Background: an optimization exercise with open tools, aiming at small area. Do not read the settings as production practice. In this exercise RTL edits were held to simulation tests only and were not proved equivalent to the original. The series may have gaps, and a smaller design here may also do less where the tests do not look. No driver is modelled on the clock port, so clocking that relies on it looks cheaper here than on a real chip. Power figures rest on the tool's default switching activity, not on a simulated workload.

==> flow/design.v <==
module mp3(
    input logic     clk,
    input logic     rst,
    output logic    _9b,     
    output logic    _6a,     
    output logic    _4a,     
    output logic    _2a,     
    output logic    _0a,     
    output logic    _5a,     
    output logic    _3b,     
    output logic    _49a,    
    output logic    _45a,    
    output logic    _48b     
);
logic [8:0] sample_idx;
logic [9:0] quarter_mem [0:127];
logic [9:0] dac_out;
initial begin
    $readmemh("quarter.hex", quarter_mem);
end
always_ff @(posedge clk) begin
    if (rst)
        sample_idx <= 0;
    else if (sample_idx == 511)
        sample_idx <= 0;
    else begin
        sample_idx++;
    end
end
always_comb begin
    dac_out = (sample_idx < 128)  ? (quarter_mem[sample_idx]) :
              (sample_idx < 256)  ? (quarter_mem[127 - (sample_idx - 128)]) :
              (sample_idx < 384)  ? (1024 - quarter_mem[sample_idx - 256]) :
                                    (1024 - quarter_mem[127 - (sample_idx - 384)]);
end
assign {_48b, _45a, _49a, _3b, _5a, _0a, _2a, _4a, _6a, _9b} = dac_out;
endmodule
==> flow/quarter.hex <==
200
206
20c
212
219
21f
225
22b
232
238
23e
244
24b
251
257
25d
263
269
270
276
27c
282
288
28e
294
29a
2a0
2a6
2ac
2b2
2b8
2bd
2c3
2c9
2cf
2d5
2da
2e0
2e5
2eb
2f1
2f6
2fc
301
306
30c
311
316
31c
321
326
32b
330
335
33a
33f
344
349
34e
352
357
35c
360
365
369
36e
372
376
37a
37f
383
387
38b
38f
393
397
39a
39e
3a2
3a5
3a9
3ac
3b0
3b3
3b6
3b9
3bd
3c0
3c3
3c6
3c8
3cb
3ce
3d1
3d3
3d6
3d8
3da
3dd
3df
3e1
3e3
3e5
3e7
3e9
3eb
3ec
3ee
3f0
3f1
3f3
3f4
3f5
3f6
3f7
3f9
3f9
3fa
3fb
3fc
3fd
3fd
3fe
3fe
3fe
3ff
3ff
3ff
==> flow/run.sh <==
#!/bin/bash
# synth_recipe.tcl (not shown) runs the flow's synth.tcl, then flattens the netlist and writes it again
# the make line also repeats each setting of config.mk as NAME=value (left out here)
make -C /OpenROAD-flow-scripts/flow DESIGN_CONFIG=/design/flow/config.mk WORK_HOME=/design/flow/orfs CLKGATE_MAP_FILE= SYNTH_SCRIPT=/design/flow/synth_recipe.tcl finish
==> flow/config.mk <==
export PLATFORM = sky130hd
export DESIGN_NAME = mp3
export DESIGN_NICKNAME = mp3
export VERILOG_FILES = /design/flow/design.v
export SDC_FILE = /design/flow/constraint.sdc
export NUM_CORES = 4
export LEC_CHECK = 0
export CAP_MARGIN = 20
export CORE_MARGIN = 2
export CORE_UTILIZATION = 40
export SLEW_MARGIN = 20
==> flow/constraint.sdc <==
create_clock -name core_clock -period 10.0 [get_ports {clk}]
set_input_delay 2.0000 -clock core_clock [delete_from_list [all_inputs] [get_ports {clk}]]
set_output_delay 2.0000 -clock core_clock [all_outputs]
set_load 0.01 [all_outputs]
**Run 1: the clock network**

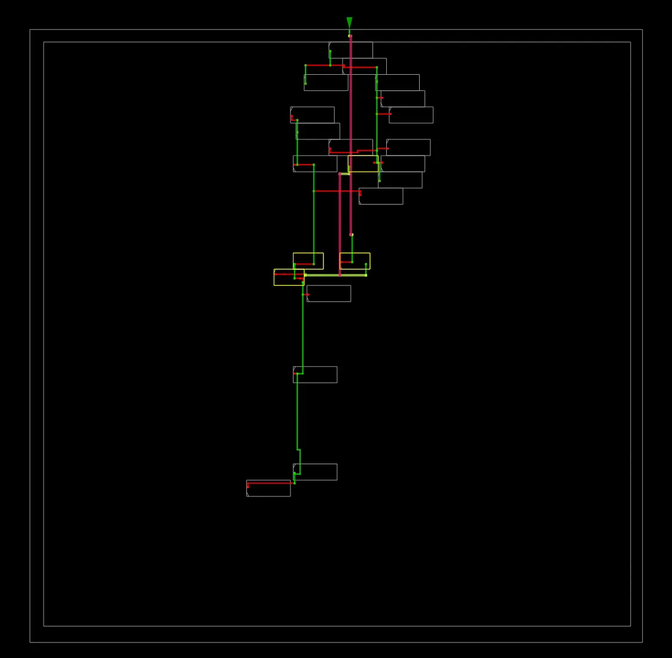
Clk power: 0.0584 mW
later-pin clock latency in the skew report: 0.25 ns

**Run 1: signal metal coverage by tile**

Scale bar: 20 um. The die is cut into 21 by 21 equal tiles; white is low, dark blue is high, scaled to the fullest tile. Values are wire area over tile area, all layers added.
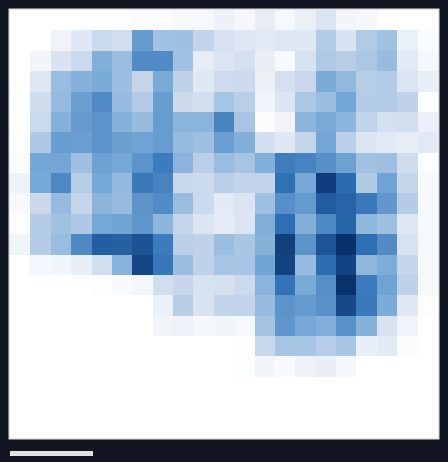
30% of the tiles are nearly empty. The fullest tile reaches 0.72. The emptiest ninth of the die: lower left. The mean over all tiles is 0.18.

**Run 1: gate families picked out**

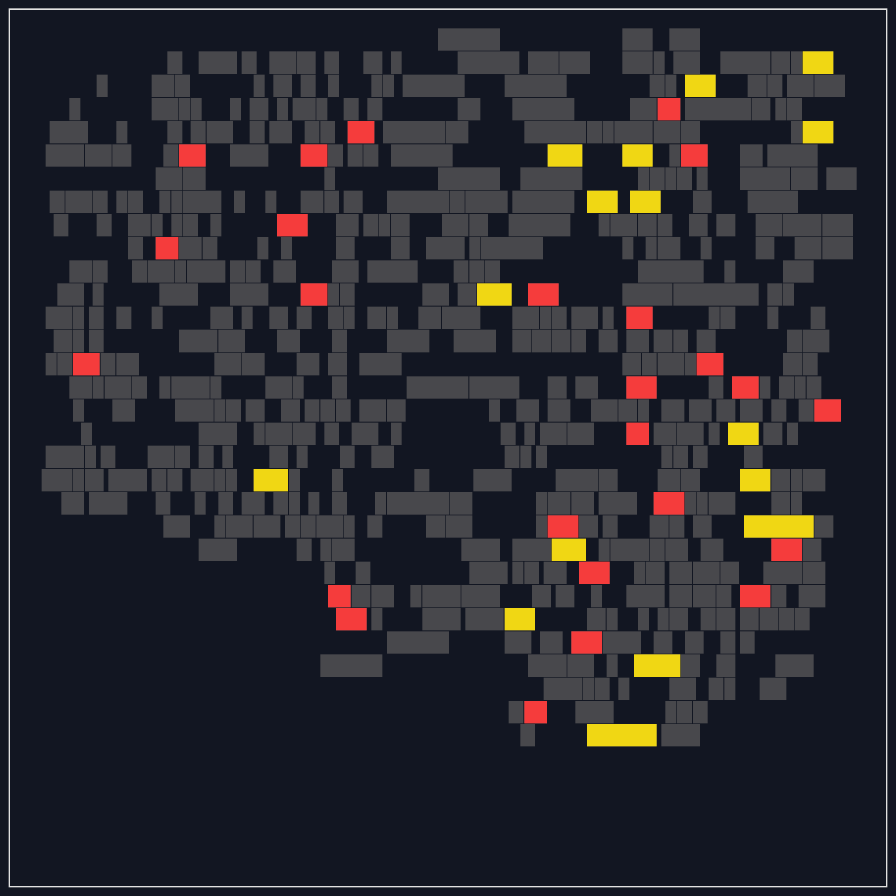
AND-OR and OR-AND gates: shown in red, cells 25. multiplexers: shown in yellow, cells 16.

**Run 1: metal 3**

Scale bar: 20 um.
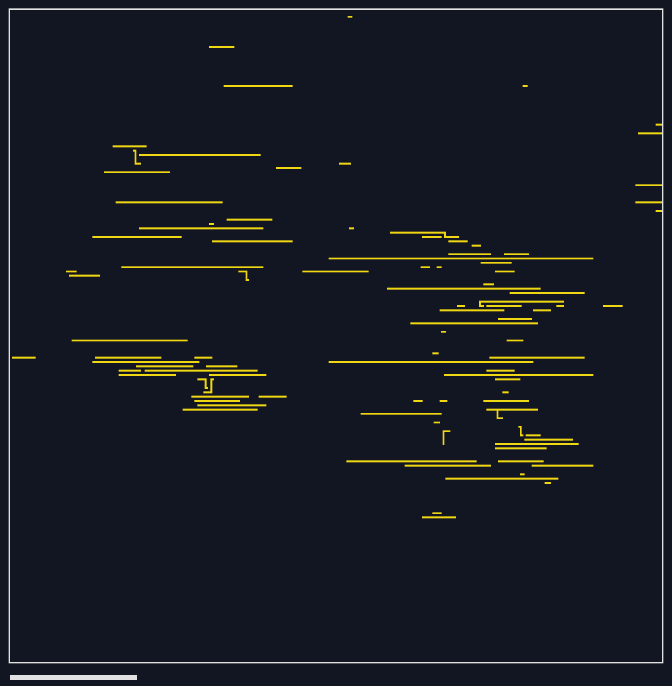
The layer carries 729 um of wire. 70 nets have wire on it. The longest straight run is 41.4 um. The wires run mostly horizontal.

==> flow_summary.yaml, run 1 <==
outcome:
  outcome: "no timing/DRC/antenna violations"
die:
  pin_count: 12
  row_count: 36
  core_um2: 9640
  start_util_pct: 40.5
  die_h_um: 103
  die_area_um2: 10600
  die_x_um: 103
setup_path:
  crit_path_start_kind: "flop"
  endpoint_kind: "output port"
  worstReg2RegStart: "sample_idx[0]"
  max_stage_delay_ns: 0.79
  worstSetupPathType: "reg2out"
  cp.required_ns: 8.00
  crit_fanout: 18
  slowest_stage: "ha_1"
  startpoint: "sample_idx[0]"
  path_cells: "inv_1 > ha_1 > nor2b_4 > o311ai_0 > nand4_1 > o31a_1 > mux2i_1 > ha_1 > inv_1 > o41ai_2 > xnor2_1 > clkdlybuf4s50_1"
  arrival_ns: 4.46
power:
  ir_drop_mv: 0.0360
  p_per_area_nw_per_um2: 69.7
  p_leak_nw: 1.41
final_layout:
  area_growth_syn_to_layout_pct: 1.41
  drive_gt1_share_pct: 8.09
  final_nets: 546
  n_antenna_cell: 0
sta:
  hold_violations: 0
  period_share_pct: 64.6
  setup_viol: 0
  worst_hold_slack_ns: 0.819
  worst_pin_slew_ns: 0.811
  post-route-min-period_ns: 6.46
  relSlewSlack_pct: 45.9
  fmax_mhz: 155
  tns_ns: 0
  clock_skew_ns: 0.00915
  rsz0062_at_grt: "no"
  finalMaxSlewViolations: 0
clock_tree:
  cts_buffer_depth: 2
  cts_hold_buf: 0
  cts.sinks: 18
  htreeDepth: 1
  cts_resized: 0
  cts_tree: "done"
  numCtsBuffers: 3
  post-cts-setup-buffer-count: 0
  clk_pin_slew_worst_paths_ns: 0.07
  cts_root_buf: "clkbuf_8"
logic_synthesis:
  synth_simple_gate_area_share_pct: 23.6
  synth_common_cells: "nor2_1 (47), o21ai_0 (39), nand2_1 (38)"
  netlist.area_leader.share_pct: 11.5
  async_flop_share_pct: 0
  ys.flop_type: "dfxtp_1"
  muxShareOfSynthArea_pct: 5.00
  yosys-top-cells-area: "ha_1 (12%), dfxtp_1 (9.2%), o21ai_0 (5.0%), nor2_1 (4.5%), nand3_1 (3.7%)"
  synth_edf_count: 0
  synthAdderAreaFrac_pct: 11.5
  synth_area_um2: 3900
  yosysMostFrequentCell: "nor2_1"
  synth_top_family_by_area: "compound AO/OA/AOI/OAI gates"
  ys_types: 77
  postSynthCellCount: 540
  synth_compound_area_share_pct: 36.6
  yosysTopAreaCell: "ha_1"
  synth_xor_area_share_pct: 3.14
  ys_ff_latch: 18
  synth.avg_cell_area_um2: 7.22
  ys_warn_count: 1
  synthesis.nets: 578
  ys_seq_area_share_pct: 9.24
global_routing:
  antenna_found_initial: 0
  grt-ovfl-total: 0
  grt.total_usage_pct: 22.2
  grt_pass1_vias: 3648
  grt_max_degree: 60
  grt_pass1_wl_mm: 19.0
routing:
  drc_errors: 0
  vias: 4059
  drt-initial-drc-count: 286
  first_pass_iters: 4
  routedWlPerCell_um: 18.3
  viasPerCell: 6.34
  drt-total-wl_mm: 11.7
  ant_nets: 0
placed_design:
  gp_congestion: 0.919
  io_buffers: 11
  dp_hpwl_mm: 8.13
run:
  drv_cap: 0
worst_hold_path:
  min_from: "sample_idx[7]"
  hold_path_class: "reg2reg"
==> run 1: through the flow <==
step	util, %	total power, mW	setup slack, ns	std cells	instance area (um^2)
floorplan	-	0.185	5.07	540	3900
global placement	40.5	0.215	4.07	636	3900
detailed placement	40.5	0.216	3.87	636	3900
CTS	41.0	0.275	3.56	640	3960
global route	41.0	0.294	3.16	640	3960
finish	41.0	0.276	3.54	640	3960
==> run 1: worst max-delay path, delay by kind of cell (launching register included) <==
| kind | cells | cell delay (ns) |
|---|---|---|
| xor+xnor | 1 | 0.16 |
| simple gates | 2 | 0.29 |
| compound gates | 3 | 0.97 |
| flops | 1 | 0.72 |
| mux | 1 | 0.15 |
| fa+ha+maj | 2 | 1.00 |
| buf+inv | 3 | 0.91 |
==> run 1: cells by family (layout without fill, tap and decap cells) <==
family                     after synthesis  in the layout
AOI/OAI and AO/OA                      190            190
xor gates and xnor gates                14             14
adders and majority gates               36             36
buffers and inverters                   81             48
DFF                                     18             18
muxes                                   16             16
and+or+nand+nor                        185            185
==> run 1: routing by layer <==
layer / wire (um) / vias to the layer above / track usage [%]
met5: 0 / - / 0
met4: 296 / 0 / 7.39
met3: 729 / 26 / 1.36
met2: 5530 / 180 / 37.2
met1: 5140 / 1906 / 30.5
li1: - / 1947 / -
==> run 1: placed cells by master (no fill, tap or decap), types with 12 or more instances in the layout <==
cell      synthesis  layout
o211ai_1         19      19
o21ai_0          39      39
nand3_1          29      29
a31oi_1          13      13
nor2_1           47      47
nand2b_1         14      14
dfxtp_1          18      18
ha_1             36      36
inv_1            23      23
nand2_1          38      38
a21oi_1          26      26
a211oi_1         12      12
==> run 1: final cells by class <==
cell class / count / area [um^2]
Fill cell: 1058 / 5680
Multi-Input combinational cell: 441 / 3120
Sequential cell: 18 / 360
Tap cell: 133 / 166
Timing Repair Buffer: 17 / 155
Inverter: 27 / 101
Clock buffer: 4 / 55.1
==> run 1: final timing paths <==
path                   end  slack, ns  depth (start not counted)
max                    _3b       3.54                         12
min          sample_idx[7]       0.82                          2
max reg2reg           flop       5.64                         10
min reg2reg  sample_idx[7]       0.82                          2
==> run 1: power breakdown <==
group	total (mW)	internal, mW	switching, mW
Sequential	0.0806	0.0754	0.00521
Clock	0.0584	0.0350	0.0234
Combinational	0.137	0.0527	0.0841
Total	0.276	0.163	0.113
## Run 2: files that changed since run 1, shown whole
removed: flow/quarter.hex
removed: flow/run.sh
==> flow/design.v <==
module mp3(
    input logic     clk,
    input logic     rst,
    output logic    _9b, _6a, _4a, _2a, _0a, _5a, _3b, _49a, _45a, _48b
);
logic [8:0] acc;
logic [6:0] addr;
logic [2:0] mag;
always_comb begin
    case (addr)
        7'd0: mag = 3'd6;
        7'd1: mag = 3'd6;
        7'd2: mag = 3'd6;
        7'd3: mag = 3'd7;
        7'd4: mag = 3'd6;
        7'd5: mag = 3'd6;
        7'd6: mag = 3'd6;
        7'd7: mag = 3'd7;
        7'd8: mag = 3'd6;
        7'd9: mag = 3'd6;
        7'd10: mag = 3'd6;
        7'd11: mag = 3'd7;
        7'd12: mag = 3'd6;
        7'd13: mag = 3'd6;
        7'd14: mag = 3'd6;
        7'd15: mag = 3'd6;
        7'd16: mag = 3'd6;
        7'd17: mag = 3'd7;
        7'd18: mag = 3'd6;
        7'd19: mag = 3'd6;
        7'd20: mag = 3'd6;
        7'd21: mag = 3'd6;
        7'd22: mag = 3'd6;
        7'd23: mag = 3'd6;
        7'd24: mag = 3'd6;
        7'd25: mag = 3'd6;
        7'd26: mag = 3'd6;
        7'd27: mag = 3'd6;
        7'd28: mag = 3'd6;
        7'd29: mag = 3'd6;
        7'd30: mag = 3'd5;
        7'd31: mag = 3'd6;
        7'd32: mag = 3'd6;
        7'd33: mag = 3'd6;
        7'd34: mag = 3'd6;
        7'd35: mag = 3'd5;
        7'd36: mag = 3'd6;
        7'd37: mag = 3'd5;
        7'd38: mag = 3'd6;
        7'd39: mag = 3'd6;
        7'd40: mag = 3'd5;
        7'd41: mag = 3'd6;
        7'd42: mag = 3'd5;
        7'd43: mag = 3'd5;
        7'd44: mag = 3'd6;
        7'd45: mag = 3'd5;
        7'd46: mag = 3'd5;
        7'd47: mag = 3'd6;
        7'd48: mag = 3'd5;
        7'd49: mag = 3'd5;
        7'd50: mag = 3'd5;
        7'd51: mag = 3'd5;
        7'd52: mag = 3'd5;
        7'd53: mag = 3'd5;
        7'd54: mag = 3'd5;
        7'd55: mag = 3'd5;
        7'd56: mag = 3'd5;
        7'd57: mag = 3'd5;
        7'd58: mag = 3'd4;
        7'd59: mag = 3'd5;
        7'd60: mag = 3'd5;
        7'd61: mag = 3'd4;
        7'd62: mag = 3'd5;
        7'd63: mag = 3'd4;
        7'd64: mag = 3'd5;
        7'd65: mag = 3'd4;
        7'd66: mag = 3'd4;
        7'd67: mag = 3'd4;
        7'd68: mag = 3'd5;
        7'd69: mag = 3'd4;
        7'd70: mag = 3'd4;
        7'd71: mag = 3'd4;
        7'd72: mag = 3'd4;
        7'd73: mag = 3'd4;
        7'd74: mag = 3'd4;
        7'd75: mag = 3'd3;
        7'd76: mag = 3'd4;
        7'd77: mag = 3'd4;
        7'd78: mag = 3'd3;
        7'd79: mag = 3'd4;
        7'd80: mag = 3'd3;
        7'd81: mag = 3'd4;
        7'd82: mag = 3'd3;
        7'd83: mag = 3'd3;
        7'd84: mag = 3'd3;
        7'd85: mag = 3'd4;
        7'd86: mag = 3'd3;
        7'd87: mag = 3'd3;
        7'd88: mag = 3'd3;
        7'd89: mag = 3'd2;
        7'd90: mag = 3'd3;
        7'd91: mag = 3'd3;
        7'd92: mag = 3'd3;
        7'd93: mag = 3'd2;
        7'd94: mag = 3'd3;
        7'd95: mag = 3'd2;
        7'd96: mag = 3'd2;
        7'd97: mag = 3'd3;
        7'd98: mag = 3'd2;
        7'd99: mag = 3'd2;
        7'd100: mag = 3'd2;
        7'd101: mag = 3'd2;
        7'd102: mag = 3'd2;
        7'd103: mag = 3'd2;
        7'd104: mag = 3'd2;
        7'd105: mag = 3'd1;
        7'd106: mag = 3'd2;
        7'd107: mag = 3'd2;
        7'd108: mag = 3'd1;
        7'd109: mag = 3'd2;
        7'd110: mag = 3'd1;
        7'd111: mag = 3'd1;
        7'd112: mag = 3'd1;
        7'd113: mag = 3'd1;
        7'd114: mag = 3'd2;
        7'd115: mag = 3'd0;
        7'd116: mag = 3'd1;
        7'd117: mag = 3'd1;
        7'd118: mag = 3'd1;
        7'd119: mag = 3'd1;
        7'd120: mag = 3'd0;
        7'd121: mag = 3'd1;
        7'd122: mag = 3'd0;
        7'd123: mag = 3'd0;
        7'd124: mag = 3'd1;
        7'd125: mag = 3'd0;
        7'd126: mag = 3'd0;
        7'd127: mag = 3'd0;
        default: mag = 3'd0;
    endcase
end
logic [8:0] s;
wire [8:0] n = s + 9'd1;
assign addr = s[7] ? ~n[6:0] : s[6:0];
wire minus = s[8] ^ s[7];
wire hi = ~s[8];
always_ff @(posedge clk) begin
    if (rst) s <= 9'd0;
    else s <= n;
end
always_ff @(posedge clk) begin
    if (rst) acc <= 9'd0;
    else acc <= minus ? acc - {6'd0, mag} : acc + {6'd0, mag};
end
wire b9 = hi | (acc == 9'd0);
assign {_48b, _45a, _49a, _3b, _5a, _0a, _2a, _4a, _6a, _9b} = {b9, acc};
endmodule
==> flow/flow/run.sh <==
#!/bin/bash
# Own flow: the standard layout (standard.sh), with these changes:
#  - synthesis: ABC maps with flow/abc.script (area-oriented) instead of ORFS's script, and
#    no adder extraction (ADDER_MAP_FILE empty), so ABC sees all logic. Flip-flop mapping,
#    flattening and renaming are the standard synthesis's (flow/my_synth.tcl).
#  - extra make variables from flow/make_args (one NAME=value per line): smaller port
#    buffers and a plainer clock tree.
set -euo pipefail
W=$(pwd)
export MY_ABC_SCRIPT=$W/flow/abc.script
sed -e "s#SYNTH_SCRIPT=[^ ]*#SYNTH_SCRIPT=$W/flow/my_synth.tcl ADDER_MAP_FILE=#" standard.sh > my_standard.sh
grep -q "my_synth.tcl ADDER_MAP_FILE=" my_standard.sh
args=()
if [[ -f flow/make_args ]]; then
  while IFS= read -r line; do [[ -n "$line" ]] && args+=("$line"); done < flow/make_args
fi
bash my_standard.sh "${args[@]}" finish > flow_make.log 2>&1
==> flow/flow/abc.script <==
strash
dc2
dch -f
amap
topo
==> flow/flow/make_args <==
BUFFER_PORTS_ARGS=-buffer_cell sky130_fd_sc_hd__buf_1
CTS_ARGS=-buf_list sky130_fd_sc_hd__clkbuf_4 -dont_use_dummy_load -repair_clock_nets
==> flow/flow/my_synth.tcl <==
# synth_recipe.tcl with one change: Yosys's abc call uses this flow's own ABC script
# (area-oriented mapping) in place of ORFS's abc_speed/abc_area script.
proc synth {args} { yosys synth -nofsm -noshare {*}$args }
proc abc {args} {
  set i [lsearch -exact $args -script]
  if {$i >= 0} { set args [lreplace $args [expr {$i+1}] [expr {$i+1}] $::env(MY_ABC_SCRIPT)] }
  yosys abc {*}$args
}
source $::env(SCRIPTS_DIR)/synth.tcl
# left out here: clear keep_hierarchy, flatten, clean up, hide names made inside functions, write 1_2_yosys.v
==> flow/standard.sh <==
#!/bin/bash
# synth_recipe.tcl (not shown) runs the flow's synth.tcl, then flattens the netlist and writes it again
# the make line also repeats each setting of config.mk as NAME=value (left out here)
make -C /OpenROAD-flow-scripts/flow DESIGN_CONFIG=/design/flow/config.mk WORK_HOME=/design/flow/orfs CLKGATE_MAP_FILE= SYNTH_SCRIPT=/design/flow/synth_recipe.tcl "${@:-finish}"
**Run 2: gate families picked out**

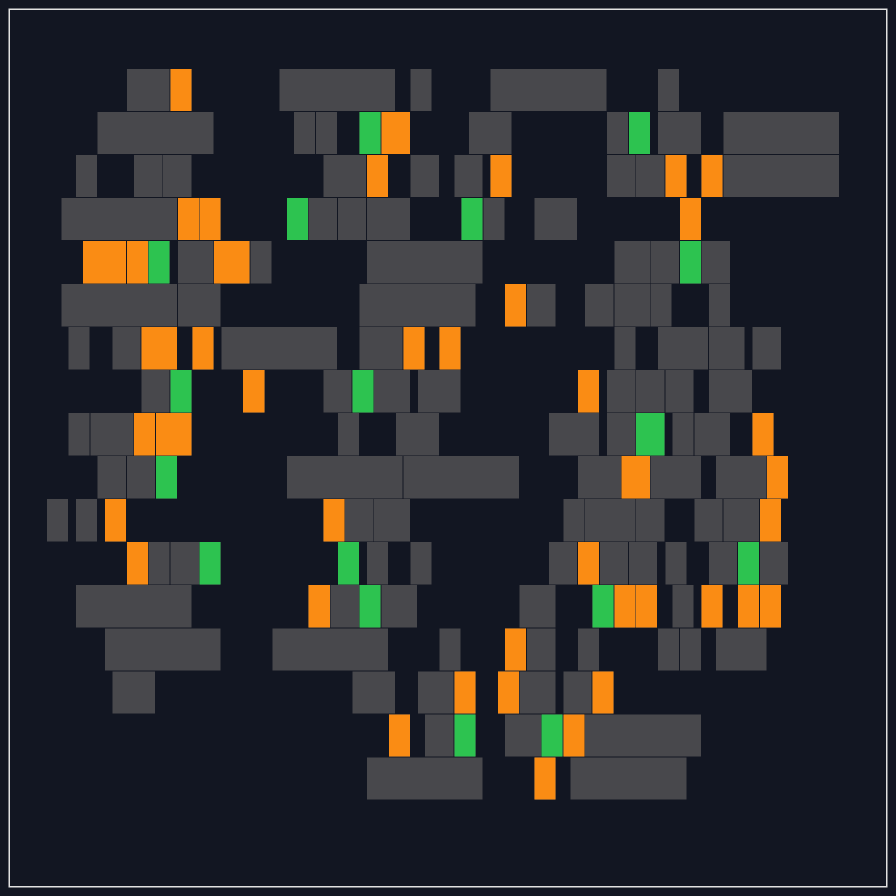
NAND gates: shown in green, cells 17. NOR gates: shown in orange, cells 42.

**Run 2: metal 3**

Scale bar: 20 um.
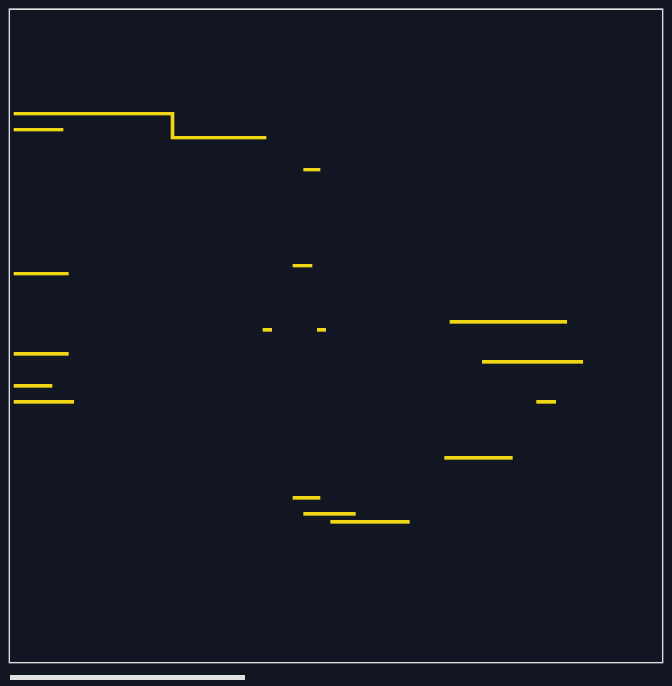
The wires run mostly horizontal. 14 nets have wire on it. The layer carries 84.2 um of wire. The longest straight run is 13.3 um.

==> run 2 against run 1 <==
  * Sequential power grew 1%
  * Global-route usage is 6.2 points lower
  * Non-clock buffer count fell by 6
  * Clock skew increased by 0.0063 ns
  * Synthesized area is 73% lower
  * Core utilization up 5.3 points
  * Critical endpoint is now acc[8]
  * Critical path depth up 11
  * Combinational power fell by 79%
  * Final cell count decreased by 68%
==> flow_summary.yaml, run 2 <==
global_routing:
  grt_max_degree: 19
  grt.total_usage_pct: 16.0
  antenna_found_initial: 0
  grt_pass1_vias: 950
final_layout:
  drive_gt1_share_pct: 1.73
  final_common_cell: "nor2_1"
  final_core_util_pct: 46.3
sta:
  setup_viol: 0
  post-route-min-period_ns: 4.99
  period_share_pct: 49.9
  finalMaxSlewViolations: 0
  tns_ns: 0
  clock_skew_ns: 0.0154
  worst_pin_slew_ns: 0.809
  rsz0062_at_grt: "no"
die:
  start_util_pct: 42.2
  row_count: 18
  die_x_um: 55.4
  core_um2: 2500
  die_h_um: 55.4
clock_tree:
  cts_root_buf: "clkbuf_4"
  cts_buffer_depth: 2
  post-cts-setup-buffer-count: 0
  cts_resized: 0
  htreeDepth: 1
logic_synthesis:
  ys_seq_area_share_pct: 34.1
  synth_edf_count: 0
  yosysMostFrequentCell: "nor2_1"
  synth.avg_cell_area_um2: 6.64
  yosysTopAreaCell: "dfxtp_1"
  ys.flop_type: "dfxtp_1"
  ys_ff_latch: 18
  ys_types: 24
  synthesis.nets: 161
  async_flop_share_pct: 0
routing:
  vias: 1129
  first_pass_iters: 4
  viasPerCell: 5.56
  drc_errors: 0
  ant_nets: 0
  drt-initial-drc-count: 52
power:
  ir_drop_mv: 0.0982
  p_total_mw: 0.145
  p_leak_nw: 0.370
outcome:
  outcome: "no timing/DRC/antenna violations"
placed_design:
  io_buffers: 11
  dp_hpwl_mm: 1.81
  gp_congestion: 0.935
setup_path:
  worstSetupPathType: "reg2reg"
  path_delay_family: "compound AO/OA/AOI/OAI gates"
  crit_path_start_kind: "flop"
  crit_fanout: 9
  slowest_stage: "o22ai_1"
  path_cells: "clkinv_1 > o22ai_1 > clkinv_1 > o21ai_0 > a31oi_1 > nor2_1 > o21ai_0 > a31oi_1 > or2_0 > nand2_1 > o21ai_0 > o21ai_0 > nor2_1 > a21oi_1 > nor2_1 > a21oi_1 > o21ai_0 > nand2_1 > nor4_1 > a21oi_1 > a21oi_1 > nor2_1 > a211oi_1"
  endpoint_kind: "flop"
-- run 2: changes by cell type in the layout (fill, tap and decap cells not counted), sizes merged, moves of 12 or more --
cell	change
inv	-26
o211ai	-19
nand2b	-14
clkinv	+15
nand2	-22
ha	-36
o21ai	-24
nand3	-28
nor2	-12
-- run 2: area by class of cell --
type	instances	area [um^2]	share of cell area, %
Tap cell	30	37.5	3.24
Sequential cell	18	360	31.1
Clock buffer	3	22.5	1.95
Multi-Input combinational cell	125	636	54.9
Inverter	16	60.1	5.19
Timing Repair Buffer	11	41.3	3.57
-- run 2: power breakdown --
part | switching [mW] | total, mW | internal [mW]
registers | 0.00526 | 0.0816 | 0.0764
logic | 0.0183 | 0.0285 | 0.0102
clock network | 0.0206 | 0.0346 | 0.0140
total | 0.0442 | 0.145 | 0.101
-- run 2: stage by stage --
stage               instances  setup WS, ns
floorplan                 159          5.91
global placement          200          5.25
detailed placement        200          5.10
CTS                       203          5.06
global route              203          4.36
finish                    203          5.01
-- run 2: cell families (layout without fill, tap and decap cells) --
group,count (synthesis),in the layout,share of synthesized area (%)
AND/OR/NAND/NOR,61,61,23.6
AO/OA/AOI/OAI,64,64,36.6
flip-flops,18,18,34.1
buffers and inverters,16,30,5.69
-- run 2: final timing paths --
kind	startpoint	end	slack (ns)	cells after the start
setup / recovery	s[7]	acc[8]	5.01	23
hold / removal	s[0]	s[0]	0.50	1
setup reg to reg	s[7]	acc[8]	5.01	23
hold reg to reg	s[0]	s[0]	0.50	1
-- run 2: per-layer routing --
metal | track usage [%] | wire length (um) | share of wire, %
met5 | 0 | 0 | 0
met4 | 7.32 | 44 | 1.8
met3 | 2.11 | 84 | 3.5
met2 | 25.3 | 1040 | 44
met1 | 21.6 | 1210 | 51
==> run 3, diff against run 2 <==
--- a/flow/config.mk
+++ b/flow/config.mk
@@ -8,4 +8,4 @@
 export CAP_MARGIN = 20
-export CORE_MARGIN = 2
-export CORE_UTILIZATION = 40
+export CORE_AREA = 3 3 77 77
+export DIE_AREA = 0 0 80 80
 export SLEW_MARGIN = 20
**Run 3: metal 2**

Scale bar: 20 um.
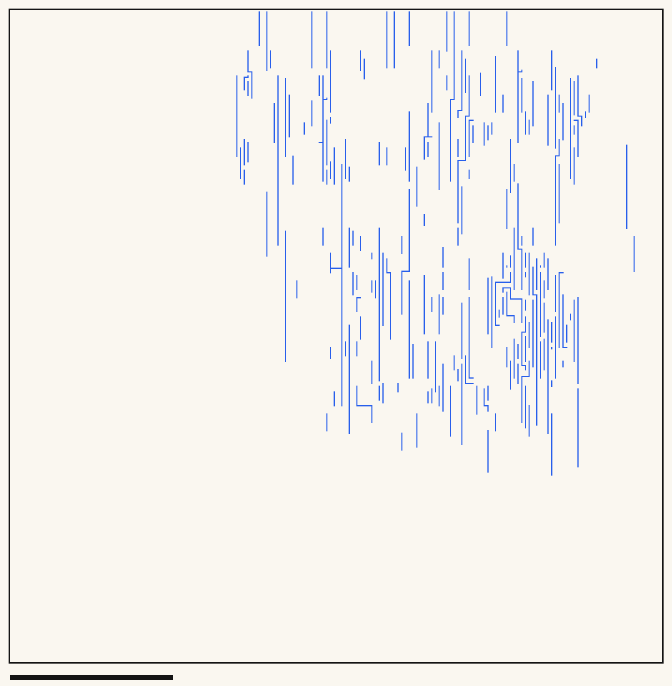
The wires run mostly vertical. The longest straight run is 29.6 um. The layer holds 44% of the routed length.

**Run 3: the clock network**

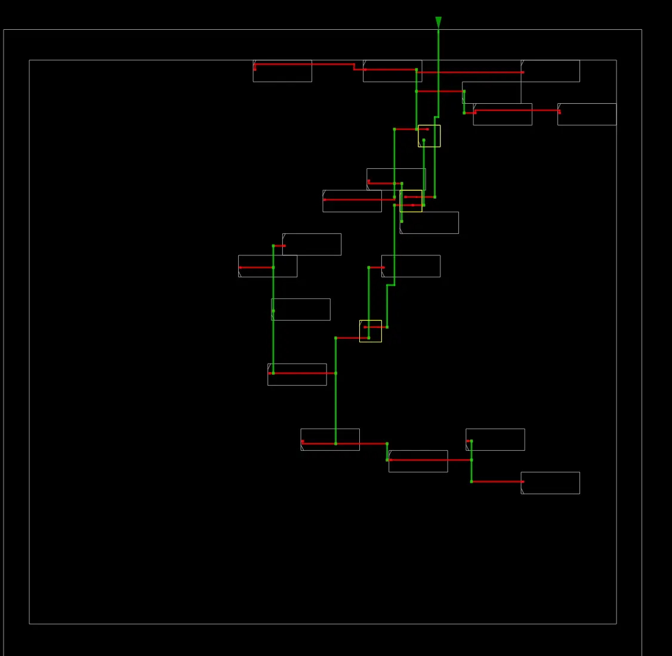
FFs & Latches: 18
Sink Count: 18
later-pin clock latency in the skew report: 0.29 ns
CTS Buf Count: 3
Worst Skew: 0.00632 ns

==> run 3 against run 2 <==
  * Still clean on timing, DRC and antenna
  * Sequential share of layout area fell by 1.3 points
  * Global-route usage fell by 8.7 points
  * Final area rose by 4.3%
==> flow_summary.yaml, run 3 <==
routing:
  vias: 1089
  drt-total-wl_mm: 2.34
  ant_nets: 0
  drt-initial-drc-count: 38
  drc_errors: 0
  viasPerCell: 4.48
  first_pass_iters: 4
die:
  pin_count: 12
  core_um2: 5200
  start_util_pct: 20.3
  die_x_um: 80
  row_count: 26
  die_h_um: 80
sta:
  period_share_pct: 48.2
  tns_ns: 0
  post-route-min-period_ns: 4.82
  fin_ws_ns: 5.18
  setup_viol: 0
  finalMaxSlewViolations: 0
  rsz0062_at_grt: "no"
  hold_violations: 0
  fmax_mhz: 207
  worst_pin_slew_ns: 0.808
placed_design:
  io_buffers: 11
  dp_hpwl_mm: 1.81
  dp_slack_ns: 5.19
  gp_congestion: 0.803
clock_tree:
  cts_tree: "done"
  cts_buffer_depth: 2
  htreeDepth: 1
  post-cts-setup-buffer-count: 0
  cts_root_buf: "clkbuf_4"
  cts_hold_buf: 0
  cts_resized: 0
final_layout:
  multi_input_area_um2: 636
  n_antenna_cell: 0
  seqCellArea_um2: 360
  drive_gt1_share_pct: 1.73
  final_common_cell: "nor2_1"
  final_nets: 177
logic_synthesis:
  ys_ff_latch: 18
  synth_edf_count: 0
  postSynthCellCount: 159
  synth_area_um2: 1060
  ys_types: 24
  yosys-top-cells-area: "dfxtp_1 (34%), nor2_1 (13%), o21ai_0 (9.5%), a21oi_1 (7.1%), a211oi_1 (6.4%)"
  ys.flop_type: "dfxtp_1"
  ys_seq_area_share_pct: 34.1
  synth.avg_cell_area_um2: 6.64
  yosysMostFrequentCell: "nor2_1"
  synthesis.nets: 161
  yosysTopAreaCell: "dfxtp_1"
  ys_warn_count: 1
  async_flop_share_pct: 0
setup_path:
  max_stage_delay_ns: 0.58
  endpoint_kind: "flop"
  crit_path_frequent_cell: "a21oi_1"
  worstSetupPathType: "reg2reg"
  path_delay_family: "compound AO/OA/AOI/OAI gates"
  cp.required_ns: 10.21
  crit_fanout: 9
  path_cells: "clkinv_1 > o22ai_1 > clkinv_1 > a21oi_1 > o221ai_1 > o311ai_0 > a21oi_1 > a31oi_1 > or2_0 > nand2_1 > o21ai_0 > o21ai_0 > nor2_1 > a21oi_1 > nor2_1 > a21oi_1 > o21ai_0 > nand2_1 > nor4_1 > a21oi_1 > a21oi_1 > nor2_1 > a211oi_1"
  crit_path_start_kind: "flop"
  slowest_stage: "o22ai_1"
  reg2reg_slack_ns: 5.18
global_routing:
  grt_pass1_vias: 934
  grt.total_usage_pct: 7.33
  grt_max_degree: 19
  antenna_found_initial: 0
power:
  ir_drop_mv: 0.0517
  p_leak_nw: 0.370
  p_total_mw: 0.146
outcome:
  outcome: "no timing/DRC/antenna violations"
==> run 3: cell counts after synthesis <==
Identical to the previous run, type by type.
==> run 3: worst paths after layout <==
path | startpoint | end | cells after the start
max | s[7] | acc[8] | 23
max reg2reg | s[7] | acc[8] | 23
min reg2reg | acc[8] | acc[8] | 1
min | acc[8] | acc[8] | 1
==> run 3: area by class of cell <==
class                   count  area share [%]
flip-flops and latches     18            29.8
inverters                  16            4.97
clock buffers               3            1.87
well taps                  70            7.25
repair buffers             11            3.42
multi-input cells         125            52.6
==> run 3: logic make-up after synthesis <==
| group | Yosys count | share of synthesized area (%) |
|---|---|---|
| AOI/OAI and AO/OA | 64 | 36.6 |
| and+or+nand+nor | 61 | 23.6 |
| DFF | 18 | 34.1 |
| buffers and inverters | 16 | 5.69 |
==> run 3: through the flow <==
step / instances / hold WS [ns] / util, % / instance area, um^2
5_1_grt: 243 / 0.538 / 23.2 / 1210
6_report: 243 / 0.518 / 23.2 / 1210
4_1_cts: 243 / 0.513 / 23.2 / 1210
2_1_floorplan: 159 / 0.448 / - / 1060
3_3_place_gp: 240 / 0.480 / 22.8 / 1180
3_5_place_dp: 240 / 0.496 / 22.8 / 1180
==> run 3: power breakdown <==
part	internal (mW)	switching (mW)
Clock	0.0140	0.0220
Sequential	0.0764	0.00563
Combinational	0.0102	0.0178
Total	0.101	0.0455
==> run 3: worst reg2reg max path: stages (launching register included) <==
cell,delay (ns)
dfxtp_1,0.50
clkinv_1,0.27
o22ai_1,0.58
clkinv_1,0.33
a21oi_1,0.27
o221ai_1,0.13
o311ai_0,0.12
a21oi_1,0.08
a31oi_1,0.28
or2_0,0.18
nand2_1,0.05
o21ai_0,0.11
o21ai_0,0.16
nor2_1,0.15
a21oi_1,0.08
nor2_1,0.16
a21oi_1,0.08
o21ai_0,0.28
nand2_1,0.12
nor4_1,0.36
a21oi_1,0.07
a21oi_1,0.18
nor2_1,0.06
a211oi_1,0.15
==> run 3: layer usage <==
metal	part of all wire [%]	vias to the layer above	global-route usage, %
met5	0	-	0
met4	0	0	2.70
met3	0.73	0	0.451
met2	44	9	11.0
met1	55	472	10.9
li1	-	608	-
==> run 4, diff against run 3 <==
--- a/flow/design.v
+++ b/flow/design.v
@@ -8,2 +8,16 @@
 logic [2:0] mag;
+logic [8:0] s;
+logic [9:0] sc;
+logic [8:0] n;
+always_comb begin
+    sc[0] = 1'b1;
+    for (int k = 0; k < 9; k++) begin
+        n[k] = s[k] ^ sc[k];
+        sc[k+1] = s[k] & sc[k];
+    end
+end
+assign addr = s[7] ? ~n[6:0] : s[6:0];
+wire inv = s[8] ^ s[7];
+wire last = sc[7];
+wire [2:0] step = last ? {1'b0, s[8], ~s[7]} & {3{~s[7]}} : mag;
 always_comb begin
@@ -137,3 +151,2 @@
         7'd126: mag = 3'd0;
-        7'd127: mag = 3'd0;
         default: mag = 3'd0;
@@ -141,17 +154,23 @@
 end
-logic [8:0] s;
-wire [8:0] n = s + 9'd1;
-assign addr = s[7] ? ~n[6:0] : s[6:0];
-wire minus = s[8] ^ s[7];
-wire hi = ~s[8];
-always_ff @(posedge clk) begin
-    if (rst) s <= 9'd0;
-    else s <= n;
+logic [9:0] ac;
+logic [8:0] sum;
+always_comb begin
+    ac[0] = 1'b0;
+    for (int k = 0; k < 9; k++) begin
+        if (k < 3) begin
+            sum[k] = acc[k] ^ step[k] ^ ac[k];
+            ac[k+1] = (acc[k] & step[k]) | (ac[k] & (acc[k] ^ step[k]));
+        end else begin
+            sum[k] = acc[k] ^ ac[k];
+            ac[k+1] = acc[k] & ac[k];
+        end
+    end
 end
 always_ff @(posedge clk) begin
-    if (rst) acc <= 9'd0;
-    else acc <= minus ? acc - {6'd0, mag} : acc + {6'd0, mag};
+    if (rst) begin s <= 9'd0; acc <= 9'd0; end
+    else begin s <= n; acc <= sum; end
 end
-wire b9 = hi | (acc == 9'd0);
-assign {_48b, _45a, _49a, _3b, _5a, _0a, _2a, _4a, _6a, _9b} = {b9, acc};
+wire [8:0] o = acc ^ {9{inv}};
+wire b9 = ~s[8] | (o == 9'd0);
+assign {_48b, _45a, _49a, _3b, _5a, _0a, _2a, _4a, _6a, _9b} = {b9, o};
 endmodule
==> flow/flow/run.sh (replaced) <==
#!/bin/bash
# Own flow: the standard layout (standard.sh), with these changes:
#  - synthesis (flow/my_synth.tcl): the final ABC mapping is tried with each area-oriented
#    script in flow/abc/ and the smallest netlist is kept; no adder extraction
#    (ADDER_MAP_FILE empty), so ABC sees all logic. Flip-flop mapping, flattening and
#    renaming are the standard synthesis's.
#  - extra make variables from flow/make_args (one NAME=value per line): smallest port
#    buffers (buf_1) and CTS limited to the clock port's net;
#  - clock tree (flow/pre_cts.tcl, run at the start of the CTS step): a single clkbuf_8
#    drives every flip-flop's clock pin.
# make's full output goes to flow_make.log; each ORFS step's log is under orfs/logs/.
set -euo pipefail
W=$(pwd)
export MY_ABC_DIR=$W/flow/abc
export MY_CLK_BUF=sky130_fd_sc_hd__clkbuf_8
export PRE_CTS_TCL=$W/flow/pre_cts.tcl
sed -e "s#SYNTH_SCRIPT=[^ ]*#SYNTH_SCRIPT=$W/flow/my_synth.tcl ADDER_MAP_FILE=#" standard.sh > my_standard.sh
grep -q "my_synth.tcl ADDER_MAP_FILE=" my_standard.sh
args=()
if [[ -f flow/make_args ]]; then
  while IFS= read -r line; do [[ -n "$line" ]] && args+=("$line"); done < flow/make_args
fi
bash my_standard.sh "${args[@]}" finish > flow_make.log 2>&1
==> flow/flow/abc/a_c2rs_amap200.script (new file) <==
strash
balance -l
resub -K 6 -l
rewrite -l
resub -K 6 -N 2 -l
refactor -l
resub -K 8 -l
balance -l
resub -K 8 -N 2 -l
rewrite -l
resub -K 10 -l
rewrite -z -l
resub -K 10 -N 2 -l
balance -l
resub -K 12 -l
refactor -z -l
resub -K 12 -N 2 -l
rewrite -z -l
balance -l
dch -f
amap -F 200 -A 200
topo
==> flow/flow/abc/b_c2rs_amap.script (new file) <==
strash
balance -l
resub -K 6 -l
rewrite -l
resub -K 6 -N 2 -l
refactor -l
resub -K 8 -l
balance -l
resub -K 8 -N 2 -l
rewrite -l
resub -K 10 -l
rewrite -z -l
resub -K 10 -N 2 -l
balance -l
resub -K 12 -l
refactor -z -l
resub -K 12 -N 2 -l
rewrite -z -l
balance -l
dch -f
amap
topo
==> flow/flow/abc/c_deep120_amap200.script (new file) <==
&get -n
&st
&deepsyn -T 120
&put
dch -f
amap -F 200 -A 200
topo
==> flow/flow/abc/d_deep60_amapm.script (new file) <==
&get -n
&st
&deepsyn -T 60
&put
dch -f
amap -m
topo
==> flow/flow/abc/e_deep60_c2rs_amap200.script (new file) <==
&get -n
&st
&deepsyn -T 60
&put
balance -l
resub -K 6 -l
rewrite -l
resub -K 6 -N 2 -l
refactor -l
resub -K 8 -l
balance -l
resub -K 8 -N 2 -l
rewrite -l
resub -K 10 -l
rewrite -z -l
resub -K 10 -N 2 -l
balance -l
resub -K 12 -l
refactor -z -l
resub -K 12 -N 2 -l
rewrite -z -l
balance -l
dch -f
amap -F 200 -A 200
topo
==> flow/flow/make_args (replaced) <==
BUFFER_PORTS_ARGS=-buffer_cell sky130_fd_sc_hd__buf_1
CTS_ARGS=-clk_nets clk -buf_list sky130_fd_sc_hd__clkbuf_8 -dont_use_dummy_load
==> flow/flow/my_synth.tcl (replaced) <==
# synth_recipe.tcl with one change: Yosys's final technology-mapping abc call is run once per
# ABC script in flow/abc/ (all area-oriented), and the smallest result is kept.
proc synth {args} { yosys synth -nofsm -noshare {*}$args }
proc area_now {} {
  set f $::env(OBJECTS_DIR)/my_abc_stat.txt
  yosys tee -q -o $f stat {*}$::lib_args
  set h [open $f]; set s [read $h]; close $h
  if {![regexp {Chip area for module [^:]*: ([0-9.]+)} $s -> a]} { error "no area in stat" }
  return $a
}
proc abc {args} {
  set i [lsearch -exact $args -script]
  if {$i < 0 || [lsearch -exact $args -liberty] < 0} { yosys abc {*}$args; return }
  set scripts [lsort [glob $::env(MY_ABC_DIR)/*.script]]
  yosys design -save my_pre_abc
  set best ""
  foreach s $scripts {
    yosys design -load my_pre_abc
    yosys abc {*}[lreplace $args [expr {$i+1}] [expr {$i+1}] $s]
    set a [area_now]
    puts "MY_ABC [file tail $s] area $a"
    if {$best eq "" || $a < $best_area} {
      set best $s; set best_area $a
      yosys design -save my_best_abc
    }
  }
  yosys design -load my_best_abc
  puts "MY_ABC chose [file tail $best] area $best_area"
}
source $::env(SCRIPTS_DIR)/synth.tcl
# left out here: clear keep_hierarchy, flatten, clean up, hide names made inside functions, write 1_2_yosys.v
==> flow/flow/pre_cts.tcl (new file) <==
# Clock tree: one clock buffer (MY_CLK_BUF) between the clock port and all the flip-flops,
# placed at the flip-flops' centroid. CTS (run only on the port's net, see CTS_ARGS in
# flow/make_args) then finds that net already buffered and adds nothing.
set block [ord::get_db_block]
set dbu [$block getDbUnitsPerMicron]
set sx 0.0; set sy 0.0; set n 0
foreach it [[$block findNet clk] getITerms] {
  set box [[$it getInst] getBBox]
  set sx [expr {$sx + ([$box xMin] + [$box xMax]) / 2.0}]
  set sy [expr {$sy + ([$box yMin] + [$box yMax]) / 2.0}]
  incr n
}
set x [expr {$sx / $n / $dbu}]
set y [expr {$sy / $n / $dbu}]
puts "clock buffer at $x $y for $n sinks"
insert_buffer -buffer_cell $::env(MY_CLK_BUF) -net clk -buffer_name clkroot_buf -location [list $x $y]
removed: flow/flow/abc.script
**Run 4: signal metal coverage by tile**

Scale bar: 20 um. The die is cut into 16 by 16 equal tiles; white is low, dark blue is high, scaled to the fullest tile. Values are wire area over tile area, all layers added.
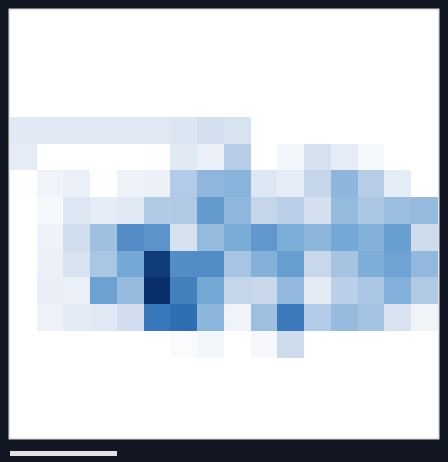
The emptiest ninth of the die: upper right. The densest ninth of the die: center. The mean over all tiles is 0.054. The fullest tile reaches 0.41. 57% of the tiles are nearly empty.

**Run 4: metal 2**

Scale bar: 20 um.
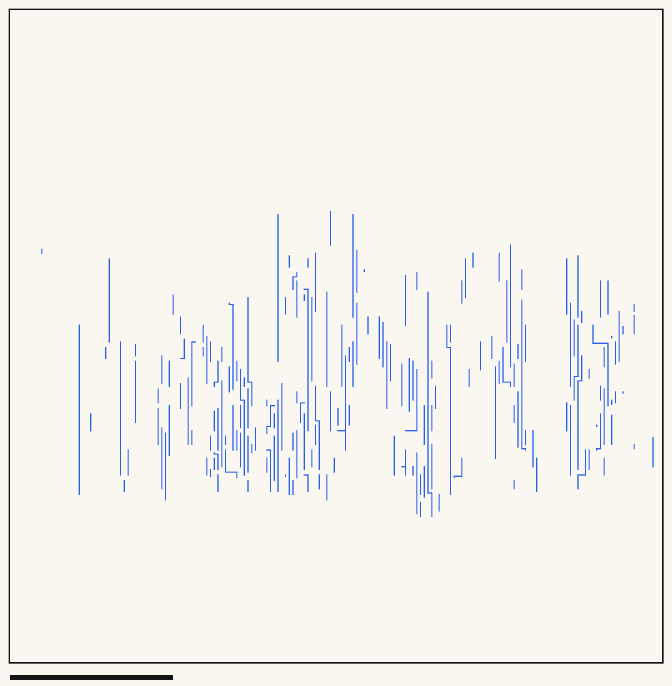
134 nets have wire on it. The wires run mostly vertical. The layer holds 41% of the routed length.

==> run 4 against run 3 <==
  * Clock power is 23% lower
  * Synthesized area fell by 5.3%
  * Largest cell class unchanged
  * Sequential cell count stayed put
  * Hold slack got worse by 0.024 ns
  * Core utilization shrank 1.3 points
  * Final area shrank 5.4%
  * Critical path type is now reg2out
  * Register-to-register slack gained 0.41 ns
  * Maximum frequency is 3.3% higher
  * Global-route usage shrank 0.48 points
  * First-iteration DRC count is 16% lower
  * Clock skew is 0.0038 ns lower
==> flow_summary.yaml, run 4 <==
sta:
  period_share_pct: 46.7
  rsz0062_at_grt: "no"
  hold_violations: 0
  tns_ns: 0
  setup_viol: 0
  clock_skew_ns: 0.00250
  worst_pin_slew_ns: 0.921
  post-route-min-period_ns: 4.67
setup_path:
  crit_fanout: 14
  endpoint_kind: "output port"
  crit_path_start_kind: "flop"
  worstSetupPathType: "reg2out"
final_layout:
  final_common_cell: "nor2_1"
  final_area_um2: 1140
  n_antenna_cell: 0
  drive_gt1_share_pct: 0.621
  final_nets: 165
die:
  pin_count: 12
  start_util_pct: 19.2
  core_um2: 5200
  die_h_um: 80
  die_x_um: 80
logic_synthesis:
  ys_warn_count: 1
  ys_types: 21
  synthesis.nets: 151
  synth_edf_count: 0
  yosys-top-cells-area: "dfxtp_1 (36%), nor2_1 (10%), o21ai_0 (8.5%), clkinv_1 (8.3%), a21oi_1 (6.5%)"
  ys_seq_area_share_pct: 36.0
  yosysTopAreaCell: "dfxtp_1"
  synth.avg_cell_area_um2: 6.71
  ys_ff_latch: 18
global_routing:
  antenna_found_initial: 0
  grt.total_usage_pct: 6.85
  grt_max_degree: 19
placed_design:
  gp_congestion: 0.824
  io_buffers: 11
  placed_area_um2: 1130
power:
  p_leak_nw: 0.379
  power_frac_clock_pct: 22.6
  intPower_mw: 0.0904
  p_switching_mw: 0.0329
  ir_drop_mv: 0.0519
clock_tree:
  cts_hold_buf: 0
  cts_resized: 0
  worstSkewPairLatency_ns: 0.16
  post-cts-setup-buffer-count: 0
routing:
  ant_nets: 0
  drt-total-wl_mm: 2.19
  viasPerCell: 4.36
  first_pass_iters: 4
  vias: 1007
  drc_errors: 0
outcome:
  outcome: "no timing/DRC/antenna violations"
-- run 4: critical path, stage by stage (launching register included) --
cell and delay [ns]:
dfxtp_1 0.45, clkinv_1 0.24, a21oi_1 0.79, clkinv_1 0.40, o22ai_1 0.28, nor3_1 0.09
nand2_1 0.07, o41ai_1 0.06, buf_1 0.13
-- run 4: per-stage QoR --
stage / power [mW] / instances / setup WS, ns / hold WS, ns / util [%]
CTS: 0.117 / 231 / 5.56 / 0.473 / 21.9
finish: 0.123 / 231 / 5.33 / 0.494 / 21.9
floorplan: 0.0919 / 149 / 5.83 / 0.439 / -
global placement: 0.0968 / 230 / 5.58 / 0.463 / 21.7
global route: 0.131 / 231 / 4.88 / 0.518 / 21.9
detailed placement: 0.0971 / 230 / 5.55 / 0.472 / 21.7
-- run 4: layout make-up, without the clock buffers --
cell class                 instances  area, um^2
multi-input combinational        109         557
tap                               70        87.6
fill                             610        4060
inverter                          22        82.6
timing repair buffer              11        41.3
sequential                        18         360
-- run 4: worst paths after layout --
kind / start / endpoint / slack (ns) / cells past startpoint
worst max-delay path: s[7] / _48b / 5.33 / 8
worst min-delay path: acc[6] / acc[6] / 0.49 / 2
worst max register to register: s[0] / acc[8] / 5.59 / 28
worst min register to register: acc[6] / acc[6] / 0.49 / 2
-- run 4: power groups by stage --
stage / Combinational (mW) / Clock [mW] / Sequential [mW]
finish: 0.0185 / 0.0278 / 0.0770
CTS: 0.0185 / 0.0201 / 0.0786
global placement: 0.0183 / 0 / 0.0785
floorplan: 0.0137 / 0 / 0.0781
global route: 0.0212 / 0.0328 / 0.0775
detailed placement: 0.0185 / 0 / 0.0786
-- run 4: cells by family after synthesis --
family | after synthesis | synth area share (%)
AO/OA/AOI/OAI | 57 | 34.9
buffers and inverters | 22 | 8.26
flip-flops | 18 | 36.0
AND/OR/NAND/NOR | 52 | 20.8
-- run 4: routing by layer --
layer	vias to the layer above	routed length, um	part of all wire (%)	track usage (%)
met4	0	10	0.46	0.338
met2	16	888	41	11.4
met5	-	0	0	0
li1	561	-	-	-
met3	2	106	4.8	0.677
met1	428	1190	54	9.93
==> run 5, diff against run 4 <==
==> flow/flow/abc/f_c2rs_r2_amapm200.script (new file) <==
strash
balance -l
resub -K 6 -l
rewrite -l
resub -K 6 -N 2 -l
refactor -l
resub -K 8 -l
balance -l
resub -K 8 -N 2 -l
rewrite -l
resub -K 10 -l
rewrite -z -l
resub -K 10 -N 2 -l
balance -l
resub -K 12 -l
refactor -z -l
resub -K 12 -N 2 -l
rewrite -z -l
balance -l
balance
rewrite
refactor
balance
rewrite
rewrite -z
balance
refactor -z
rewrite -z
balance
dch -f
amap -m -F 200 -A 200
topo
==> flow/flow/abc/g_c2rs_dchr_amap200.script (new file) <==
strash
balance -l
resub -K 6 -l
rewrite -l
resub -K 6 -N 2 -l
refactor -l
resub -K 8 -l
balance -l
resub -K 8 -N 2 -l
rewrite -l
resub -K 10 -l
rewrite -z -l
resub -K 10 -N 2 -l
balance -l
resub -K 12 -l
refactor -z -l
resub -K 12 -N 2 -l
rewrite -z -l
balance -l
dch -f -r
amap -F 200 -A 200
topo
==> flow/flow/abc/h_c2rs2_amap200.script (new file) <==
strash
balance -l
resub -K 6 -l
rewrite -l
resub -K 6 -N 2 -l
refactor -l
resub -K 8 -l
balance -l
resub -K 8 -N 2 -l
rewrite -l
resub -K 10 -l
rewrite -z -l
resub -K 10 -N 2 -l
balance -l
resub -K 12 -l
refactor -z -l
resub -K 12 -N 2 -l
rewrite -z -l
balance -l
balance -l
resub -K 6 -l
rewrite -l
resub -K 6 -N 2 -l
refactor -l
resub -K 8 -l
balance -l
resub -K 8 -N 2 -l
rewrite -l
resub -K 10 -l
rewrite -z -l
resub -K 10 -N 2 -l
balance -l
resub -K 12 -l
refactor -z -l
resub -K 12 -N 2 -l
rewrite -z -l
balance -l
dch -f
amap -F 200 -A 200
topo
**Run 5: gate families picked out**

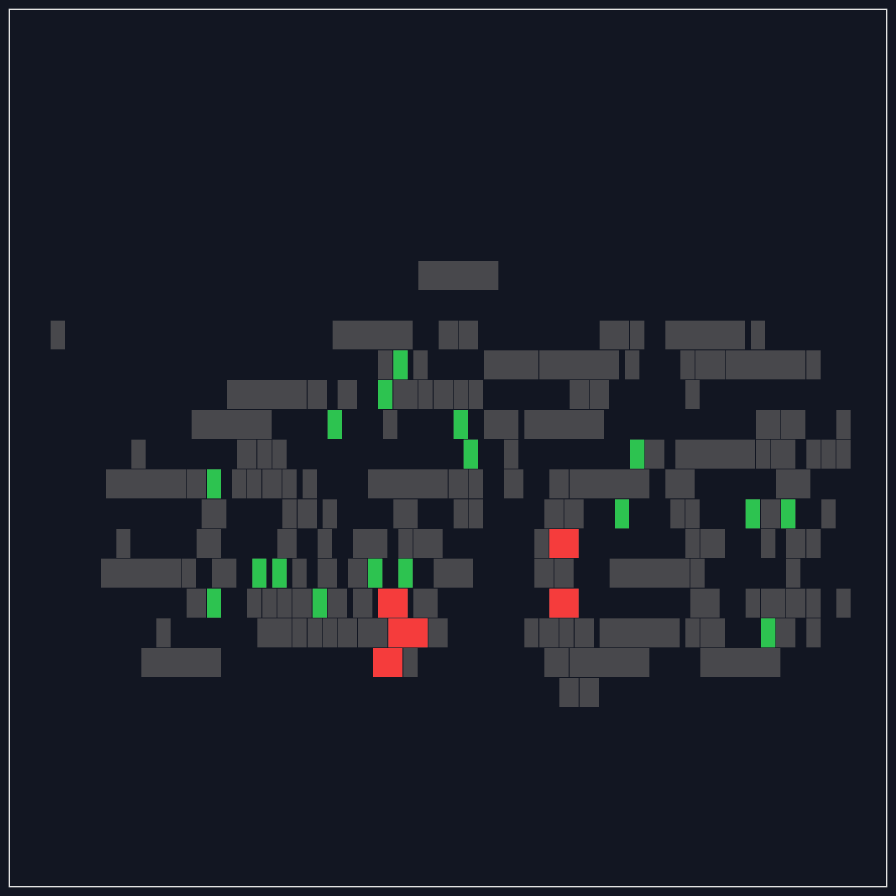
AND-OR and OR-AND gates: shown in red, cells 5. NAND gates: shown in green, cells 17.

==> run 5 against run 4 <==
  * Final area is the same
  * Critical path depth unchanged
  * Die area is the same
  * Sequential power hardly changed
  * Setup slack stayed put
  * Sequential cell count stayed put
  * Register-to-register slack barely moved
==> flow_summary.yaml, run 5 <==
outcome:
  outcome: "no timing/DRC/antenna violations"
placed_design:
  io_buffers: 11
  gp_congestion: 0.824
logic_synthesis:
  ys_ff_latch: 18
  postSynthCellCount: 149
  synth.avg_cell_area_um2: 6.71
  ys_seq_area_share_pct: 36.0
  synth_edf_count: 0
  ys_warn_count: 1
  yosysTopAreaCell: "dfxtp_1"
  ys_types: 21
  yosys-top-cells-area: "dfxtp_1 (36%), nor2_1 (10%), o21ai_0 (8.5%), clkinv_1 (8.3%), a21oi_1 (6.5%)"
  synthesis.nets: 151
  netlist.area_leader.share_pct: 36.0
power:
  intPower_mw: 0.0904
  p_leak_nw: 0.379
  power_frac_clock_pct: 22.6
  p_switching_mw: 0.0329
  ir_drop_mv: 0.0519
clock_tree:
  cts_resized: 0
  worstSkewPairLatency_ns: 0.16
  cts_hold_buf: 0
  post-cts-setup-buffer-count: 0
setup_path:
  worstSetupPathType: "reg2out"
  crit_fanout: 14
  r2r-end: "acc[8]"
  crit_path_start_kind: "flop"
  r2r_cells: 28
  crit_end: "_48b"
  startpoint: "s[7]"
  endpoint_kind: "output port"
  worstReg2RegStart: "s[0]"
  reg2reg_slack_ns: 5.59
routing:
  routedWlPerCell_um: 9.48
  first_pass_iters: 4
  vias: 1007
  drt-total-wl_mm: 2.19
  drc_errors: 0
  ant_nets: 0
  viasPerCell: 4.36
sta:
  post-route-min-period_ns: 4.67
  clock_skew_ns: 0.00250
  rsz0062_at_grt: "no"
  hold_violations: 0
  worst_pin_slew_ns: 0.921
  finalMaxSlewViolations: 0
  setup_viol: 0
  period_share_pct: 46.7
  tns_ns: 0
  worst_hold_slack_ns: 0.494
global_routing:
  antenna_found_initial: 0
  grt_max_degree: 19
  grt.total_usage_pct: 6.85
final_layout:
  n_antenna_cell: 0
  drive_gt1_share_pct: 0.621
  fillers: 610
  final_common_cell: "nor2_1"
  reg.largest.list: "acc: 9 flops, s: 9 flops"
  final_nets: 165
die:
  pin_count: 12
  start_util_pct: 19.2
  die_h_um: 80
  core_um2: 5200
  die_x_um: 80
## run 5: cell counts after synthesis
No cell type changed its count.
## run 5: layout make-up, without the clock buffers
class                   count  area, um^2  area share [%]
multi-input cells         109         557            48.7
repair buffers             11        41.3            3.61
well taps                  70        87.6            7.67
flip-flops and latches     18         360            31.5
inverters                  22        82.6            7.23
## run 5: worst max-delay path: stages (launching register included)
cell and delay [ns]:
dfxtp_1 0.45, clkinv_1 0.24, a21oi_1 0.79, clkinv_1 0.40, o22ai_1 0.28, nor3_1 0.09
nand2_1 0.07, o41ai_1 0.06, buf_1 0.13
## run 5: per-layer routing
metal	GRT usage, %	part of all wire (%)	vias to the layer above
met1	9.93	54	428
met2	11.4	41	16
li1	-	-	561
met3	0.677	4.8	2
met5	0	0	-
met4	0.338	0.46	0
## run 5: cells by family after synthesis
group / count (synthesis) / synth area share (%)
AO/OA/AOI/OAI: 57 / 34.9
AND/OR/NAND/NOR: 52 / 20.8
buffers and inverters: 22 / 8.26
flip-flops: 18 / 36.0
## run 5: through the flow
stage	power [mW]	cell area [um^2]	instances	util (%)	setup WS, ns
after global routing	0.131	1140	231	21.9	4.88
after CTS	0.117	1140	231	21.9	5.56
final	0.123	1140	231	21.9	5.33
after global placement	0.0968	1130	230	21.7	5.58
after detailed placement	0.0971	1130	230	21.7	5.55
after floorplan	0.0919	1000	149	-	5.83
## run 5: worst min path at each step
stage	startpoint	end	cells after the start
6_report	acc[6]	acc[6]	2
2_1_floorplan	acc[8]	acc[8]	1
3_3_place_gp	s[0]	s[0]	1
3_5_place_dp	s[0]	s[0]	1
4_1_cts	s[0]	s[0]	1
5_1_grt	acc[6]	acc[6]	2
## run 5: power by group through the flow
stage / Clock (mW) / Sequential (mW) / Combinational (mW)
finish: 0.0278 / 0.0770 / 0.0185
global route: 0.0328 / 0.0775 / 0.0212
CTS: 0.0201 / 0.0786 / 0.0185
detailed placement: 0 / 0.0786 / 0.0185
global placement: 0 / 0.0785 / 0.0183
floorplan: 0 / 0.0781 / 0.0137
==> run 6, diff against run 5 <==
--- a/flow/design.v
+++ b/flow/design.v
@@ -3,3 +3,12 @@
     input logic     rst,
-    output logic    _9b, _6a, _4a, _2a, _0a, _5a, _3b, _49a, _45a, _48b
+    output logic    _9b,     
+    output logic    _6a,     
+    output logic    _4a,     
+    output logic    _2a,     
+    output logic    _0a,     
+    output logic    _5a,     
+    output logic    _3b,     
+    output logic    _49a,    
+    output logic    _45a,    
+    output logic    _48b     
 );
==> run 6 against run 5 <==
  * Register-to-register slack barely moved
  * Combinational power about the same
  * Core utilization is the same
  * Global-route usage unchanged
  * Setup slack did not move
  * Power did not move
  * Sequential share of layout area unchanged
  * Hold slack unchanged
  * Die area stayed put
  * Largest power group unchanged
==> flow_summary.yaml, run 6 <==
power:
  p_switching_mw: 0.0329
  p_leak_nw: 0.379
  intPower_mw: 0.0904
  ir_drop_mv: 0.0519
  power_frac_clock_pct: 22.6
  p_total_mw: 0.123
die:
  pin_count: 12
  start_util_pct: 19.2
  die_x_um: 80
  core_um2: 5200
global_routing:
  grt_pass1_wl_mm: 3.77
  grt.total_usage_pct: 6.85
  antenna_found_initial: 0
  grt_max_degree: 19
routing:
  vias: 1007
  drt-total-wl_mm: 2.19
  ant_nets: 0
  first_pass_iters: 4
  drc_errors: 0
  routedWlPerCell_um: 9.48
setup_path:
  worstReg2RegStart: "s[0]"
  crit_path_start_kind: "flop"
  endpoint_kind: "output port"
  worstSetupPathType: "reg2out"
  r2r_cells: 28
  r2r-end: "acc[8]"
  startpoint: "s[7]"
  reg2reg_slack_ns: 5.59
  crit_fanout: 14
final_layout:
  reg.largest.list: "acc: 9 flops, s: 9 flops"
  drive_gt1_share_pct: 0.621
  final_area_um2: 1140
  final_core_util_pct: 21.9
  final_common_cell: "nor2_1"
  final_nets: 165
sta:
  worst_pin_slew_ns: 0.921
  rsz0062_at_grt: "no"
  post-route-min-period_ns: 4.67
  clock_skew_ns: 0.00250
  finalMaxSlewViolations: 0
  hold_violations: 0
  period_share_pct: 46.7
  setup_viol: 0
placed_design:
  io_buffers: 11
  gp_congestion: 0.824
  placed_area_um2: 1130
clock_tree:
  worstSkewPairLatency_ns: 0.16
  cts_hold_buf: 0
  post-cts-setup-buffer-count: 0
  cts_resized: 0
logic_synthesis:
  ys_ff_latch: 18
  netlist.area_leader.share_pct: 36.0
  synth_edf_count: 0
  synth.avg_cell_area_um2: 6.71
  postSynthCellCount: 149
  yosys-top-cells-area: "dfxtp_1 (36%), nor2_1 (10%), o21ai_0 (8.5%), clkinv_1 (8.3%), a21oi_1 (6.5%)"
  yosysTopAreaCell: "dfxtp_1"
outcome:
  outcome: "no timing/DRC/antenna violations"
## run 6: how the worst min path moves through the flow
stage	startpoint	end	slack (ns)	cells after the start
3_5_place_dp	s[0]	s[0]	0.47	1
4_1_cts	s[0]	s[0]	0.47	1
3_3_place_gp	s[0]	s[0]	0.46	1
6_report	acc[6]	acc[6]	0.49	2
5_1_grt	acc[6]	acc[6]	0.52	2
2_1_floorplan	acc[8]	acc[8]	0.44	1
## run 6: cells by family after synthesis
family	Yosys count	synth area share (%)
buffers and inverters	22	8.26
flip-flops	18	36.0
AND/OR/NAND/NOR	52	20.8
AO/OA/AOI/OAI	57	34.9
## run 6: cell type report, without the clock buffers
type / count / area [um^2] / area share, %
repair buffers: 11 / 41.3 / 3.61
well taps: 70 / 87.6 / 7.67
flip-flops and latches: 18 / 360 / 31.5
multi-input cells: 109 / 557 / 48.7
inverters: 22 / 82.6 / 7.23
## run 6: routing by layer
layer / vias to the layer above / wire length, um / global-route usage (%)
li1: 561 / - / -
met1: 428 / 1190 / 9.93
met2: 16 / 888 / 11.4
met3: 2 / 106 / 0.677
met4: 0 / 10 / 0.338
met5: - / 0 / 0
## run 6: power by group through the flow
stage                     Sequential [mW]  Combinational, mW  Clock [mW]
after global routing               0.0775             0.0212      0.0328
after detailed placement           0.0786             0.0185           0
final                              0.0770             0.0185      0.0278
after CTS                          0.0786             0.0185      0.0201
after global placement             0.0785             0.0183           0
after floorplan                    0.0781             0.0137           0
## run 6: critical path: stages (launching register included)
cell	delay [ns]
dfxtp_1	0.45
clkinv_1	0.24
a21oi_1	0.79
clkinv_1	0.40
o22ai_1	0.28
nor3_1	0.09
nand2_1	0.07
o41ai_1	0.06
buf_1	0.13
## run 6: stage by stage
step / hold slack, ns / setup WS, ns / cells
global route: 0.518 / 4.88 / 231
finish: 0.494 / 5.33 / 231
detailed placement: 0.472 / 5.55 / 230
CTS: 0.473 / 5.56 / 231
floorplan: 0.439 / 5.83 / 149
global placement: 0.463 / 5.58 / 230
==> run 7, diff against run 6 <==
--- a/flow/flow/run.sh
+++ b/flow/flow/run.sh
@@ -14,3 +14,3 @@
 export MY_ABC_DIR=$W/flow/abc
-export MY_CLK_BUF=sky130_fd_sc_hd__clkbuf_8
+export MY_CLK_BUF=sky130_fd_sc_hd__buf_6
 export PRE_CTS_TCL=$W/flow/pre_cts.tcl
**Run 7: metal 2**

Scale bar: 20 um.
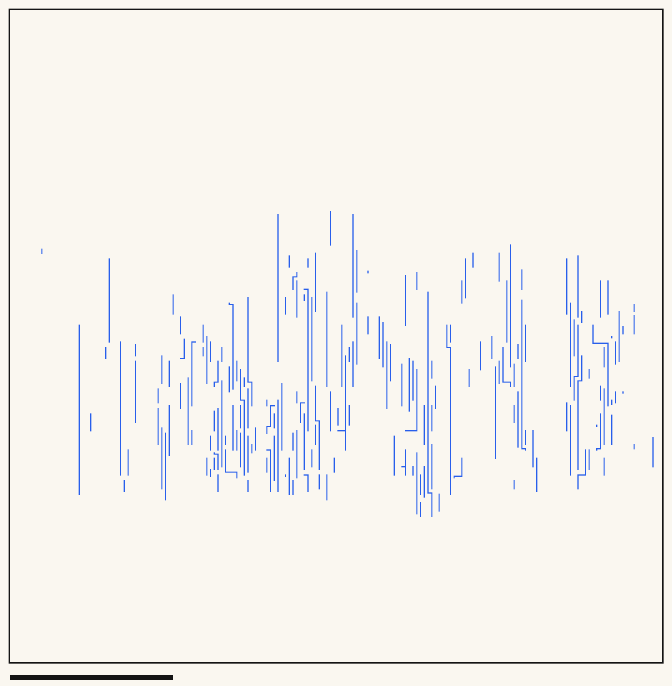
The layer carries 889 um of wire. 134 nets have wire on it.

**Run 7: signal metal coverage by tile**

Scale bar: 20 um. The die is cut into 16 by 16 equal tiles; white is low, dark blue is high, scaled to the fullest tile. Values are wire area over tile area, all layers added.
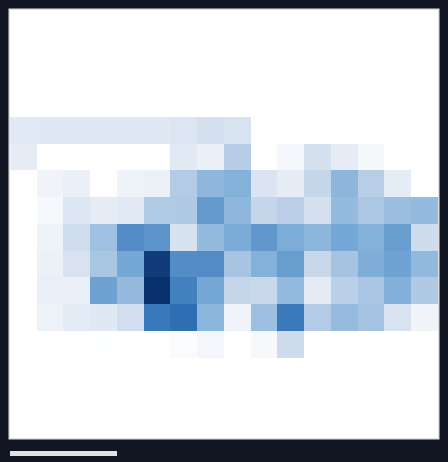
The densest ninth of the die: center. 7.4% of the tiles are over half the peak. The fullest tile reaches 0.41. The mean over all tiles is 0.054. The emptiest ninth of the die: upper right. 57% of the tiles are nearly empty.

==> run 7 against run 6 <==
  * Core utilization about the same
  * Power down 0.96%
  * Routed wire length about the same
  * First-iteration DRC count unchanged
  * Hold slack better by 0.0016 ns
  * Combinational power about the same
  * Critical path depth unchanged
  * Maximum frequency up 0.37%
  * Global-route usage unchanged
  * Setup slack better by 0.017 ns
  * Critical endpoint unchanged
  * Largest power group unchanged
==> flow_summary.yaml, run 7 <==
outcome:
  outcome: "no timing/DRC/antenna violations"
global_routing:
  grt_max_degree: 19
  antenna_found_initial: 0
  grt.total_usage_pct: 6.85
  grt_pass1_wl_mm: 3.77
  grt_pass1_vias: 855
  grt-ovfl-total: 0
logic_synthesis:
  ys_warn_count: 1
  synth_area_um2: 1000
  postSynthCellCount: 149
  yosysTopAreaCell: "dfxtp_1"
  yosys-top-cells-area: "dfxtp_1 (36%), nor2_1 (10%), o21ai_0 (8.5%), clkinv_1 (8.3%), a21oi_1 (6.5%)"
  yosysMostFrequentCell: "nor2_1"
  ys.flop_type: "dfxtp_1"
  synthesis.nets: 151
  synth_edf_count: 0
  ys_ff_latch: 18
  netlist.area_leader.share_pct: 36.0
  synth.avg_cell_area_um2: 6.71
  ys_seq_area_share_pct: 36.0
  synth_common_cells: "nor2_1 (27), clkinv_1 (22), dfxtp_1 (18)"
  ys_types: 21
die:
  die_h_um: 80
  pin_count: 12
  start_util_pct: 19.2
  die_x_um: 80
  core_um2: 5200
  row_count: 26
  die_area_um2: 6400
setup_path:
  arrival_ns: 2.65
  crit_path_start_kind: "flop"
  crit_path_frequent_cell: "clkinv_1"
  worstSetupPathType: "reg2out"
  max_stage_delay_ns: 0.79
  slowest_stage: "a21oi_1"
  endpoint_kind: "output port"
  cp_num_buf_inv: 3
  crit_fanout: 14
  r2r-end: "acc[8]"
  cp.required_ns: 8.00
  path_delay_family: "compound AO/OA/AOI/OAI gates"
  reg2reg_slack_ns: 5.58
  r2r_cells: 28
  worstReg2RegStart: "s[0]"
  path_cells: "clkinv_1 > a21oi_1 > clkinv_1 > o22ai_1 > nor3_1 > nand2_1 > o41ai_1 > buf_1"
power:
  p_per_area_nw_per_um2: 107
  p_total_mw: 0.122
  ir_drop_mv: 0.0501
  p_leak_nw: 0.378
final_layout:
  drive_gt1_share_pct: 0.621
  final_core_util_pct: 21.9
  final_nets: 165
  reg.largest.list: "acc: 9 flops, s: 9 flops"
  final_cell_mix: "nor2_1 (27), clkinv_1 (22), dfxtp_1 (18), nand2_1 (17), o21ai_0 (17)"
  final_common_cell: "nor2_1"
  n_antenna_cell: 0
sta:
  relSlewSlack_pct: 38.6
  fmax_mhz: 215
  clock_skew_ns: 0.00250
  post-route-min-period_ns: 4.65
  period_share_pct: 46.5
  finalMaxSlewViolations: 0
  rsz0062_at_grt: "no"
  worst_pin_slew_ns: 0.921
  hold_violations: 0
  setup_viol: 0
  tns_ns: 0
routing:
  vias: 1007
  first_pass_iters: 4
  routedWlPerCell_um: 9.49
  drt-initial-drc-count: 32
  drt-total-wl_mm: 2.19
  ant_nets: 0
  drc_errors: 0
  viasPerCell: 4.36
run:
  drv_cap: 0
worst_hold_path:
  worstHoldPathCells: 2
  holdPathEnd: "acc[6]"
  min_from: "acc[6]"
clock_tree:
  cts_resized: 0
  clk_pin_slew_worst_paths_ns: 0.12
  worstSkewPairLatency_ns: 0.14
  cts_hold_buf: 0
  post-cts-setup-buffer-count: 0
placed_design:
  gp_congestion: 0.824
  io_buffers: 11
## run 7: kinds of logic (layout without fill, tap and decap cells)
kind of cell / Yosys count / in the layout / synth area share (%)
compound gates: 57 / 57 / 34.9
buf+inv: 22 / 34 / 8.26
simple gates: 52 / 52 / 20.8
flops: 18 / 18 / 36.0
## run 7: per-stage QoR
stage	instances	cell area (um^2)	hold slack, ns	setup slack (ns)
global route	231	1140	0.519	4.88
detailed placement	230	1130	0.472	5.55
finish	231	1140	0.495	5.35
global placement	230	1130	0.463	5.58
CTS	231	1140	0.473	5.56
floorplan	149	1000	0.439	5.83
## run 7: worst min-delay path: stages (launching register included)
cell      delay (ns)
dfxtp_1         0.33
clkinv_1        0.07
a211oi_1        0.06
## run 7: routing by layer
layer | routed length [um] | track usage, % | up-vias
met1 | 1190 | 9.93 | 428
met5 | 0 | 0 | -
li1 | - | - | 561
met4 | 10 | 0.338 | 0
met2 | 888 | 11.4 | 16
met3 | 106 | 0.677 | 2
## run 7: report_power, final
| part | internal [mW] | switching, mW |
|---|---|---|
| logic | 0.00642 | 0.0121 |
| clock network | 0.00815 | 0.0185 |
| registers | 0.0747 | 0.00229 |
## run 7: worst max-delay path by stage
| stage | start | to | cells past startpoint |
|---|---|---|---|
| global route | s[0] | acc[8] | 28 |
| floorplan | s[7] | _48b | 6 |
| finish | s[7] | _48b | 8 |
| detailed placement | s[7] | _48b | 8 |
| global placement | s[7] | _48b | 8 |
| CTS | s[7] | _48b | 8 |
## run 7: area by class of cell, without the clock buffers
| class | count | area (um^2) | share of cell area (%) |
|---|---|---|---|
| well taps | 70 | 87.6 | 7.68 |
| repair buffers | 11 | 41.3 | 3.62 |
| multi-input cells | 109 | 557 | 48.8 |
| inverters | 22 | 82.6 | 7.24 |
| flip-flops and latches | 18 | 360 | 31.6 |

==> port drivers added, routing unchanged <==
The results above use ideal ports. As a check the final layouts listed here were re-extracted and re-timed, cells and wires unchanged. Step 1 sets driving cells, clkbuf_16 on the clock port and buf_2 on the other inputs (assumed; they add their load-dependent delay and slew). Step 2 times the ports against the registers' clock, not the clock port: input delays grow and output delays shrink by t, the midpoint of the rising clock arrivals with the driver on. Slacks: no drivers / after step 1 / after step 2; pairs: no drivers / after step 1.
run	t (ns)	setup WS [ns]	hold WS [ns]
run 1	0.274	3.537 / 3.513 / 3.787	0.819 / 0.819 / 0.819
run 2	0.308	5.006 / 5.006 / 5.006	0.502 / 0.502 / 0.502
run 3	0.303	5.177 / 5.177 / 5.177	0.518 / 0.518 / 0.518
run 4	0.186	5.332 / 5.308 / 5.495	0.494 / 0.494 / 0.494
run 5	0.186	5.332 / 5.308 / 5.495	0.494 / 0.494 / 0.494
run 6	0.186	5.332 / 5.308 / 5.495	0.494 / 0.494 / 0.494
run 7	0.167	5.349 / 5.324 / 5.491	0.495 / 0.495 / 0.495
After both steps every run listed still meets setup and hold.
